Context: an optimization exercise on an open-source flow, tuned for small area. The choices shown serve that exercise and are no tape-out recipe.
At most, simulation tests tie the RTL to the original design; equivalence was not proved.
Not every run is shown, and edits may drop behaviour that the tests do not exercise.
For runs 2, 4 and 5, only the layout was checked, not whether the RTL still works.

==> run.sh <==
#!/bin/bash
# synth_recipe.tcl (not shown) runs the flow's synth.tcl, then flattens the netlist and writes it again
# the make line also repeats each setting of config.mk as NAME=value (left out here)
make -C /OpenROAD-flow-scripts/flow DESIGN_CONFIG=/design/flow/config.mk WORK_HOME=/design/flow/orfs CLKGATE_MAP_FILE= SYNTH_SCRIPT=/design/flow/synth_recipe.tcl finish
==> config.mk <==
export PLATFORM = sky130hd
export DESIGN_NAME = CORDIC_Top
export DESIGN_NICKNAME = CORDIC_Top
export VERILOG_FILES = /design/flow/design.v
export SDC_FILE = /design/flow/constraint.sdc
export NUM_CORES = 4
export LEC_CHECK = 0
export CAP_MARGIN = 20
export CORE_MARGIN = 2
export CORE_UTILIZATION = 40
export SLEW_MARGIN = 20
==> constraint.sdc <==
create_clock -name core_clock -period 10.0 [get_ports {clk}]
set_input_delay 2.0000 -clock core_clock [delete_from_list [all_inputs] [get_ports {clk}]]
set_output_delay 2.0000 -clock core_clock [all_outputs]
set_load 0.01 [all_outputs]
==> design.v <==
module CORDIC_Stage #(parameter SH = 2) (
	input s,
	input [32:0] x_in,
	output [32:0] x_out
);
	wire [31:0] lo = s ? x_in[31:0] : ~x_in[31:0];
	wire [32:0] t = {s ? x_in[32] : ~x_in[32], lo >> SH};
	wire cin = ~s & ~(|x_in[SH-1:0]);
	assign x_out = x_in + t + cin;
endmodule
module CORDIC_Top (
    input clk,
    input [31:0] target,
    output [31:0] cos_x
);
	wire s0 = target > 32'h3b58ce00;
	wire big = target > 32'hc90fdaa2;
	wire [31:0] r1w = s0 ? (32'h6e5b96a2 - target) : (target - 32'h1bfd5800);
	wire r1pos = big | (~r1w[31] & (r1w[30] | r1w[29]));
	wire r1neg = ~big & r1w[31] & ~(r1w[30] & r1w[29]);
	wire [29:0] r1c = r1pos ? 30'h1fffffff : r1neg ? 30'h20000000 : r1w[29:0];
	reg [29:0] q1_r; reg q1_s0;
	always @(posedge clk) begin q1_r <= r1c; q1_s0 <= s0; end
	wire c1_s1 = ~q1_r[29];
	wire [29:0] c1_r2 = q1_r + (c1_s1 ? 30'h301522b0 : 30'hfeadd50);
	wire c1_s2 = ~c1_r2[29];
	wire [29:0] c1_r3 = c1_r2 + (c1_s2 ? 30'h3802a910 : 30'h7fd56f0);
	wire c1_s3 = ~c1_r3[29];
	wire [29:0] c1_r4 = c1_r3 + (c1_s3 ? 30'h3c005548 : 30'h3ffaab8);
	wire c1_pos = ~c1_r4[29] & (|c1_r4[28:26]);
	wire c1_neg = c1_r4[29] & ~(&c1_r4[28:26]);
	wire [26:0] c1_r4c = c1_pos ? 27'h3ffffff : c1_neg ? 27'h4000000 : c1_r4[26:0];
	reg [26:0] q2_r; reg [3:0] q2_s;
	always @(posedge clk) begin q2_r <= c1_r4c; q2_s <= {c1_s3, c1_s2, c1_s1, q1_s0}; end
	wire c2_s4 = ~q2_r[26];
	wire [26:0] c2_r5a = q2_r + (c2_s4 ? 27'h6000aaa : 27'h1fff556);
	wire c2_wrap = ~(c2_s4 | (|q2_s));
	wire [26:0] c2_r5 = c2_wrap ? 27'h4000000 : c2_r5a;
	wire c2_s5 = ~c2_r5[26];
	wire [26:0] c2_r6 = c2_r5 + (c2_s5 ? 27'h7000155 : 27'hfffeab);
	wire c2_s6 = ~c2_r6[26];
	wire [26:0] c2_r7 = c2_r6 + (c2_s6 ? 27'h780002a : 27'h7fffd6);
	wire c2_pos = ~c2_r7[26] & (|c2_r7[25:23]);
	wire c2_neg = c2_r7[26] & ~(&c2_r7[25:23]);
	wire [23:0] c2_r7c = c2_pos ? 24'h7fffff : c2_neg ? 24'h800000 : c2_r7[23:0];
	reg [23:0] q3_r; reg [6:0] q3_s;
	always @(posedge clk) begin q3_r <= c2_r7c; q3_s <= {c2_s6, c2_s5, c2_s4, q2_s}; end
	wire c3_s7 = ~q3_r[23];
	wire [23:0] c3_r8 = q3_r + (c3_s7 ? 24'hc00005 : 24'h3ffffb);
	wire c3_s8 = ~c3_r8[23];
	wire [23:0] c3_r9 = c3_r8 + (c3_s8 ? 24'he00001 : 24'h1fffff);
	wire [7:0] c3_q9 = c3_r9[23:16];
	wire c3_s9 = ~c3_q9[7];
	wire [7:0] c3_q10 = c3_q9 + (c3_s9 ? 8'hf0 : 8'h10);
	wire c3_s10 = ~c3_q10[7];
	wire [7:0] c3_q11 = c3_q10 + (c3_s10 ? 8'hf8 : 8'h08);
	wire c3_s11 = ~c3_q11[7];
	wire [7:0] c3_q12 = c3_q11 + (c3_s11 ? 8'hfc : 8'h04);
	wire c3_s12 = ~c3_q12[7];
	wire [7:0] c3_q13 = c3_q12 + (c3_s12 ? 8'hfe : 8'h02);
	wire c3_s13 = ~c3_q13[7];
	reg [32:0] c3_x5;
	always @* begin
		case (q3_s[4:0])
			5'd0: c3_x5 = 33'h169ce5000;
			5'd1: c3_x5 = 33'h137bdc000;
			5'd2: c3_x5 = 33'h15b807000;
			5'd3: c3_x5 = 33'h11b220000;
			5'd4: c3_x5 = 33'h16509b000;
			5'd5: c3_x5 = 33'h12c4c4000;
			5'd6: c3_x5 = 33'h154d39000;
			5'd7: c3_x5 = 33'h10be00000;
			5'd8: c3_x5 = 33'h167fdb000;
			5'd9: c3_x5 = 33'h132b24000;
			5'd10: c3_x5 = 33'h158c39000;
			5'd11: c3_x5 = 33'h1143e0000;
			5'd12: c3_x5 = 33'h162ea5000;
			5'd13: c3_x5 = 33'h12683c000;
			5'd14: c3_x5 = 33'h151a87000;
			5'd15: c3_x5 = 33'h104000000;
			5'd16: c3_x5 = 33'h06909b000;
			5'd17: c3_x5 = 33'h035624000;
			5'd18: c3_x5 = 33'h05a479000;
			5'd19: c3_x5 = 33'h017de0000;
			5'd20: c3_x5 = 33'h0641e5000;
			5'd21: c3_x5 = 33'h02993c000;
			5'd22: c3_x5 = 33'h053647000;
			5'd23: c3_x5 = 33'h008200000;
			5'd24: c3_x5 = 33'h0672a5000;
			5'd25: c3_x5 = 33'h0302dc000;
			5'd26: c3_x5 = 33'h057747000;
			5'd27: c3_x5 = 33'h010c20000;
			5'd28: c3_x5 = 33'h061edb000;
			5'd29: c3_x5 = 33'h0239c4000;
			5'd30: c3_x5 = 33'h0501f9000;
			5'd31: c3_x5 = 33'h000000001;
			default: c3_x5 = 33'h0;
		endcase
	end
	wire [32:0] c3_x6, c3_x7, c3_x8;
	CORDIC_Stage #(.SH(7)) it5 (.s(q3_s[5]), .x_in(c3_x5), .x_out(c3_x6));
	CORDIC_Stage #(.SH(8)) it6 (.s(q3_s[6]), .x_in(c3_x6), .x_out(c3_x7));
	CORDIC_Stage #(.SH(9)) it7 (.s(c3_s7), .x_in(c3_x7), .x_out(c3_x8));
	reg [32:0] q4_x; reg [13:8] q4_s;
	always @(posedge clk) begin q4_x <= c3_x8; q4_s <= {c3_s13, c3_s12, c3_s11, c3_s10, c3_s9, c3_s8}; end
	wire [32:0] c4_x9, c4_x10;
	CORDIC_Stage #(.SH(10)) it8 (.s(q4_s[8]), .x_in(q4_x), .x_out(c4_x9));
	CORDIC_Stage #(.SH(11)) it9 (.s(q4_s[9]), .x_in(c4_x9), .x_out(c4_x10));
	reg [32:0] q5_x; reg [13:10] q5_s;
	always @(posedge clk) begin q5_x <= c4_x10; q5_s <= q4_s[13:10]; end
	wire [32:0] c5_x11, c5_x12;
	CORDIC_Stage #(.SH(12)) it10 (.s(q5_s[10]), .x_in(q5_x), .x_out(c5_x11));
	CORDIC_Stage #(.SH(13)) it11 (.s(q5_s[11]), .x_in(c5_x11), .x_out(c5_x12));
	reg [32:0] q6_x; reg [13:12] q6_s;
	always @(posedge clk) begin q6_x <= c5_x12; q6_s <= q5_s[13:12]; end
	wire [32:0] c6_x13, c6_x14;
	CORDIC_Stage #(.SH(14)) it12 (.s(q6_s[12]), .x_in(q6_x), .x_out(c6_x13));
	CORDIC_Stage #(.SH(15)) it13 (.s(q6_s[13]), .x_in(c6_x13), .x_out(c6_x14));
	reg [31:0] q7_x;
	always @(posedge clk) q7_x <= c6_x14[31:0];
	assign cos_x = q7_x * 32'h6DECAD8B;
endmodule
**Run 1: congestion heat map**

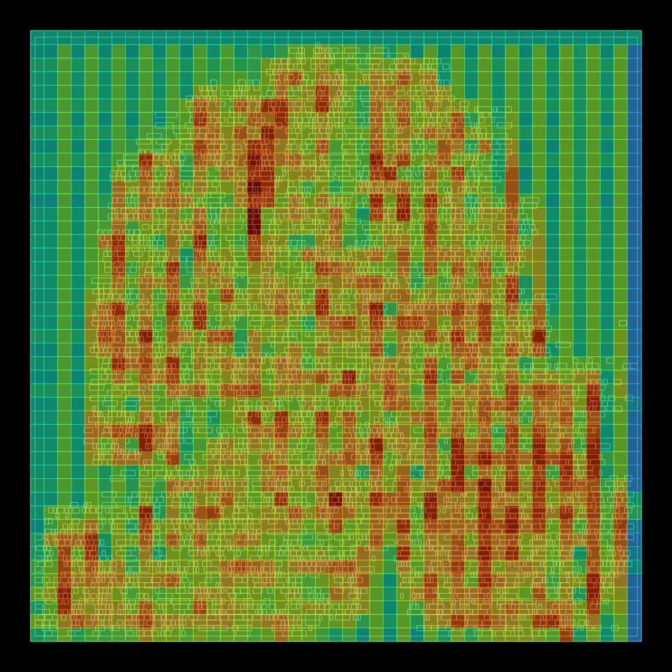
final core utilization: 0.439
met1 Resource Use GR: 0.261

**Run 1: metal 4**

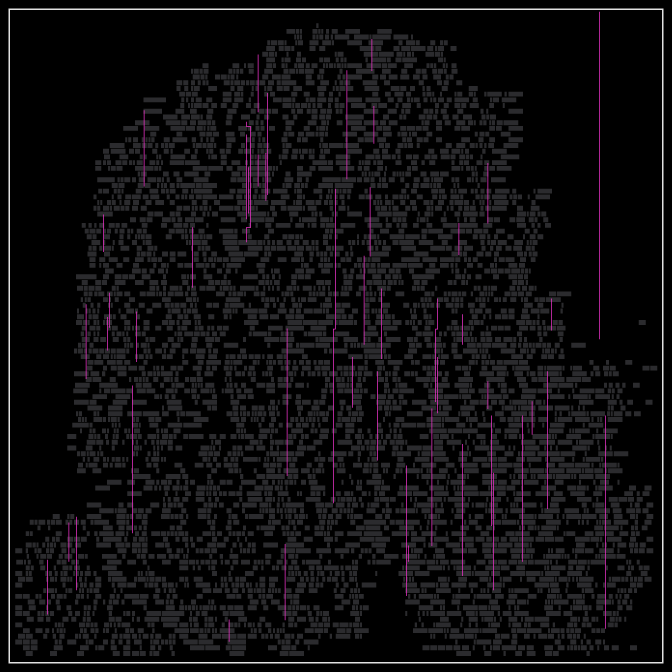
- share of all routed wire: 2.1%
- wire length on this layer: 1,960 um
- longest straight run: 156 um

==> results.py, run 1 <==
metrics = {
    "sta": {
        "hold_viol": 0,
        "max_clock_freq_ghz": 0.104,
        "setup_viol": 0,
        "final.min_clock_period_ns": 9.60,
        "slew-limit-headroom": 0.385,
        "fin_skew_ns": 0.0505,
        "fin_crit_sh": 0.960,
        "worst_pin_slew_ns": 0.914,
        "slew_violations": 0,
        "setup_slack_ns": 0.397,
    },
    "clock_tree": {
        "cts_buffer_depth": 3,
        "cts_hold_buffers": 0,
        "cts_setup_buffers": 0,
        "cts_buffers": 30,
        "ctsRootBufferMaster": "clkbuf_16",
        "clkLatencyLatePin_ns": 0.62,
        "path_clk_slew_ns": 0.06,
        "cts_tree": "done",
        "clock-sinks": 246,
        "htreeDepth": 1,
    },
    "floorplan": {
        "rows": 112,
        "die_area_um2": 96600,
        "start_util": 0.403,
        "fp.dieH_um": 311,
        "num_io_pins": 65,
        "core_area_um2": 93300,
        "die_w_um": 311,
    },
    "finish": {
        "fillCellCount": 9363,
        "layout_common_cells": "566 x ha_1, 494 x inv_1, 468 x xnor2_1, 337 x a21oi_1, 305 x nor2_1",
        "seq_area_um2": 4930,
        "final_common_cell": "ha_1",
        "nets": 5431,
        "diodes": 0,
        "multiInputGateArea_um2": 30500,
        "area_growth_pct": 8.95,
        "layout-drive-gt1-share": 0.0386,
    },
    "logic_synthesis": {
        "syn_inst": 4578,
        "synth_area_per_cell_um2": 8.22,
        "ys.flop_type": "dfxtp_1",
        "synth_top_area_frac": 0.188,
        "ys_seq_area_frac": 0.131,
        "netlist_area_um2": 37600,
        "async_flop_share": 0,
        "synth-edff-count": 0,
        "ys_types": 91,
        "synth_warnings": 1,
        "post-synth-top-area-cell": "ha_1",
        "ys_ff_latch": 246,
        "synth_nets": 5393,
        "synth_area_leaders": "ha_1 19%, dfxtp_1 13%, fa_1 11%, xnor2_1 11%, inv_1 4.9%",
    },
    "worst_hold_path": {
        "min_path_type": "reg -> reg",
    },
    "place": {
        "portBuffers": 64,
        "dpl_worst_slack_ns": 0.605,
        "gp_congestion": 0.892,
        "dpl.hpwl_um": 80400,
    },
    "run_status": {
        "outcome": "finished clean",
    },
    "worst_setup_path": {
        "crit_path_start_kind": "register",
        "cp_data_arrival_time_ns": 7.60,
        "cp_max_fo": 6,
        "cp-end-kind": "output port",
        "worstSetupPathType": "reg -> out",
        "required_ns": 8.00,
    },
    "detailed_routing": {
        "drc": 0,
        "wl_um": 94800,
        "drt-initial-drc-count": 1837,
        "dr_total_vias": 31400,
        "first_pass_iters": 8,
        "vias_per_cell": 5.32,
        "wire_per_inst_um": 16.1,
        "ant_nets": 0,
    },
    "run": {
        "maxCapViolCount": 0,
    },
    "global_route": {
        "gr-total-overflow": 0,
        "grt_pass1_vias": 30900,
        "grt_pass1_wl_um": 158000,
        "antenna_found_initial": 0,
        "gr-usage-all-layers": 0.194,
        "grt_max_degree": 39,
    },
}
**Run 1: I/O pins on the die edge**

Pins as bars across the die edge, other pins in grey.
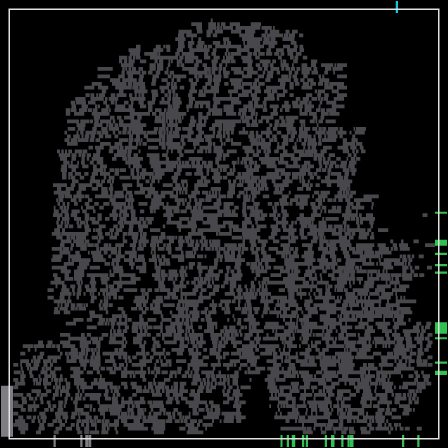
- green: cos_x (pins 32; direction output; edge 17 right, 15 bottom)
- cyan: clk (pins 1; direction input; edge top)
- all pins by edge: 27 left, 20 bottom, 17 right, 1 top

## run 1: layout make-up
| cell class | instances | share of cell area |
|---|---|---|
| clock inverters | 20 | 0.00751 |
| clock buffers | 36 | 0.0199 |
| well taps | 1254 | 0.0383 |
| flip-flops and latches | 246 | 0.120 |
| repair buffers | 111 | 0.0245 |
| multi-input cells | 3731 | 0.744 |
| inverters | 496 | 0.0454 |
## run 1: per-stage QoR
stage / setup TNS (ns) / cell area (um2) / cells / hold slack, ns
floorplan: 0 / 37700 / 4578 / 0.310
global placement: 0 / 39800 / 5838 / 0.311
detailed placement: 0 / 39800 / 5838 / 0.313
CTS: 0 / 41000 / 5894 / 0.327
global route: -0.0101 / 41000 / 5894 / 0.341
finish: 0 / 41000 / 5894 / 0.324
## run 1: worst paths after layout
path / from / to / slack [ns] / cells past startpoint
setup / recovery: q7_x[14] / cos_x[30] / 0.40 / 23
hold / removal: q1_s0 / q2_s[0] / 0.32 / 0
hold reg to reg: q1_s0 / q2_s[0] / 0.32 / 0
setup reg to reg: q2_r[26] / q3_r[2] / 0.84 / 40
## run 1: Yosys cell counts, types with 9 or more instances
master	n
a21oi_1	338
nor2_1	305
o22ai_1	9
o211ai_1	29
dfxtp_1	246
buf_1	11
nand3_1	81
a31oi_1	35
o31ai_1	21
o31a_1	15
nand2_1	219
a31o_2	10
o21bai_1	43
a211oi_1	34
nand2b_1	56
nor3_1	88
o21a_1	81
nor2b_1	61
a21o_1	163
o41ai_1	9
nand4_1	46
a211o_1	20
a2111oi_0	9
o21ai_0	266
and2_1	31
nor4_1	41
a41oi_1	12
ha_1	566
a21boi_0	21
inv_1	494
fa_1	216
and3_1	38
or2_2	22
mux2i_1	13
or4_1	15
xnor2_1	469
xor2_1	180
clkbuf_1	91
or3_1	31
## run 1: layer usage
layer / up-vias / wire length (um) / GRT usage
li1: 16100 / - / -
met1: 14700 / 45100 / 0.261
met2: 509 / 44500 / 0.335
met3: 106 / 3250 / 0.0199
met4: 0 / 1960 / 0.0426
met5: - / 0 / 0
## run 1: critical path: stages (launching register included)
cell,delay [ns]
dfxtp_1,0.39
ha_1,0.36
inv_1,0.08
fa_1,0.52
fa_1,0.55
inv_1,0.05
fa_1,0.41
fa_1,0.48
fa_1,0.53
fa_1,0.49
inv_1,0.05
fa_1,0.47
inv_1,0.08
ha_1,0.37
a21o_1,0.21
a21oi_1,0.15
nor2b_1,0.07
o21ai_0,0.13
and3b_2,0.26
a21oi_1,0.11
or3_1,0.36
a21oi_1,0.18
xnor2_1,0.15
clkdlybuf4s50_1,0.56
## run 1: state kept, by name, indices dropped and copies added (netlist names)
signal    cells
it5.x_in     18
q7_x         32
q6_x         32
q5_x         32
q1_s0         1
q4_s          6
q5_s          4
q2_r         27
q2_s          4
q1_r         30
q6_s          2
q3_r         24
q4_x         32
q3_s          2
## run 1: logic make-up (layout without fill, tap and decap cells)
| group | Yosys count | in the layout | synth area share |
|---|---|---|---|
| AOI/OAI and AO/OA | 1207 | 1207 | 0.207 |
| and+or+nand+nor | 1076 | 1076 | 0.142 |
| adders and majority gates | 782 | 782 | 0.303 |
| xor gates and xnor gates | 650 | 650 | 0.152 |
| buffers and inverters | 601 | 663 | 0.0603 |
| DFF | 246 | 246 | 0.131 |
| muxes | 16 | 16 | 0.00495 |
## run 1: what timing repair did
action                                 4_1_cts  5_1_grt
gates resized for setup                      0       18
setup endpoints to repair                    0       27
endpoints found under the hold margin        0        0
==> run 2: a larger rewrite; changed files in full <==
==> design.v <==
module CORDIC_Stage (
	input clk,
	input rst,
	input sign_in,
	input USE_SIN_in,
	input [7:0] ite,
	input [32:0] arctan_in_1,
	input [32:0] arctan_in_2,
	input [32:0] target_in,
	input [32:0] curr_angle_in,
	input [32:0] x_in,
	input [32:0] y_in,
	output sign_out,
	output USE_SIN_out,
	output [32:0] curr_angle_out,
	output [32:0] x_out,
	output [32:0] y_out,
	output [32:0] target_out
	);
	reg sign;
	reg [32:0] x[0:1];
	reg [32:0] y[0:1];
	reg [32:0] y_tmp[0:3];
	reg [32:0] x_tmp[0:3];
	reg [3:0] count[0:1];
	reg [32:0] current_angle[0:1];
	reg [32:0] atan[0:1];
	reg [32:0] target_q;
	reg USE_SIN_q;
	reg sign_q;
	reg [32:0] x_q;
	reg [32:0] y_q;
	reg [32:0] current_angle_q;
	always @(posedge clk) begin
			sign = sign_in;
			target_q <= target_in;
			USE_SIN_q <= USE_SIN_in;
			count[0] = ite[7:4];
			y_tmp[0] = sign ? y_in : ~y_in+1;
			y_tmp[1] = {y_tmp[0][32], y_tmp[0][31:0]>>count[0]};
			x_tmp[0] = sign ? x_in : ~x_in+1;
			x_tmp[1] = {x_tmp[0][32], x_tmp[0][31:0]>>count[0]};
			x[0] = x_in + y_tmp[1];
			y[0] = x_tmp[1] + y_in;
			atan[0] = sign ? arctan_in_1 : ~arctan_in_1+1;
			current_angle[0] = curr_angle_in + atan[0];
			if (current_angle[0] > target_in) begin
				sign = 1'b0;
			end
			else begin
				sign = 1'b1;
			end
			count[1] = ite[3:0];
			y_tmp[2] = sign ? y[0] : ~y[0]+1;
			y_tmp[3] = {y_tmp[2][32], y_tmp[2][31:0]>>count[1]};
			x_tmp[2] = sign ? x[0] : ~x[0]+1;
			x_tmp[3] = {x_tmp[2][32], x_tmp[2][31:0]>>count[1]};
			x[1] = x[0] + y_tmp[3];
			y[1] = x_tmp[3] + y[0];
			atan[1] = sign ? arctan_in_2 : ~arctan_in_2+1;
			current_angle[1] = current_angle[0] + atan[1];
			if (current_angle[1] > target_in) begin
				sign = 1'b0;
			end
			else begin
				sign = 1'b1;
			end
			sign_q <= sign;
			x_q <= x[1];
			y_q <= y[1];
			current_angle_q <= current_angle[1];
	end
	assign sign_out = sign_q;
	assign curr_angle_out = current_angle_q;
	assign x_out = x_q;
	assign y_out = y_q;
	assign USE_SIN_out = USE_SIN_q;
	assign target_out = target_q;
endmodule
module CORDIC_Top (
    input clk,
    input [31:0] target,
	 output [31:0] cos_x
);
	wire sign_intermediate[0:6];
	wire USE_SIN_intermediate[0:6];
	wire [32:0] angle_intermediate[0:6];
	wire [32:0] x_intermediate[0:6];
	wire [32:0] y_intermediate[0:6];
	wire [32:0] target_intermediate[0:6];
	wire [32:0] arctan[0:13];
	wire [7:0] ite[0:6];
	wire [32:0] x_init = 33'b01;
	wire [32:0] y_init = 33'b001;
	assign arctan[0]  = 33'b000011111010110110111011000000000;
	assign arctan[1]  = 33'b000001111111010101101110101010000;
	assign arctan[2]  = 33'b000000111111111010101011011110000;
	assign arctan[3]  = 33'b000000011111111111010101010111000;
	assign arctan[4]  = 33'b000000001111111111111010101010110;
	assign arctan[5]  = 33'b000000000111111111111111010101011;
	assign arctan[6]  = 33'b000000000011111111111111111010110;
	assign arctan[7]  = 33'b000000000001111111111111111111011;
	assign arctan[8]  = 33'b000000000000111111111111111111111;
	assign arctan[9]  = 33'b000000000000100000000000000000000;
	assign arctan[10] = 33'b000000000000010000000000000000000;
	assign arctan[11] = 33'b000000000000001000000000000000000;
	assign arctan[12] = 33'b000000000000000100000000000000000;
	assign arctan[13] = 33'b000000000000000010000000000000000;
	assign ite[0]  = 8'b00100011;
	assign ite[1]  = 8'b01000101;
	assign ite[2]  = 8'b01100111;
	assign ite[3]  = 8'b10001001;
	assign ite[4]  = 8'b10101011;
	assign ite[5]  = 8'b11001101;
	assign ite[6]  = 8'b11101111;
	reg init_sign;
	reg USE_SIN;
	wire [32:0] init_angle = 33'b000111011010110001100111000000000;
	reg [32:0] ext_target;
	reg [32:0] fin_target;
	always @* begin
		ext_target = { 1'b0 , target};
		USE_SIN = 0;
		if (ext_target > init_angle) begin
			if (ext_target > 33'b00111) begin
				fin_target = 33'b011001001000011111101101010100010 + (~ext_target + 1);
				init_sign = 1;
				USE_SIN = 1;
			end else begin
				init_sign = 1;
				fin_target = ext_target;
			end
		end
		else begin
			init_sign = 0;
			fin_target = ext_target;
		end
	end
	CORDIC_Stage stage1(
		 .clk(clk),
		 .sign_in(init_sign),
		 .USE_SIN_in(USE_SIN),
		 .ite(ite[0]),
		 .target_in(fin_target),
		 .arctan_in_1(arctan[0]),
		 .arctan_in_2(arctan[1]),
		 .curr_angle_in(init_angle),
		 .x_in(x_init),
		 .y_in(y_init),
		 .sign_out(sign_intermediate[0]),
		 .curr_angle_out(angle_intermediate[0]),
		 .x_out(x_intermediate[0]),
		 .y_out(y_intermediate[0]),
		 .target_out(target_intermediate[0]),
		 .USE_SIN_out(USE_SIN_intermediate[0])
	);
	CORDIC_Stage stage2(
		 .clk(clk),
		 .sign_in(sign_intermediate[0]),
		 .USE_SIN_in(USE_SIN_intermediate[0]),
		 .ite(ite[1]),
		 .target_in(target_intermediate[0]),
		 .arctan_in_1(arctan[2]),
		 .arctan_in_2(arctan[3]),
		 .curr_angle_in(angle_intermediate[0]),
		 .x_in(x_intermediate[0]),
		 .y_in(y_intermediate[0]),
		 .sign_out(sign_intermediate[1]),
		 .curr_angle_out(angle_intermediate[1]),
		 .x_out(x_intermediate[1]),
		 .y_out(y_intermediate[1]),
		 .target_out(target_intermediate[1]),
		 .USE_SIN_out(USE_SIN_intermediate[1])
	);
	CORDIC_Stage stage3(
		 .clk(clk),
		 .sign_in(sign_intermediate[1]),
		 .USE_SIN_in(USE_SIN_intermediate[1]),
		 .ite(ite[2]),
		 .target_in(target_intermediate[1]),
		 .arctan_in_1(arctan[4]),
		 .arctan_in_2(arctan[5]),
		 .curr_angle_in(angle_intermediate[1]),
		 .x_in(x_intermediate[1]),
		 .y_in(y_intermediate[1]),
		 .sign_out(sign_intermediate[2]),
		 .curr_angle_out(angle_intermediate[2]),
		 .x_out(x_intermediate[2]),
		 .y_out(y_intermediate[2]),
		 .target_out(target_intermediate[2]),
		 .USE_SIN_out(USE_SIN_intermediate[2])
	);
	CORDIC_Stage stage4(
		 .clk(clk),
		 .sign_in(sign_intermediate[2]),
		 .USE_SIN_in(USE_SIN_intermediate[2]),
		 .ite(ite[3]),
		 .target_in(target_intermediate[2]),
		 .arctan_in_1(arctan[6]),
		 .arctan_in_2(arctan[7]),
		 .curr_angle_in(angle_intermediate[2]),
		 .x_in(x_intermediate[2]),
		 .y_in(y_intermediate[2]),
		 .sign_out(sign_intermediate[3]),
		 .curr_angle_out(angle_intermediate[3]),
		 .x_out(x_intermediate[3]),
		 .y_out(y_intermediate[3]),
		 .target_out(target_intermediate[3]),
		 .USE_SIN_out(USE_SIN_intermediate[3])
	);
	CORDIC_Stage stage5(
		 .clk(clk),
		 .sign_in(sign_intermediate[3]),
		 .USE_SIN_in(USE_SIN_intermediate[3]),
		 .ite(ite[4]),
		 .target_in(target_intermediate[3]),
		 .arctan_in_1(arctan[8]),
		 .arctan_in_2(arctan[9]),
		 .curr_angle_in(angle_intermediate[3]),
		 .x_in(x_intermediate[3]),
		 .y_in(y_intermediate[3]),
		 .sign_out(sign_intermediate[4]),
		 .curr_angle_out(angle_intermediate[4]),
		 .x_out(x_intermediate[4]),
		 .y_out(y_intermediate[4]),
		 .target_out(target_intermediate[4]),
		 .USE_SIN_out(USE_SIN_intermediate[4])
	);
	CORDIC_Stage stage6(
		 .clk(clk),
		 .sign_in(sign_intermediate[4]),
		 .USE_SIN_in(USE_SIN_intermediate[4]),
		 .ite(ite[5]),
		 .target_in(target_intermediate[4]),
		 .arctan_in_1(arctan[10]),
		 .arctan_in_2(arctan[11]),
		 .curr_angle_in(angle_intermediate[4]),
		 .x_in(x_intermediate[4]),
		 .y_in(y_intermediate[4]),
		 .sign_out(sign_intermediate[5]),
		 .curr_angle_out(angle_intermediate[5]),
		 .x_out(x_intermediate[5]),
		 .y_out(y_intermediate[5]),
		 .target_out(target_intermediate[5]),
		 .USE_SIN_out(USE_SIN_intermediate[5])
	);
	CORDIC_Stage stage7(
		 .clk(clk),
		 .sign_in(sign_intermediate[5]),
		 .USE_SIN_in(USE_SIN_intermediate[5]),
		 .ite(ite[6]),
		 .target_in(target_intermediate[5]),
		 .arctan_in_1(arctan[12]),
		 .arctan_in_2(arctan[13]),
		 .curr_angle_in(angle_intermediate[5]),
		 .x_in(x_intermediate[5]),
		 .y_in(y_intermediate[5]),
		 .sign_out(sign_intermediate[6]),
		 .curr_angle_out(angle_intermediate[6]),
		 .x_out(x_intermediate[6]),
		 .y_out(y_intermediate[6]),
		 .target_out(target_intermediate[6]),
		 .USE_SIN_out(USE_SIN_intermediate[6])
	);
	wire [31:0] K = 32'b01101101111011001010110110001011;
	wire [31:0] done;
	assign done = USE_SIN_intermediate[6] ? y_intermediate[6][31:0] : x_intermediate[6][31:0];
	assign cos_x = done*K;
endmodule
**Run 2: logic cells by family**

Bar = 100 um.
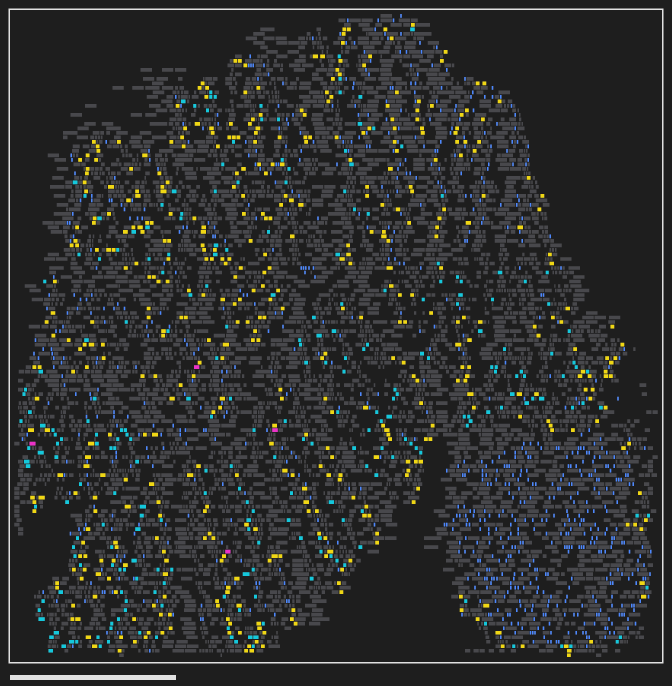
- yellow: non-inverting ao/oa cells (cells 468; where widely spread)
- magenta: mux cells (cells 4)
- cyan: and/or cells (cells 254; where widely spread)
- blue: inv cells (cells 811; where widely spread)

**Run 2: cell density map**

Bar = 100 um. The die is cut into 39 by 39 equal tiles; white is low, dark blue is high, 0 to 100% covered.
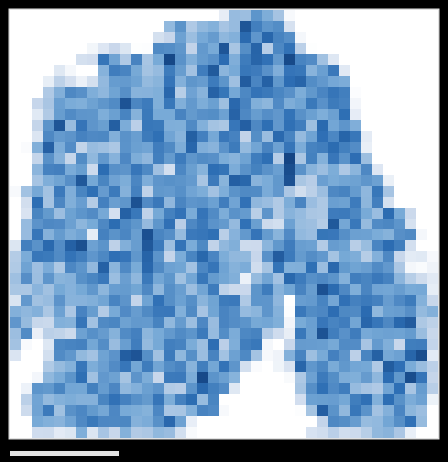
- fullest tile: 92%
- mean over tiles: 42%
- nearly empty tiles: 20%

**Run 2: I/O pins on the die edge**

Pins as bars across the die edge, other pins in grey.
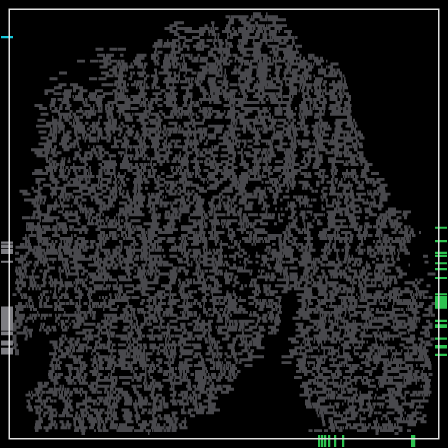
- cyan: clk (pins 1; direction input; edge left)
- green: cos_x (pins 32; direction output; edge 23 right, 9 bottom)
- all pins by edge: 33 left, 23 right, 9 bottom

==> run 2 against run 1 <==
  * Still clean
  * Cell area increased by 64%
  * Area after synthesis is 62% higher
  * Clock skew fell by 0.011 ns
  * Die area up 61%
  * Final cell count is 61% higher
  * Register-to-register slack worse by 0.07 ns
  * Worst hold slack better by 0.023 ns
  * Wire length grew 69%
  * Critical path type unchanged
  * Largest cell class unchanged
==> results.py, run 2 <==
metrics = {
    "run_status": {
        "outcome": "finished clean",
    },
    "floorplan": {
        "rows": 143,
        "die_w_um": 394,
        "fp.dieH_um": 394,
        "start_util": 0.402,
        "die_area_um2": 155000,
        "num_io_pins": 65,
        "core_area_um2": 151000,
    },
    "finish": {
        "area_growth_pct": 10.6,
        "layout_common_cells": "1,046 x ha_1, 807 x inv_1, 589 x xnor2_1, 564 x dfxtp_1",
        "final_util": 0.444,
        "diodes": 0,
        "nets": 8695,
        "layout-drive-gt1-share": 0.0479,
        "final_common_cell": "ha_1",
    },
    "worst_setup_path": {
        "r2r_slack_ns": 0.77,
        "reg2regPathDepth": 42,
        "required_ns": 8.00,
        "cp_max_fo": 5,
        "cp_slowest_cell": "fa_1",
        "cp-end-kind": "output port",
        "crit_end": "cos_x[30]",
        "crit_path_frequent_cell": "fa_1",
        "reg2reg_to": "stage2.sign_q",
        "crit_chain": "ha_1 -> inv_1 -> fa_1 -> fa_1 -> fa_1 -> fa_1 -> inv_1 -> fa_1 -> fa_1 -> fa_1 -> ha_1 -> and3_1 -> and3_1 -> o211ai_1 -> nand3_1 -> o41ai_1 -> buf_4 -> o2111ai_1 -> a21oi_1 -> xnor2_1 -> clkdlybuf4s50_1",
        "crit_path_start_kind": "register",
        "setup.worst_path.start": "stage7.y_q[16]",
        "r2r_start": "stage1.sign_q",
        "cp_data_arrival_time_ns": 7.73,
        "worstSetupPathType": "reg -> out",
        "critPathMaxStageDelay_ns": 0.59,
        "cp_top_family": "adder cells",
        "cp_num_cells": 21,
        "critPathBufInv": 4,
    },
    "clock_tree": {
        "htreeDepth": 3,
        "clock-sinks": 572,
        "cts_setup_buffers": 0,
        "cts_buffer_depth": 3,
        "cts_buffers": 70,
        "clkLatencyLatePin_ns": 0.69,
        "path_clk_slew_ns": 0.06,
        "cts_tree": "done",
        "ctsRootBufferMaster": "clkbuf_16",
    },
    "logic_synthesis": {
        "ys_seq_area_frac": 0.188,
        "ys_ff_latch": 572,
        "synth_warnings": 9,
        "synth_area_per_cell_um2": 8.41,
        "synthTopCellsByCount": "1,046 x ha_1, 808 x inv_1, 589 x xnor2_1",
        "synth_top_area_frac": 0.215,
        "ys_types": 101,
        "synth_area_leaders": "ha_1 22%, dfxtp_1 19%, xnor2_1 8.5%, fa_1 7.0%, inv_1 5.0%",
        "netlist_area_um2": 60800,
        "syn_inst": 7232,
        "synth_most_common_cell": "ha_1",
        "ys.flop_type": "dfxtp_1",
        "post-synth-top-area-cell": "ha_1",
        "async_flop_share": 0,
        "synth_nets": 8525,
        "synth-edff-count": 0,
    },
    "detailed_routing": {
        "dr_total_vias": 50400,
        "drc": 0,
        "wl_um": 160000,
        "wire_per_inst_um": 16.9,
        "first_pass_iters": 6,
        "drt-initial-drc-count": 2729,
        "vias_per_cell": 5.31,
        "ant_nets": 0,
    },
    "sta": {
        "setup_viol": 0,
        "max_clock_freq_ghz": 0.103,
        "fin_crit_sh": 0.973,
        "fin_skew_ns": 0.0395,
        "slew_violations": 0,
        "final.setup.tns_ns": 0,
        "worst_pin_slew_ns": 0.963,
        "setup_slack_ns": 0.271,
        "hold_viol": 0,
        "final.min_clock_period_ns": 9.73,
        "slew-limit-headroom": 0.348,
        "rsz0062_at_grt": "true",
    },
    "global_route": {
        "grt_pass1_wl_um": 261000,
        "gr-total-overflow": 0,
        "grt_pass1_vias": 49800,
        "grt_max_degree": 40,
        "gr-usage-all-layers": 0.204,
        "antenna_found_initial": 1,
    },
    "worst_hold_path": {
        "worstHoldStart": "stage4.target_q[0]",
        "min_path_type": "reg -> reg",
    },
    "place": {
        "dpl_worst_slack_ns": 0.477,
        "portBuffers": 64,
        "dpl.hpwl_um": 138000,
        "gp_congestion": 0.920,
    },
    "run": {
        "maxCapViolCount": 0,
    },
}
## run 2: cell types whose count changed after synthesis, sizes merged, moves of 90 or more
cell,before,now
ha,566,1046
dfxtp,246,572
inv,494,809
nor2,305,515
a21oi,339,520
xnor2,469,589
nand2,219,333
nor3,88,182
xor2,181,271
## run 2: cell families (layout without fill, tap and decap cells)
logic type | count (synthesis) | count (layout) | synth area share
AOI/OAI and AO/OA | 1734 | 1734 | 0.184
xor gates and xnor gates | 861 | 861 | 0.124
adders and majority gates | 1260 | 1260 | 0.286
buffers and inverters | 903 | 1130 | 0.0564
DFF | 572 | 572 | 0.188
muxes | 4 | 4 | 0.000679
and+or+nand+nor | 1898 | 1898 | 0.160
## run 2: timing repair
action,4_1_cts,5_1_grt
resized for setup,5,22
hold endpoints to repair,0,0
hold buffers,0,0
gates cloned,0,0
setup endpoints to repair,1,18
## run 2: worst reg2reg max path, delay by kind of cell, from the launching register on
family,cells,cell delay (ns)
simple gates,12,1.18
flops,1,0.35
xor+xnor,2,0.31
fa+ha+maj,4,1.44
buf+inv,3,0.76
compound gates,21,5.03
## run 2: worst min-delay path by stage
stage,end,slack [ns],cells after the start
floorplan,stage2.target_q[2],0.32,0
global placement,stage6.target_q[9],0.34,0
detailed placement,stage5.target_q[0],0.33,0
CTS,stage5.target_q[0],0.35,0
global route,stage6.target_q[7],0.35,0
finish,stage5.target_q[0],0.35,0
## run 2: stage by stage
step | std cells | hold WS (ns) | cell area (um2)
after floorplan | 7232 | 0.323 | 60800
after global placement | 9360 | 0.338 | 64600
after detailed placement | 9360 | 0.332 | 64600
after CTS | 9489 | 0.346 | 67200
after global routing | 9489 | 0.353 | 67200
final | 9489 | 0.347 | 67200
## run 2: area by class of cell
class                           count  area [um2]
Inverter                          811        3040
Clock buffer                       89        1890
Tap cell                         2030        2540
Sequential cell                   572       11500
Multi-Input combinational cell   5757       46000
Timing Repair Buffer              190        1600
Fill cell                       15000       84100
Clock inverter                     40         696
## run 2: routing by layer
| metal | global-route usage | wire (um) | up-vias |
|---|---|---|---|
| li1 | - | - | 25700 |
| met1 | 0.266 | 75000 | 23600 |
| met2 | 0.355 | 75800 | 813 |
| met3 | 0.0212 | 5530 | 206 |
| met4 | 0.0577 | 4040 | 0 |
| met5 | 0 | 0 | - |
==> run 3: too many edits to list; what changed since run 2 <==
design.v: 269 -> 1667 lines; modules unchanged: 0
  CORDIC_Stage_8: new, 109 lines
  CORDIC_Stage_9: new, 107 lines
  CORDIC_Stage_10: new, 105 lines
  CORDIC_Stage_11: new, 103 lines
  CORDIC_Stage_12: new, 101 lines
  CORDIC_Stage_13: new, 99 lines
  CORDIC_Stage_14: new, 97 lines
  CORDIC_Stage_15: new, 95 lines
  CORDIC_Mul: new, 459 lines
  CORDIC_Top: edited, 190 -> 392 lines
  removed: CORDIC_Stage
==> module CORDIC_Stage_8 as of run 3 <==
module CORDIC_Stage_8 (input s, input [32:0] x, output [32:0] y);
	wire cin = ~s & ~(|x[7:0]);
	wire ns = ~s;
	wire as_1 = x[0] ^ (x[8] ^ ns) ^ cin;
	wire ac_2 = (x[0] & (x[8] ^ ns)) | (x[0] & cin) | ((x[8] ^ ns) & cin);
	wire as_3 = x[1] ^ (x[9] ^ ns) ^ ac_2;
	wire ac_4 = (x[1] & (x[9] ^ ns)) | (x[1] & ac_2) | ((x[9] ^ ns) & ac_2);
	wire as_5 = x[2] ^ (x[10] ^ ns) ^ ac_4;
	wire ac_6 = (x[2] & (x[10] ^ ns)) | (x[2] & ac_4) | ((x[10] ^ ns) & ac_4);
	wire as_7 = x[3] ^ (x[11] ^ ns) ^ ac_6;
	wire ac_8 = (x[3] & (x[11] ^ ns)) | (x[3] & ac_6) | ((x[11] ^ ns) & ac_6);
	wire as_9 = x[4] ^ (x[12] ^ ns) ^ ac_8;
	wire ac_10 = (x[4] & (x[12] ^ ns)) | (x[4] & ac_8) | ((x[12] ^ ns) & ac_8);
	wire az_11 = x[5] ^ (x[13] ^ ns);
	wire ak_12 = x[5] & (x[13] ^ ns);
	wire az_13 = x[6] ^ (x[14] ^ ns) ^ ak_12;
	wire ak_14 = (x[6] & (x[14] ^ ns)) | (x[6] & ak_12) | ((x[14] ^ ns) & ak_12);
	wire az_15 = x[7] ^ (x[15] ^ ns) ^ ak_14;
	wire ak_16 = (x[7] & (x[15] ^ ns)) | (x[7] & ak_14) | ((x[15] ^ ns) & ak_14);
	wire az_17 = x[8] ^ (x[16] ^ ns) ^ ak_16;
	wire ak_18 = (x[8] & (x[16] ^ ns)) | (x[8] & ak_16) | ((x[16] ^ ns) & ak_16);
	wire az_19 = x[9] ^ (x[17] ^ ns) ^ ak_18;
	wire ak_20 = (x[9] & (x[17] ^ ns)) | (x[9] & ak_18) | ((x[17] ^ ns) & ak_18);
	wire ao_21 = az_11 ^ ac_10;
	wire ao_22 = az_13 ^ (ac_10 & az_11);
	wire ap_23 = az_11 & az_13;
	wire ao_24 = az_15 ^ (ac_10 & ap_23);
	wire ap_25 = ap_23 & az_15;
	wire ao_26 = az_17 ^ (ac_10 & ap_25);
	wire ap_27 = ap_25 & az_17;
	wire ao_28 = az_19 ^ (ac_10 & ap_27);
	wire ap_29 = ap_27 & az_19;
	wire aco_30 = ak_20 | (ac_10 & ap_29);
	wire az_31 = x[10] ^ (x[18] ^ ns);
	wire ak_32 = x[10] & (x[18] ^ ns);
	wire az_33 = x[11] ^ (x[19] ^ ns) ^ ak_32;
	wire ak_34 = (x[11] & (x[19] ^ ns)) | (x[11] & ak_32) | ((x[19] ^ ns) & ak_32);
	wire az_35 = x[12] ^ (x[20] ^ ns) ^ ak_34;
	wire ak_36 = (x[12] & (x[20] ^ ns)) | (x[12] & ak_34) | ((x[20] ^ ns) & ak_34);
	wire az_37 = x[13] ^ (x[21] ^ ns) ^ ak_36;
	wire ak_38 = (x[13] & (x[21] ^ ns)) | (x[13] & ak_36) | ((x[21] ^ ns) & ak_36);
	wire az_39 = x[14] ^ (x[22] ^ ns) ^ ak_38;
	wire ak_40 = (x[14] & (x[22] ^ ns)) | (x[14] & ak_38) | ((x[22] ^ ns) & ak_38);
	wire ao_41 = az_31 ^ aco_30;
	wire ao_42 = az_33 ^ (aco_30 & az_31);
	wire ap_43 = az_31 & az_33;
	wire ao_44 = az_35 ^ (aco_30 & ap_43);
	wire ap_45 = ap_43 & az_35;
	wire ao_46 = az_37 ^ (aco_30 & ap_45);
	wire ap_47 = ap_45 & az_37;
	wire ao_48 = az_39 ^ (aco_30 & ap_47);
	wire ap_49 = ap_47 & az_39;
	wire aco_50 = ak_40 | (aco_30 & ap_49);
	wire az_51 = x[15] ^ (x[23] ^ ns);
	wire ak_52 = x[15] & (x[23] ^ ns);
	wire az_53 = x[16] ^ (x[24] ^ ns) ^ ak_52;
	wire ak_54 = (x[16] & (x[24] ^ ns)) | (x[16] & ak_52) | ((x[24] ^ ns) & ak_52);
	wire az_55 = x[17] ^ (x[25] ^ ns) ^ ak_54;
	wire ak_56 = (x[17] & (x[25] ^ ns)) | (x[17] & ak_54) | ((x[25] ^ ns) & ak_54);
	wire az_57 = x[18] ^ (x[26] ^ ns) ^ ak_56;
	wire ak_58 = (x[18] & (x[26] ^ ns)) | (x[18] & ak_56) | ((x[26] ^ ns) & ak_56);
	wire az_59 = x[19] ^ (x[27] ^ ns) ^ ak_58;
	wire ak_60 = (x[19] & (x[27] ^ ns)) | (x[19] & ak_58) | ((x[27] ^ ns) & ak_58);
	wire ao_61 = az_51 ^ aco_50;
	wire ao_62 = az_53 ^ (aco_50 & az_51);
	wire ap_63 = az_51 & az_53;
	wire ao_64 = az_55 ^ (aco_50 & ap_63);
	wire ap_65 = ap_63 & az_55;
	wire ao_66 = az_57 ^ (aco_50 & ap_65);
	wire ap_67 = ap_65 & az_57;
	wire ao_68 = az_59 ^ (aco_50 & ap_67);
	wire ap_69 = ap_67 & az_59;
	wire aco_70 = ak_60 | (aco_50 & ap_69);
	wire az_71 = x[20] ^ (x[28] ^ ns);
	wire ak_72 = x[20] & (x[28] ^ ns);
	wire az_73 = x[21] ^ (x[29] ^ ns) ^ ak_72;
	wire ak_74 = (x[21] & (x[29] ^ ns)) | (x[21] & ak_72) | ((x[29] ^ ns) & ak_72);
	wire az_75 = x[22] ^ (x[30] ^ ns) ^ ak_74;
	wire ak_76 = (x[22] & (x[30] ^ ns)) | (x[22] & ak_74) | ((x[30] ^ ns) & ak_74);
	wire az_77 = x[23] ^ (x[31] ^ ns) ^ ak_76;
	wire ak_78 = (x[23] & (x[31] ^ ns)) | (x[23] & ak_76) | ((x[31] ^ ns) & ak_76);
	wire ao_79 = az_71 ^ aco_70;
	wire ao_80 = az_73 ^ (aco_70 & az_71);
	wire ap_81 = az_71 & az_73;
	wire ao_82 = az_75 ^ (aco_70 & ap_81);
	wire ap_83 = ap_81 & az_75;
	wire ao_84 = az_77 ^ (aco_70 & ap_83);
	wire ap_85 = ap_83 & az_77;
	wire aco_86 = ak_78 | (aco_70 & ap_85);
	wire hi_87 = x[24] ^ aco_86;
	wire hq_88 = x[24];
	wire hi_89 = x[25] ^ (aco_86 & hq_88);
	wire hq_90 = hq_88 & x[25];
	wire hi_91 = x[26] ^ (aco_86 & hq_90);
	wire hq_92 = hq_90 & x[26];
	wire hi_93 = x[27] ^ (aco_86 & hq_92);
	wire hq_94 = hq_92 & x[27];
	wire hi_95 = x[28] ^ (aco_86 & hq_94);
	wire hq_96 = hq_94 & x[28];
	wire hi_97 = x[29] ^ (aco_86 & hq_96);
	wire hq_98 = hq_96 & x[29];
	wire hi_99 = x[30] ^ (aco_86 & hq_98);
	wire hq_100 = hq_98 & x[30];
	wire hi_101 = x[31] ^ (aco_86 & hq_100);
	wire hq_102 = hq_100 & x[31];
	wire hco_103 = aco_86 & hq_102;
	assign y[31:0] = {hi_101, hi_99, hi_97, hi_95, hi_93, hi_91, hi_89, hi_87, ao_84, ao_82, ao_80, ao_79, ao_68, ao_66, ao_64, ao_62, ao_61, ao_48, ao_46, ao_44, ao_42, ao_41, ao_28, ao_26, ao_24, ao_22, ao_21, as_9, as_7, as_5, as_3, as_1};
	assign y[32] = s ? hco_103 : ~hco_103;
endmodule
==> module CORDIC_Stage_13 as of run 3 <==
module CORDIC_Stage_13 (input s, input [32:0] x, output [32:0] y);
	wire cin = ~s & ~(|x[12:0]);
	wire ns = ~s;
	wire as_1 = x[0] ^ (x[13] ^ ns) ^ cin;
	wire ac_2 = (x[0] & (x[13] ^ ns)) | (x[0] & cin) | ((x[13] ^ ns) & cin);
	wire as_3 = x[1] ^ (x[14] ^ ns) ^ ac_2;
	wire ac_4 = (x[1] & (x[14] ^ ns)) | (x[1] & ac_2) | ((x[14] ^ ns) & ac_2);
	wire as_5 = x[2] ^ (x[15] ^ ns) ^ ac_4;
	wire ac_6 = (x[2] & (x[15] ^ ns)) | (x[2] & ac_4) | ((x[15] ^ ns) & ac_4);
	wire as_7 = x[3] ^ (x[16] ^ ns) ^ ac_6;
	wire ac_8 = (x[3] & (x[16] ^ ns)) | (x[3] & ac_6) | ((x[16] ^ ns) & ac_6);
	wire as_9 = x[4] ^ (x[17] ^ ns) ^ ac_8;
	wire ac_10 = (x[4] & (x[17] ^ ns)) | (x[4] & ac_8) | ((x[17] ^ ns) & ac_8);
	wire az_11 = x[5] ^ (x[18] ^ ns);
	wire ak_12 = x[5] & (x[18] ^ ns);
	wire az_13 = x[6] ^ (x[19] ^ ns) ^ ak_12;
	wire ak_14 = (x[6] & (x[19] ^ ns)) | (x[6] & ak_12) | ((x[19] ^ ns) & ak_12);
	wire az_15 = x[7] ^ (x[20] ^ ns) ^ ak_14;
	wire ak_16 = (x[7] & (x[20] ^ ns)) | (x[7] & ak_14) | ((x[20] ^ ns) & ak_14);
	wire az_17 = x[8] ^ (x[21] ^ ns) ^ ak_16;
	wire ak_18 = (x[8] & (x[21] ^ ns)) | (x[8] & ak_16) | ((x[21] ^ ns) & ak_16);
	wire az_19 = x[9] ^ (x[22] ^ ns) ^ ak_18;
	wire ak_20 = (x[9] & (x[22] ^ ns)) | (x[9] & ak_18) | ((x[22] ^ ns) & ak_18);
	wire ao_21 = az_11 ^ ac_10;
	wire ao_22 = az_13 ^ (ac_10 & az_11);
	wire ap_23 = az_11 & az_13;
	wire ao_24 = az_15 ^ (ac_10 & ap_23);
	wire ap_25 = ap_23 & az_15;
	wire ao_26 = az_17 ^ (ac_10 & ap_25);
	wire ap_27 = ap_25 & az_17;
	wire ao_28 = az_19 ^ (ac_10 & ap_27);
	wire ap_29 = ap_27 & az_19;
	wire aco_30 = ak_20 | (ac_10 & ap_29);
	wire az_31 = x[10] ^ (x[23] ^ ns);
	wire ak_32 = x[10] & (x[23] ^ ns);
	wire az_33 = x[11] ^ (x[24] ^ ns) ^ ak_32;
	wire ak_34 = (x[11] & (x[24] ^ ns)) | (x[11] & ak_32) | ((x[24] ^ ns) & ak_32);
	wire az_35 = x[12] ^ (x[25] ^ ns) ^ ak_34;
	wire ak_36 = (x[12] & (x[25] ^ ns)) | (x[12] & ak_34) | ((x[25] ^ ns) & ak_34);
	wire az_37 = x[13] ^ (x[26] ^ ns) ^ ak_36;
	wire ak_38 = (x[13] & (x[26] ^ ns)) | (x[13] & ak_36) | ((x[26] ^ ns) & ak_36);
	wire az_39 = x[14] ^ (x[27] ^ ns) ^ ak_38;
	wire ak_40 = (x[14] & (x[27] ^ ns)) | (x[14] & ak_38) | ((x[27] ^ ns) & ak_38);
	wire ao_41 = az_31 ^ aco_30;
	wire ao_42 = az_33 ^ (aco_30 & az_31);
	wire ap_43 = az_31 & az_33;
	wire ao_44 = az_35 ^ (aco_30 & ap_43);
	wire ap_45 = ap_43 & az_35;
	wire ao_46 = az_37 ^ (aco_30 & ap_45);
	wire ap_47 = ap_45 & az_37;
	wire ao_48 = az_39 ^ (aco_30 & ap_47);
	wire ap_49 = ap_47 & az_39;
	wire aco_50 = ak_40 | (aco_30 & ap_49);
	wire az_51 = x[15] ^ (x[28] ^ ns);
	wire ak_52 = x[15] & (x[28] ^ ns);
	wire az_53 = x[16] ^ (x[29] ^ ns) ^ ak_52;
	wire ak_54 = (x[16] & (x[29] ^ ns)) | (x[16] & ak_52) | ((x[29] ^ ns) & ak_52);
	wire az_55 = x[17] ^ (x[30] ^ ns) ^ ak_54;
	wire ak_56 = (x[17] & (x[30] ^ ns)) | (x[17] & ak_54) | ((x[30] ^ ns) & ak_54);
	wire az_57 = x[18] ^ (x[31] ^ ns) ^ ak_56;
	wire ak_58 = (x[18] & (x[31] ^ ns)) | (x[18] & ak_56) | ((x[31] ^ ns) & ak_56);
	wire ao_59 = az_51 ^ aco_50;
	wire ao_60 = az_53 ^ (aco_50 & az_51);
	wire ap_61 = az_51 & az_53;
	wire ao_62 = az_55 ^ (aco_50 & ap_61);
	wire ap_63 = ap_61 & az_55;
	wire ao_64 = az_57 ^ (aco_50 & ap_63);
	wire ap_65 = ap_63 & az_57;
	wire aco_66 = ak_58 | (aco_50 & ap_65);
	wire hi_67 = x[19] ^ aco_66;
	wire hq_68 = x[19];
	wire hi_69 = x[20] ^ (aco_66 & hq_68);
	wire hq_70 = hq_68 & x[20];
	wire hi_71 = x[21] ^ (aco_66 & hq_70);
	wire hq_72 = hq_70 & x[21];
	wire hi_73 = x[22] ^ (aco_66 & hq_72);
	wire hq_74 = hq_72 & x[22];
	wire hi_75 = x[23] ^ (aco_66 & hq_74);
	wire hq_76 = hq_74 & x[23];
	wire hi_77 = x[24] ^ (aco_66 & hq_76);
	wire hq_78 = hq_76 & x[24];
	wire hi_79 = x[25] ^ (aco_66 & hq_78);
	wire hq_80 = hq_78 & x[25];
	wire hi_81 = x[26] ^ (aco_66 & hq_80);
	wire hq_82 = hq_80 & x[26];
	wire hi_83 = x[27] ^ (aco_66 & hq_82);
	wire hq_84 = hq_82 & x[27];
	wire hi_85 = x[28] ^ (aco_66 & hq_84);
	wire hq_86 = hq_84 & x[28];
	wire hi_87 = x[29] ^ (aco_66 & hq_86);
	wire hq_88 = hq_86 & x[29];
	wire hi_89 = x[30] ^ (aco_66 & hq_88);
	wire hq_90 = hq_88 & x[30];
	wire hi_91 = x[31] ^ (aco_66 & hq_90);
	wire hq_92 = hq_90 & x[31];
	wire hco_93 = aco_66 & hq_92;
	assign y[31:0] = {hi_91, hi_89, hi_87, hi_85, hi_83, hi_81, hi_79, hi_77, hi_75, hi_73, hi_71, hi_69, hi_67, ao_64, ao_62, ao_60, ao_59, ao_48, ao_46, ao_44, ao_42, ao_41, ao_28, ao_26, ao_24, ao_22, ao_21, as_9, as_7, as_5, as_3, as_1};
	assign y[32] = s ? hco_93 : ~hco_93;
endmodule
**Run 3: congestion heat map**

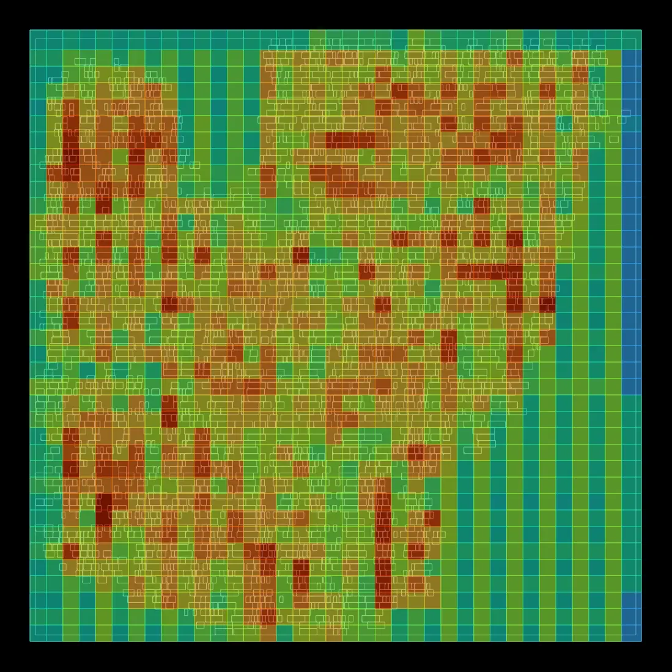
met1 Resource Use GR: 0.262
Routed WL per cell: 17.5 um
final core utilization: 0.447
M2 GR Usage: 0.334
Top Usage Layer GRT: met2

**Run 3: cell density map**

Bar = 100 um. The die is cut into 26 by 26 equal tiles; white is low, dark blue is high, 0 to 100% covered.
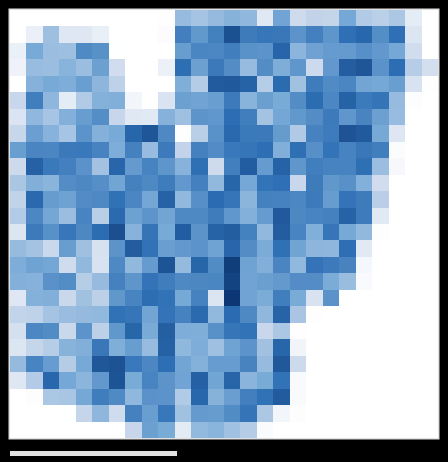
- fullest tile: 97%
- tiles over 75% full: 9.0%
- nearly empty tiles: 23%
- densest ninth of the die: centre
- emptiest ninth of the die: lower right

**Run 3: metal 4**

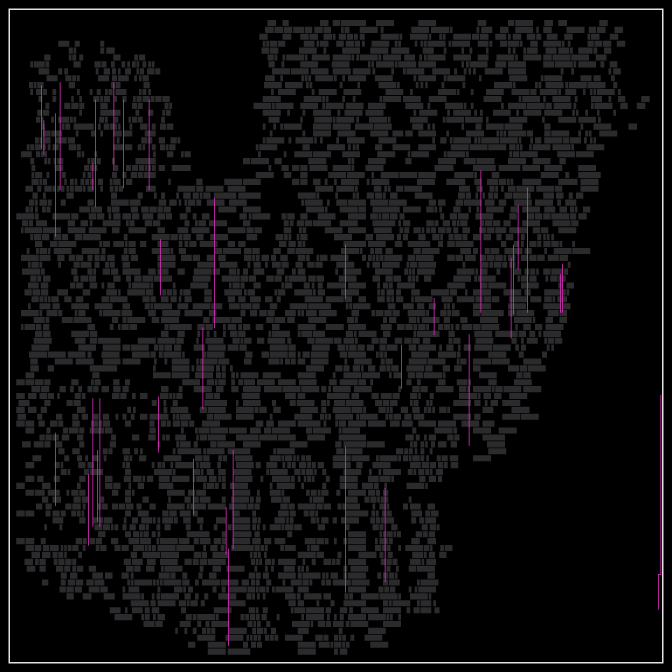
- longest straight run: 70.6 um
- share of all routed wire: 1.9%

==> run 3 against run 2 <==
  * Still clean
  * Core utilization rose by 0.27 points
  * Sequential cell count fell by 356
  * Worst setup slack improved by 0.12 ns
  * Global-route usage fell by 0.92 points
  * Critical endpoint unchanged
==> results.py, run 3 <==
metrics = {
    "clock_tree": {
        "cts_buffer_depth": 3,
        "htreeDepth": 1,
        "path_clk_slew_ns": 0.06,
        "cts_hold_buffers": 0,
        "cts_buffers": 25,
        "cts_tree": "done",
        "ctsRootBufferMaster": "clkbuf_16",
        "clkLatencyLatePin_ns": 0.54,
    },
    "logic_synthesis": {
        "post-synth-top-area-cell": "fa_1",
        "ys_seq_area_frac": 0.169,
        "ys.flop_type": "dfxtp_1",
        "ys_types": 95,
        "synth_area_leaders": "fa_1 28%, dfxtp_1 17%, xnor2_1 9.9%, ha_1 7.7%, inv_1 5.6%",
        "ys_ff_latch": 216,
        "synth_area_per_cell_um2": 9.29,
        "synthTopCellsByCount": "378 x inv_1, 353 x fa_1, 289 x xnor2_1",
        "synth_most_common_cell": "inv_1",
        "netlist_area_um2": 25500,
        "synth_warnings": 1,
        "synth_nets": 3294,
        "syn_inst": 2750,
        "synth_top_area_frac": 0.277,
        "synth-edff-count": 0,
    },
    "global_route": {
        "gr-total-overflow": 0,
        "gr-usage-all-layers": 0.195,
        "grt_pass1_vias": 19900,
        "grt_max_degree": 59,
    },
    "worst_setup_path": {
        "required_ns": 8.00,
        "cp_data_arrival_time_ns": 7.61,
        "reg2reg_to": "q5_x[29]",
        "cp-end-kind": "output port",
        "reg2regPathDepth": 31,
        "r2r_start": "q4_s[8]",
        "crit_path_start_kind": "register",
        "worstSetupPathType": "reg -> out",
    },
    "sta": {
        "fin_crit_sh": 0.961,
        "setup_viol": 0,
        "fin_skew_ns": 0.0237,
        "hold_viol": 0,
        "worst_pin_slew_ns": 0.980,
        "final.setup.tns_ns": 0,
        "slew_violations": 0,
        "max_clock_freq_ghz": 0.104,
        "slew-limit-headroom": 0.345,
    },
    "floorplan": {
        "die_w_um": 257,
        "fp.dieH_um": 257,
        "rows": 92,
        "num_io_pins": 65,
        "start_util": 0.405,
    },
    "detailed_routing": {
        "first_pass_iters": 8,
        "wl_um": 63700,
        "drc": 0,
        "dr_total_vias": 18800,
    },
    "worst_hold_path": {
        "min_path_type": "reg -> reg",
        "holdPathStages": 0,
        "worstHoldStart": "q5_s[13]",
    },
    "finish": {
        "nets": 3327,
        "final_common_cell": "inv_1",
        "layout_common_cells": "378 x inv_1, 353 x fa_1, 288 x xnor2_1, 209 x dfxtp_1, 158 x ha_1",
        "area_growth_pct": 10.4,
        "diodes": 0,
    },
    "place": {
        "gp_congestion": 0.916,
        "portBuffers": 64,
    },
    "run": {
        "maxCapViolCount": 0,
    },
    "run_status": {
        "outcome": "finished clean",
    },
}
run 3: cell types whose count changed after synthesis, moves of 125 or more:
cell	delta
a21o_1	-202
a21oi_1	-421
dfxtp_1	-356
fa_1	+139
ha_1	-888
inv_1	-430
nand2_1	-176
nor2_1	-396
nor3_1	-128
o21a_1	-125
o21ai_0	-232
xnor2_1	-300
xor2_1	-126
run 3: worst max-delay path by stage:
stage	to	depth (start not counted)	slack, ns	from
3_3_place_gp	q1_r[17]	30	-0.04	target[0]
5_1_grt	q1_r[14]	31	-0.01	target[0]
6_report	cos_x[30]	21	0.39	q7_x[18]
2_1_floorplan	q1_r[12]	31	0.65	target[13]
3_5_place_dp	q1_r[6]	30	-0.25	target[0]
4_1_cts	cos_x[30]	22	0.13	q7_x[13]
run 3: cells by family after synthesis:
family | Yosys count | synth area share
xor gates and xnor gates | 434 | 0.149
AOI/OAI and AO/OA | 403 | 0.105
muxes | 11 | 0.00588
adders and majority gates | 513 | 0.355
other | 1 | 0.000147
buffers and inverters | 537 | 0.0852
and+or+nand+nor | 635 | 0.131
DFF | 216 | 0.169
run 3: per-stage QoR:
step / setup slack (ns) / hold WS [ns] / cells / area [um2]
floorplan: 0.651 / 0.310 / 2750 / 25500
global placement: -0.0428 / 0.311 / 3586 / 27100
detailed placement: -0.245 / 0.312 / 3587 / 27100
CTS: 0.126 / 0.326 / 3631 / 28000
global route: -0.0135 / 0.336 / 3646 / 28200
finish: 0.393 / 0.325 / 3646 / 28200
run 3: area by class of cell:
| type | count | area (um2) |
|---|---|---|
| Clock buffer | 31 | 688 |
| Clock inverter | 13 | 165 |
| Fill cell | 6171 | 34900 |
| Inverter | 382 | 1430 |
| Multi-Input combinational cell | 2000 | 19200 |
| Sequential cell | 216 | 4340 |
| Tap cell | 846 | 1060 |
| Timing Repair Buffer | 158 | 1350 |
run 3: timing repair:
item                                   CTS  global route
pin swaps                                0             5
resized for setup                        5            18
setup buffers                            0            12
endpoints found under the hold margin    0             0
setup endpoints to repair                4            39
cloned                                   0             3
run 3: critical path, cell delays in order, from the launching register on:
cell	delay [ns]
dfxtp_1	0.55
inv_1	0.16
fa_1	0.47
fa_1	0.49
inv_1	0.05
fa_1	0.48
fa_1	0.47
inv_1	0.07
ha_1	0.16
fa_1	0.16
inv_1	0.04
fa_1	0.37
fa_1	0.40
fa_1	0.39
fa_1	0.39
fa_1	0.49
or4_1	0.47
o41ai_4	0.28
nand3_2	0.19
o41a_1	0.35
nor2_1	0.11
clkdlybuf4s50_1	0.54
run 3: per-layer routing:
layer	share of wire	GRT usage	routed length, um
met5	0	0	0
met4	0.019	0.0378	1210
met3	0.039	0.0262	2480
met2	0.49	0.334	30900
met1	0.46	0.262	29100
## Run 4: large edit since run 3, in outline
design.v: 1667 -> 1667 lines; modules unchanged: 9
  CORDIC_Mul: edited, 459 -> 459 lines
--- a/config.mk
+++ b/config.mk
@@ -6,6 +6,7 @@
 export NUM_CORES = 4
 export LEC_CHECK = 0
-export CAP_MARGIN = 20
+export CAP_MARGIN = 10
 export CORE_MARGIN = 2
 export CORE_UTILIZATION = 40
-export SLEW_MARGIN = 20
+export CTS_BUF_LIST = sky130_fd_sc_hd__clkbuf_4
+export SLEW_MARGIN = 10
**Run 4: congestion heat map**

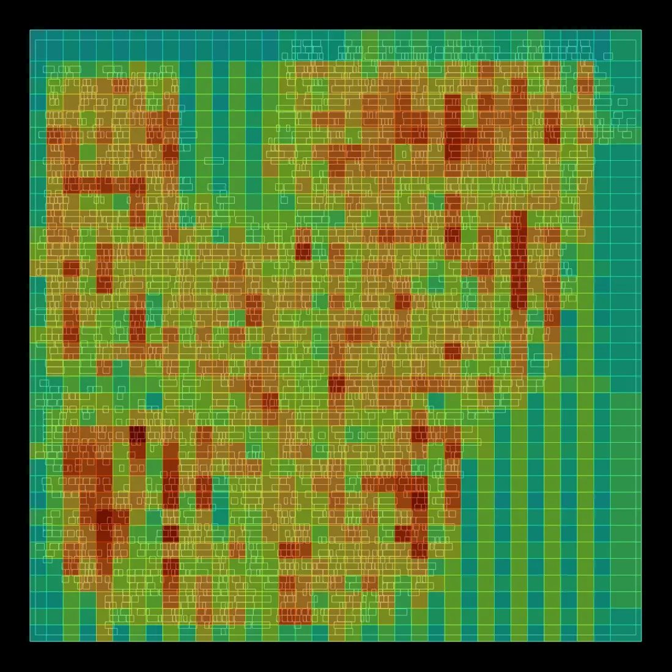
final core utilization: 0.452
Routed WL per cell: 17.0 um

**Run 4: I/O pins on the die edge**

Pins as bars across the die edge, other pins in grey.
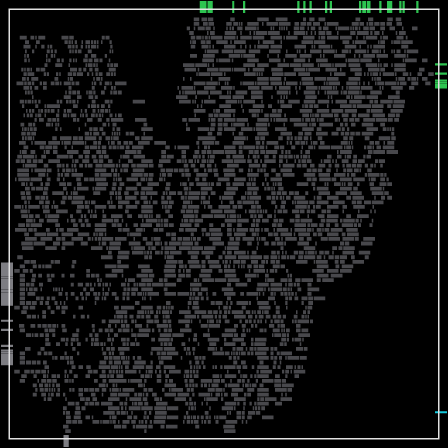
- cyan: clk (pins 1; direction input; edge right)
- green: cos_x (pins 32; direction output; edge 26 top, 6 right)

**Run 4: cell density map**

Bar = 100 um. The die is cut into 25 by 25 equal tiles; white is low, dark blue is high, 0 to 100% covered.
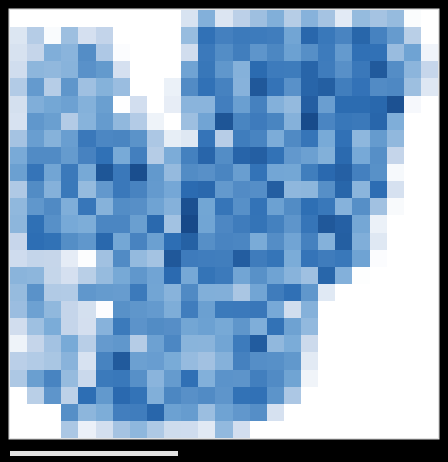
- fullest tile: 90%
- tiles over 75% full: 7.5%
- densest ninth of the die: centre
- mean over tiles: 42%

==> run 4 against run 3 <==
  * First-iteration DRC count shrank 17%
  * Via count increased by 1.1%
  * Die area down 1.8%
  * Synthesized cell count is 1.5% lower
  * Worst hold slack got worse by 0.029 ns
  * Area after synthesis down 1.8%
  * Non-clock buffer count rose by 18
  * Core utilization up 0.54 points
  * Critical path type unchanged
==> results.py, run 4 <==
metrics = {
    "place": {
        "dpl_cell_area_um2": 27200,
        "dpl.hpwl_um": 52300,
        "dp.cells": 3601,
        "portBuffers": 64,
        "gp_congestion": 0.918,
    },
    "detailed_routing": {
        "wl_met3_um": 2930,
        "top_layer_used": "met4",
        "vias_per_cell": 5.13,
        "drc": 0,
        "drt-initial-drc-count": 1006,
        "first_pass_iters": 5,
        "wl_um": 63100,
        "wl_met1_um": 28900,
        "ant_nets": 0,
        "dr_total_vias": 19000,
        "met2_length_um": 30100,
    },
    "worst_setup_path": {
        "cp_max_fo": 7,
        "cp_data_arrival_time_ns": 7.53,
        "cp-end-kind": "output port",
        "reg2regPathDepth": 37,
        "worstSetupPathType": "reg -> out",
        "required_ns": 8.00,
        "crit_path_start_kind": "register",
    },
    "global_route": {
        "grt_max_degree": 55,
        "grt_pass1_vias": 19900,
        "antenna_found_initial": 2,
        "grt_pass1_wl_um": 105000,
        "gr-total-overflow": 0,
        "gr-usage-all-layers": 0.201,
    },
    "logic_synthesis": {
        "post-synth-top-area-cell": "fa_1",
        "synth_area_leaders": "fa_1 28%, dfxtp_1 17%, xnor2_1 9.4%, ha_1 7.7%, inv_1 5.7%",
        "synth_top_area_frac": 0.277,
        "ys_ff_latch": 216,
        "ys_types": 87,
        "synth_nets": 3242,
        "ys.flop_type": "dfxtp_1",
        "synth-edff-count": 0,
        "ys_seq_area_frac": 0.172,
        "async_flop_share": 0,
        "synthTopCellsByCount": "382 x inv_1, 347 x fa_1, 269 x xnor2_1",
        "netlist_area_um2": 25100,
        "synth_area_per_cell_um2": 9.26,
        "synth_warnings": 1,
        "synth_most_common_cell": "inv_1",
        "syn_inst": 2708,
    },
    "sta": {
        "worst_pin_slew_ns": 1.03,
        "max_clock_freq_ghz": 0.105,
        "final.min_clock_period_ns": 9.53,
        "rsz0062_at_grt": "false",
        "hold_ws_ns": 0.296,
        "slew-limit-headroom": 0.306,
        "hold_viol": 0,
        "fin_skew_ns": 0.0674,
        "slew_violations": 0,
        "fin_crit_sh": 0.953,
        "setup_viol": 0,
    },
    "finish": {
        "nets": 3357,
        "area_growth_pct": 11.5,
        "final_common_cell": "inv_1",
        "final_cells": 3704,
        "layout_common_cells": "382 x inv_1, 347 x fa_1, 269 x xnor2_1, 203 x dfxtp_1, 162 x xor2_1",
        "fin_area_um2": 28000,
        "layout-drive-gt1-share": 0.0908,
    },
    "floorplan": {
        "core_area_um2": 61800,
        "rows": 91,
        "die_w_um": 254,
        "fp.dieH_um": 254,
        "num_io_pins": 65,
        "start_util": 0.406,
        "die_area_um2": 64700,
    },
    "clock_tree": {
        "clkLatencyLatePin_ns": 0.79,
        "clock-sinks": 216,
        "cts_buffers": 57,
        "ctsRootBufferMaster": "clkbuf_4",
        "htreeDepth": 2,
        "cts_tree": "done",
        "path_clk_slew_ns": 0.07,
        "cts_buffer_depth": 3,
    },
    "worst_hold_path": {
        "min_path_type": "reg -> reg",
        "holdPathStages": 0,
    },
    "run": {
        "maxCapViolCount": 0,
    },
    "run_status": {
        "outcome": "finished clean",
    },
}
-- run 4: changes by cell type in the layout (fill, tap and decap cells not counted), sizes merged, moves of 9 or more --
| cell | before | now |
|---|---|---|
| clkbuf | 31 | 77 |
| nand2 | 157 | 134 |
| xnor2 | 289 | 269 |
| buf | 94 | 112 |
| xor2 | 145 | 162 |
| nor3b | 16 | 2 |
| nand2b | 20 | 33 |
| clkinv | 8 | 20 |
| a211oi | 10 | 20 |
| and2 | 24 | 14 |
| nor2b | 13 | 23 |
| nor2 | 117 | 126 |
-- run 4: cell families after synthesis --
logic type | synth area share
AND/OR/NAND/NOR | 0.136
adder cells (fa/ha/maj) | 0.355
buffers and inverters | 0.0765
XOR/XNOR | 0.151
AO/OA/AOI/OAI | 0.106
flip-flops | 0.172
multiplexers | 0.00259
other | 0.000150
-- run 4: routing by layer --
metal  vias up  GRT usage
met5         -          0
met4         0     0.0459
met3        81     0.0307
met2       448      0.339
met1      9321      0.273
li1       9161          -
-- run 4: worst paths after layout --
| check | start | endpoint | slack (ns) |
|---|---|---|---|
| worst max-delay path | q7_x[12] | cos_x[31] | 0.47 |
| worst min-delay path | q3_s[9] | q4_s[9] | 0.30 |
| worst max register to register | q3_s[5] | q4_x[29] | 0.82 |
| worst min register to register | q3_s[9] | q4_s[9] | 0.30 |
-- run 4: layout make-up --
type,instances,area (um2)
clock inverter,24,161
multi-input combinational,1988,18900
inverter,384,1440
timing repair buffer,176,1520
tap,837,1050
clock buffer,77,578
antenna,2,5.00
sequential,216,4350
fill,6041,33900
-- run 4: what timing repair did --
action / in CTS / in global routing
endpoints found under the setup margin: 0 / 12
hold endpoints to repair: 0 / 0
buffers inserted: 0 / 0
resized for setup: 0 / 19
hold buffers: 0 / 0
-- run 4: critical path, stage by stage, from the launching register on --
cell and delay, ns:
dfxtp_1 0.69, inv_1 0.26, fa_1 0.50, fa_1 0.57, fa_1 0.44, fa_1 0.49, fa_1 0.51, inv_1 0.04
ha_1 0.19, inv_1 0.06, fa_1 0.16, inv_1 0.05, fa_1 0.39, fa_1 0.37, inv_1 0.08, fa_1 0.42
nand4b_1 0.26, a21oi_2 0.22, and2_1 0.20, nand3b_1 0.10, xnor2_1 0.17, clkdlybuf4s50_1 0.56
-- run 4: through the flow --
step / TNS (ns) / utilization / worst slack [ns]
2_1_floorplan: 0 / - / 0.286
3_3_place_gp: -0.549 / 0.440 / -0.0373
3_5_place_dp: -4.19 / 0.440 / -0.194
4_1_cts: 0 / 0.451 / 0.0193
5_1_grt: 0 / 0.452 / 0.0211
6_report: 0 / 0.452 / 0.466
==> inputs of run 5 (changes only) <==
--- a/config.mk
+++ b/config.mk
@@ -6,7 +6,6 @@
 export NUM_CORES = 4
 export LEC_CHECK = 0
-export CAP_MARGIN = 10
+export CAP_MARGIN = 20
 export CORE_MARGIN = 2
 export CORE_UTILIZATION = 40
-export CTS_BUF_LIST = sky130_fd_sc_hd__clkbuf_4
-export SLEW_MARGIN = 10
+export SLEW_MARGIN = 20
**Run 5: logic cells by family**

Bar = 100 um.
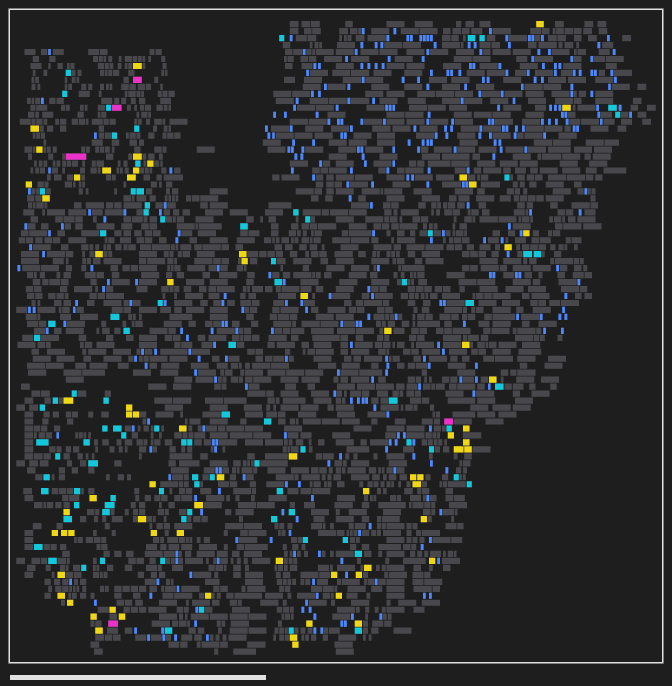
- blue: inv cells (cells 384; where widely spread)
- yellow: non-inverting ao/oa cells (cells 70; where widely spread)
- magenta: mux cells (cells 5)
- cyan: and/or cells (cells 89; where widely spread)

**Run 5: metal 4**

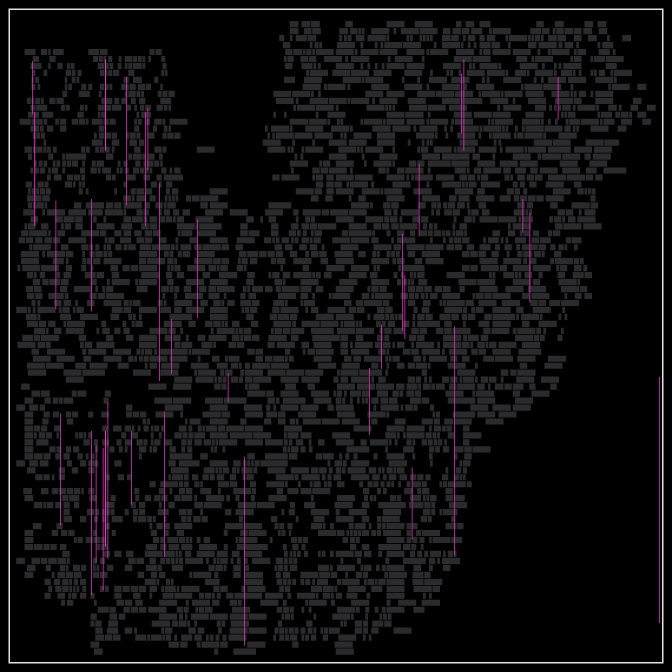
- longest straight run: 95.9 um
- main direction: vertical
- nets with wire on the layer: 28
- wire length on this layer: 1,390 um
- share of all routed wire: 2.2%

**Run 5: cell density map**

Bar = 100 um. The die is cut into 25 by 25 equal tiles; white is low, dark blue is high, 0 to 100% covered.
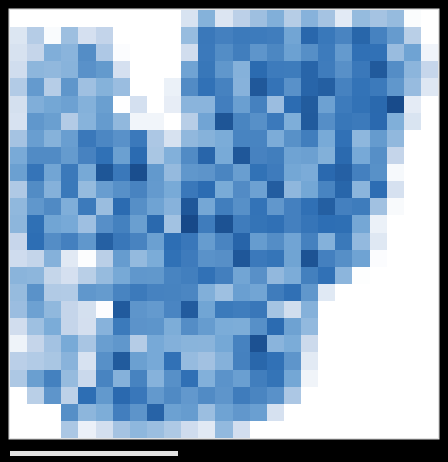
- emptiest ninth of the die: lower right
- mean over tiles: 42%
- densest ninth of the die: centre
- nearly empty tiles: 21%

==> run 5 against run 4 <==
  * Still clean on timing, DRC and antenna
  * Critical path depth is 14 higher
  * Sequential cell count stayed put
  * First-iteration DRC count is 2.2% higher
  * Core utilization is 0.28 points higher
  * Count of clock-buffer cells in the layout is 51 lower
  * Sequential share of layout area is 0.16 points lower
  * Largest cell class unchanged
==> results.py, run 5 <==
metrics = {
    "run_status": {
        "outcome": "finished clean",
    },
    "finish": {
        "layout-drive-gt1-share": 0.0737,
        "final_util": 0.455,
        "final_common_cell": "inv_1",
        "diodes": 0,
        "fillCellCount": 5993,
        "nets": 3324,
        "area_growth_pct": 12.2,
        "layout_common_cells": "382 x inv_1, 347 x fa_1, 269 x xnor2_1, 212 x dfxtp_1, 162 x xor2_1",
    },
    "logic_synthesis": {
        "synth_warnings": 1,
        "synth_area_leaders": "fa_1 28%, dfxtp_1 17%, xnor2_1 9.4%, ha_1 7.7%, inv_1 5.7%",
        "ys_seq_area_frac": 0.172,
        "synthTopCellsByCount": "382 x inv_1, 347 x fa_1, 269 x xnor2_1",
        "ys.flop_type": "dfxtp_1",
        "synth_nets": 3242,
        "synth_top_area_frac": 0.277,
        "syn_inst": 2708,
        "synth_area_per_cell_um2": 9.26,
        "post-synth-top-area-cell": "fa_1",
        "ys_ff_latch": 216,
        "synth-edff-count": 0,
        "ys_types": 87,
        "async_flop_share": 0,
        "synth_most_common_cell": "inv_1",
        "netlist_area_um2": 25100,
    },
    "worst_setup_path": {
        "required_ns": 10.41,
        "worstSetupPathType": "in -> reg",
        "cp_max_fo": 27,
        "cp-end-kind": "register",
        "r2r_start": "q3_s[5]",
        "crit_path_frequent_cell": "fa_1",
        "critPathMaxStageDelay_ns": 0.55,
        "crit_path_start_kind": "input pin",
        "cp_slowest_cell": "or4_4",
        "cp_data_arrival_time_ns": 9.92,
        "setup.worst_path.start": "target[19]",
    },
    "worst_hold_path": {
        "worstHoldStart": "q3_s[9]",
        "min_path_type": "reg -> reg",
    },
    "detailed_routing": {
        "wire_per_inst_um": 17.2,
        "wl_um": 62700,
        "ant_nets": 0,
        "drc": 0,
        "drt-initial-drc-count": 1028,
        "vias_per_cell": 5.13,
        "first_pass_iters": 5,
        "dr_total_vias": 18700,
    },
    "global_route": {
        "gr-usage-all-layers": 0.199,
        "antenna_found_initial": 0,
        "gr-total-overflow": 0,
        "grt_max_degree": 55,
        "grt_pass1_wl_um": 104000,
        "grt_pass1_vias": 19500,
    },
    "clock_tree": {
        "clkLatencyLatePin_ns": 0.55,
        "path_clk_slew_ns": 0.07,
        "cts_buffers": 24,
        "htreeDepth": 1,
        "cts_buffer_depth": 3,
        "clock-sinks": 216,
        "cts_tree": "done",
        "cts_hold_buffers": 0,
        "ctsRootBufferMaster": "clkbuf_16",
    },
    "floorplan": {
        "start_util": 0.406,
        "fp.dieH_um": 254,
        "die_area_um2": 64700,
        "rows": 91,
        "die_w_um": 254,
        "num_io_pins": 65,
        "core_area_um2": 61800,
    },
    "sta": {
        "setup_slack_ns": 0.483,
        "fin_crit_sh": 0.952,
        "rsz0062_at_grt": "false",
        "setup_viol": 0,
        "slew-limit-headroom": 0.291,
        "hold_viol": 0,
        "max_clock_freq_ghz": 0.105,
        "fin_skew_ns": 0.0198,
        "final.min_clock_period_ns": 9.52,
        "worst_pin_slew_ns": 1.05,
        "slew_violations": 0,
    },
    "place": {
        "portBuffers": 64,
        "gp_congestion": 0.918,
        "dpl.hpwl_um": 52300,
        "dpl_worst_slack_ns": -0.194,
    },
    "run": {
        "maxCapViolCount": 0,
    },
}
## run 5: cell counts after synthesis
No cell type changed its count.
## run 5: metrics by stage
step           TNS (ns)  instances  area (um2)  hold slack [ns]
3_5_place_dp      -4.19       3601       27200            0.314
5_1_grt               0       3645       28100            0.316
2_1_floorplan         0       2708       25100            0.310
6_report              0       3645       28100            0.307
4_1_cts               0       3645       28100            0.316
3_3_place_gp     -0.549       3601       27200            0.313
## run 5: path summary, 6_finish.rpt
check        cells after the start       end  slack [ns]
max                             35   q1_r[1]        0.48
min                              0   q4_s[9]        0.31
max reg2reg                     37  q4_x[29]        0.81
min reg2reg                      0   q4_s[9]        0.31
## run 5: worst max-delay path, delay by kind of cell
family | cells | cell delay [ns]
AOI/OAI and AO/OA | 9 | 1.58
xor gates and xnor gates | 3 | 0.47
adders and majority gates | 7 | 2.25
buffers and inverters | 7 | 1.22
and+or+nand+nor | 9 | 2.38
## run 5: cell type report
type,count,area (um2),share of cell area
Clock inverter,18,294,0.0105
Inverter,384,1440,0.0512
Timing Repair Buffer,176,1520,0.0540
Clock buffer,26,629,0.0224
Sequential cell,216,4330,0.154
Tap cell,837,1050,0.0372
Multi-Input combinational cell,1988,18900,0.671
## run 5: cell families after synthesis
logic type      share of synthesized area
compound gates                      0.106
xor+xnor                            0.151
fa+ha+maj                           0.355
buf+inv                            0.0765
flops                               0.172
mux                               0.00259
other cells                      0.000150
simple gates                        0.136
## run 5: repair_timing
action	CTS	global route
gates resized for setup	0	12
endpoints found under the setup margin	0	37
setup buffers	0	0
## run 5: per-layer routing
layer / vias to the layer above / track usage / wire, um
met1: 9184 / 0.270 / 28600
met5: - / 0 / 0
met3: 73 / 0.0289 / 2850
li1: 9047 / - / -
met2: 396 / 0.336 / 29900
met4: 0 / 0.0457 / 1390

==> layout pictures side by side <==
Logic cells by family.
Bar = 100 um.
shot_01.png
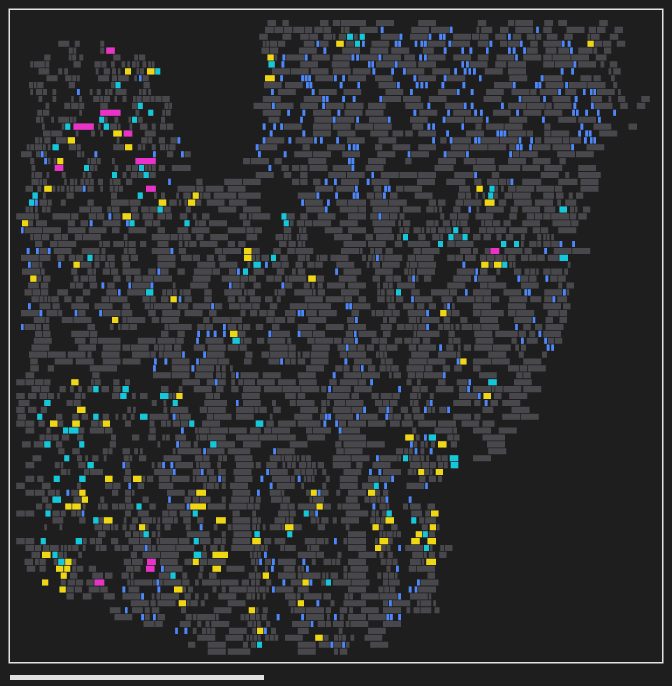
shot_02.png
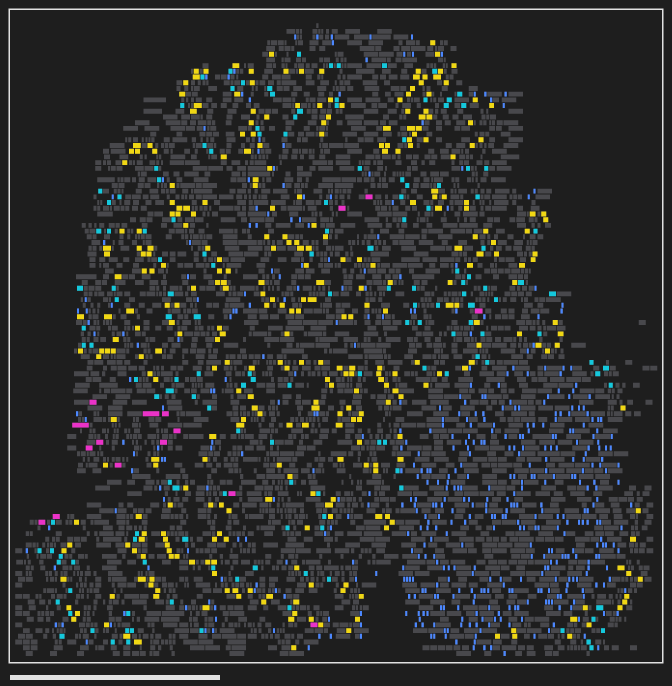
Run 1 is shot_02.png.
Run 3 is shot_01.png.
- largest die: shot_02.png
- most cells: shot_02.png

Key to shot_01.png:
- cyan: and/or cells (cells 92; where widely spread)
- magenta: mux cells (cells 11)
- yellow: non-inverting ao/oa cells (cells 85)
- blue: inv cells (cells 382)

==> re-timing with driven ports <==
The flow's constraints put no driver on any port. The routed layouts listed below were extracted and timed again, unchanged, in two steps.
Step 1 sets driving cells, clkbuf_16 on the clock port and buf_2 on the other inputs (assumed; they add their load-dependent delay and slew).
Step 2 also shifts input and output timing later by t, the mid clock arrival at the registers, as if the neighbouring blocks saw the same clock.
a / b / c = no drivers / after step 1 / after step 2; a / b = the first two.
run | t, ns | slack for setup (ns) | clock arrival spread, ns | worst slew at a driven data input, ns
run 1 | 0.657 | 0.397 / 0.332 / 0.838 | 0.055 / 0.055 | 0.04
run 2 | 0.748 | 0.271 / 0.194 / 0.772 | 0.045 / 0.045 | 0.04
run 3 | 0.581 | 0.393 / 0.340 / -0.152 | 0.027 / 0.027 | 0.04
run 4 | 0.814 | 0.466 / 0.414 / -0.239 | 0.069 / 0.070 | 0.04
run 5 | 0.591 | 0.483 / 0.449 / -0.080 | 0.021 / 0.021 | 0.04
With both steps, setup timing fails in run 3, run 4 and run 5, where it was met with ideal ports. For run 4, which loses most, drivers alone change the setup slack by -0.052 ns; drivers and shift together by -0.705 ns.
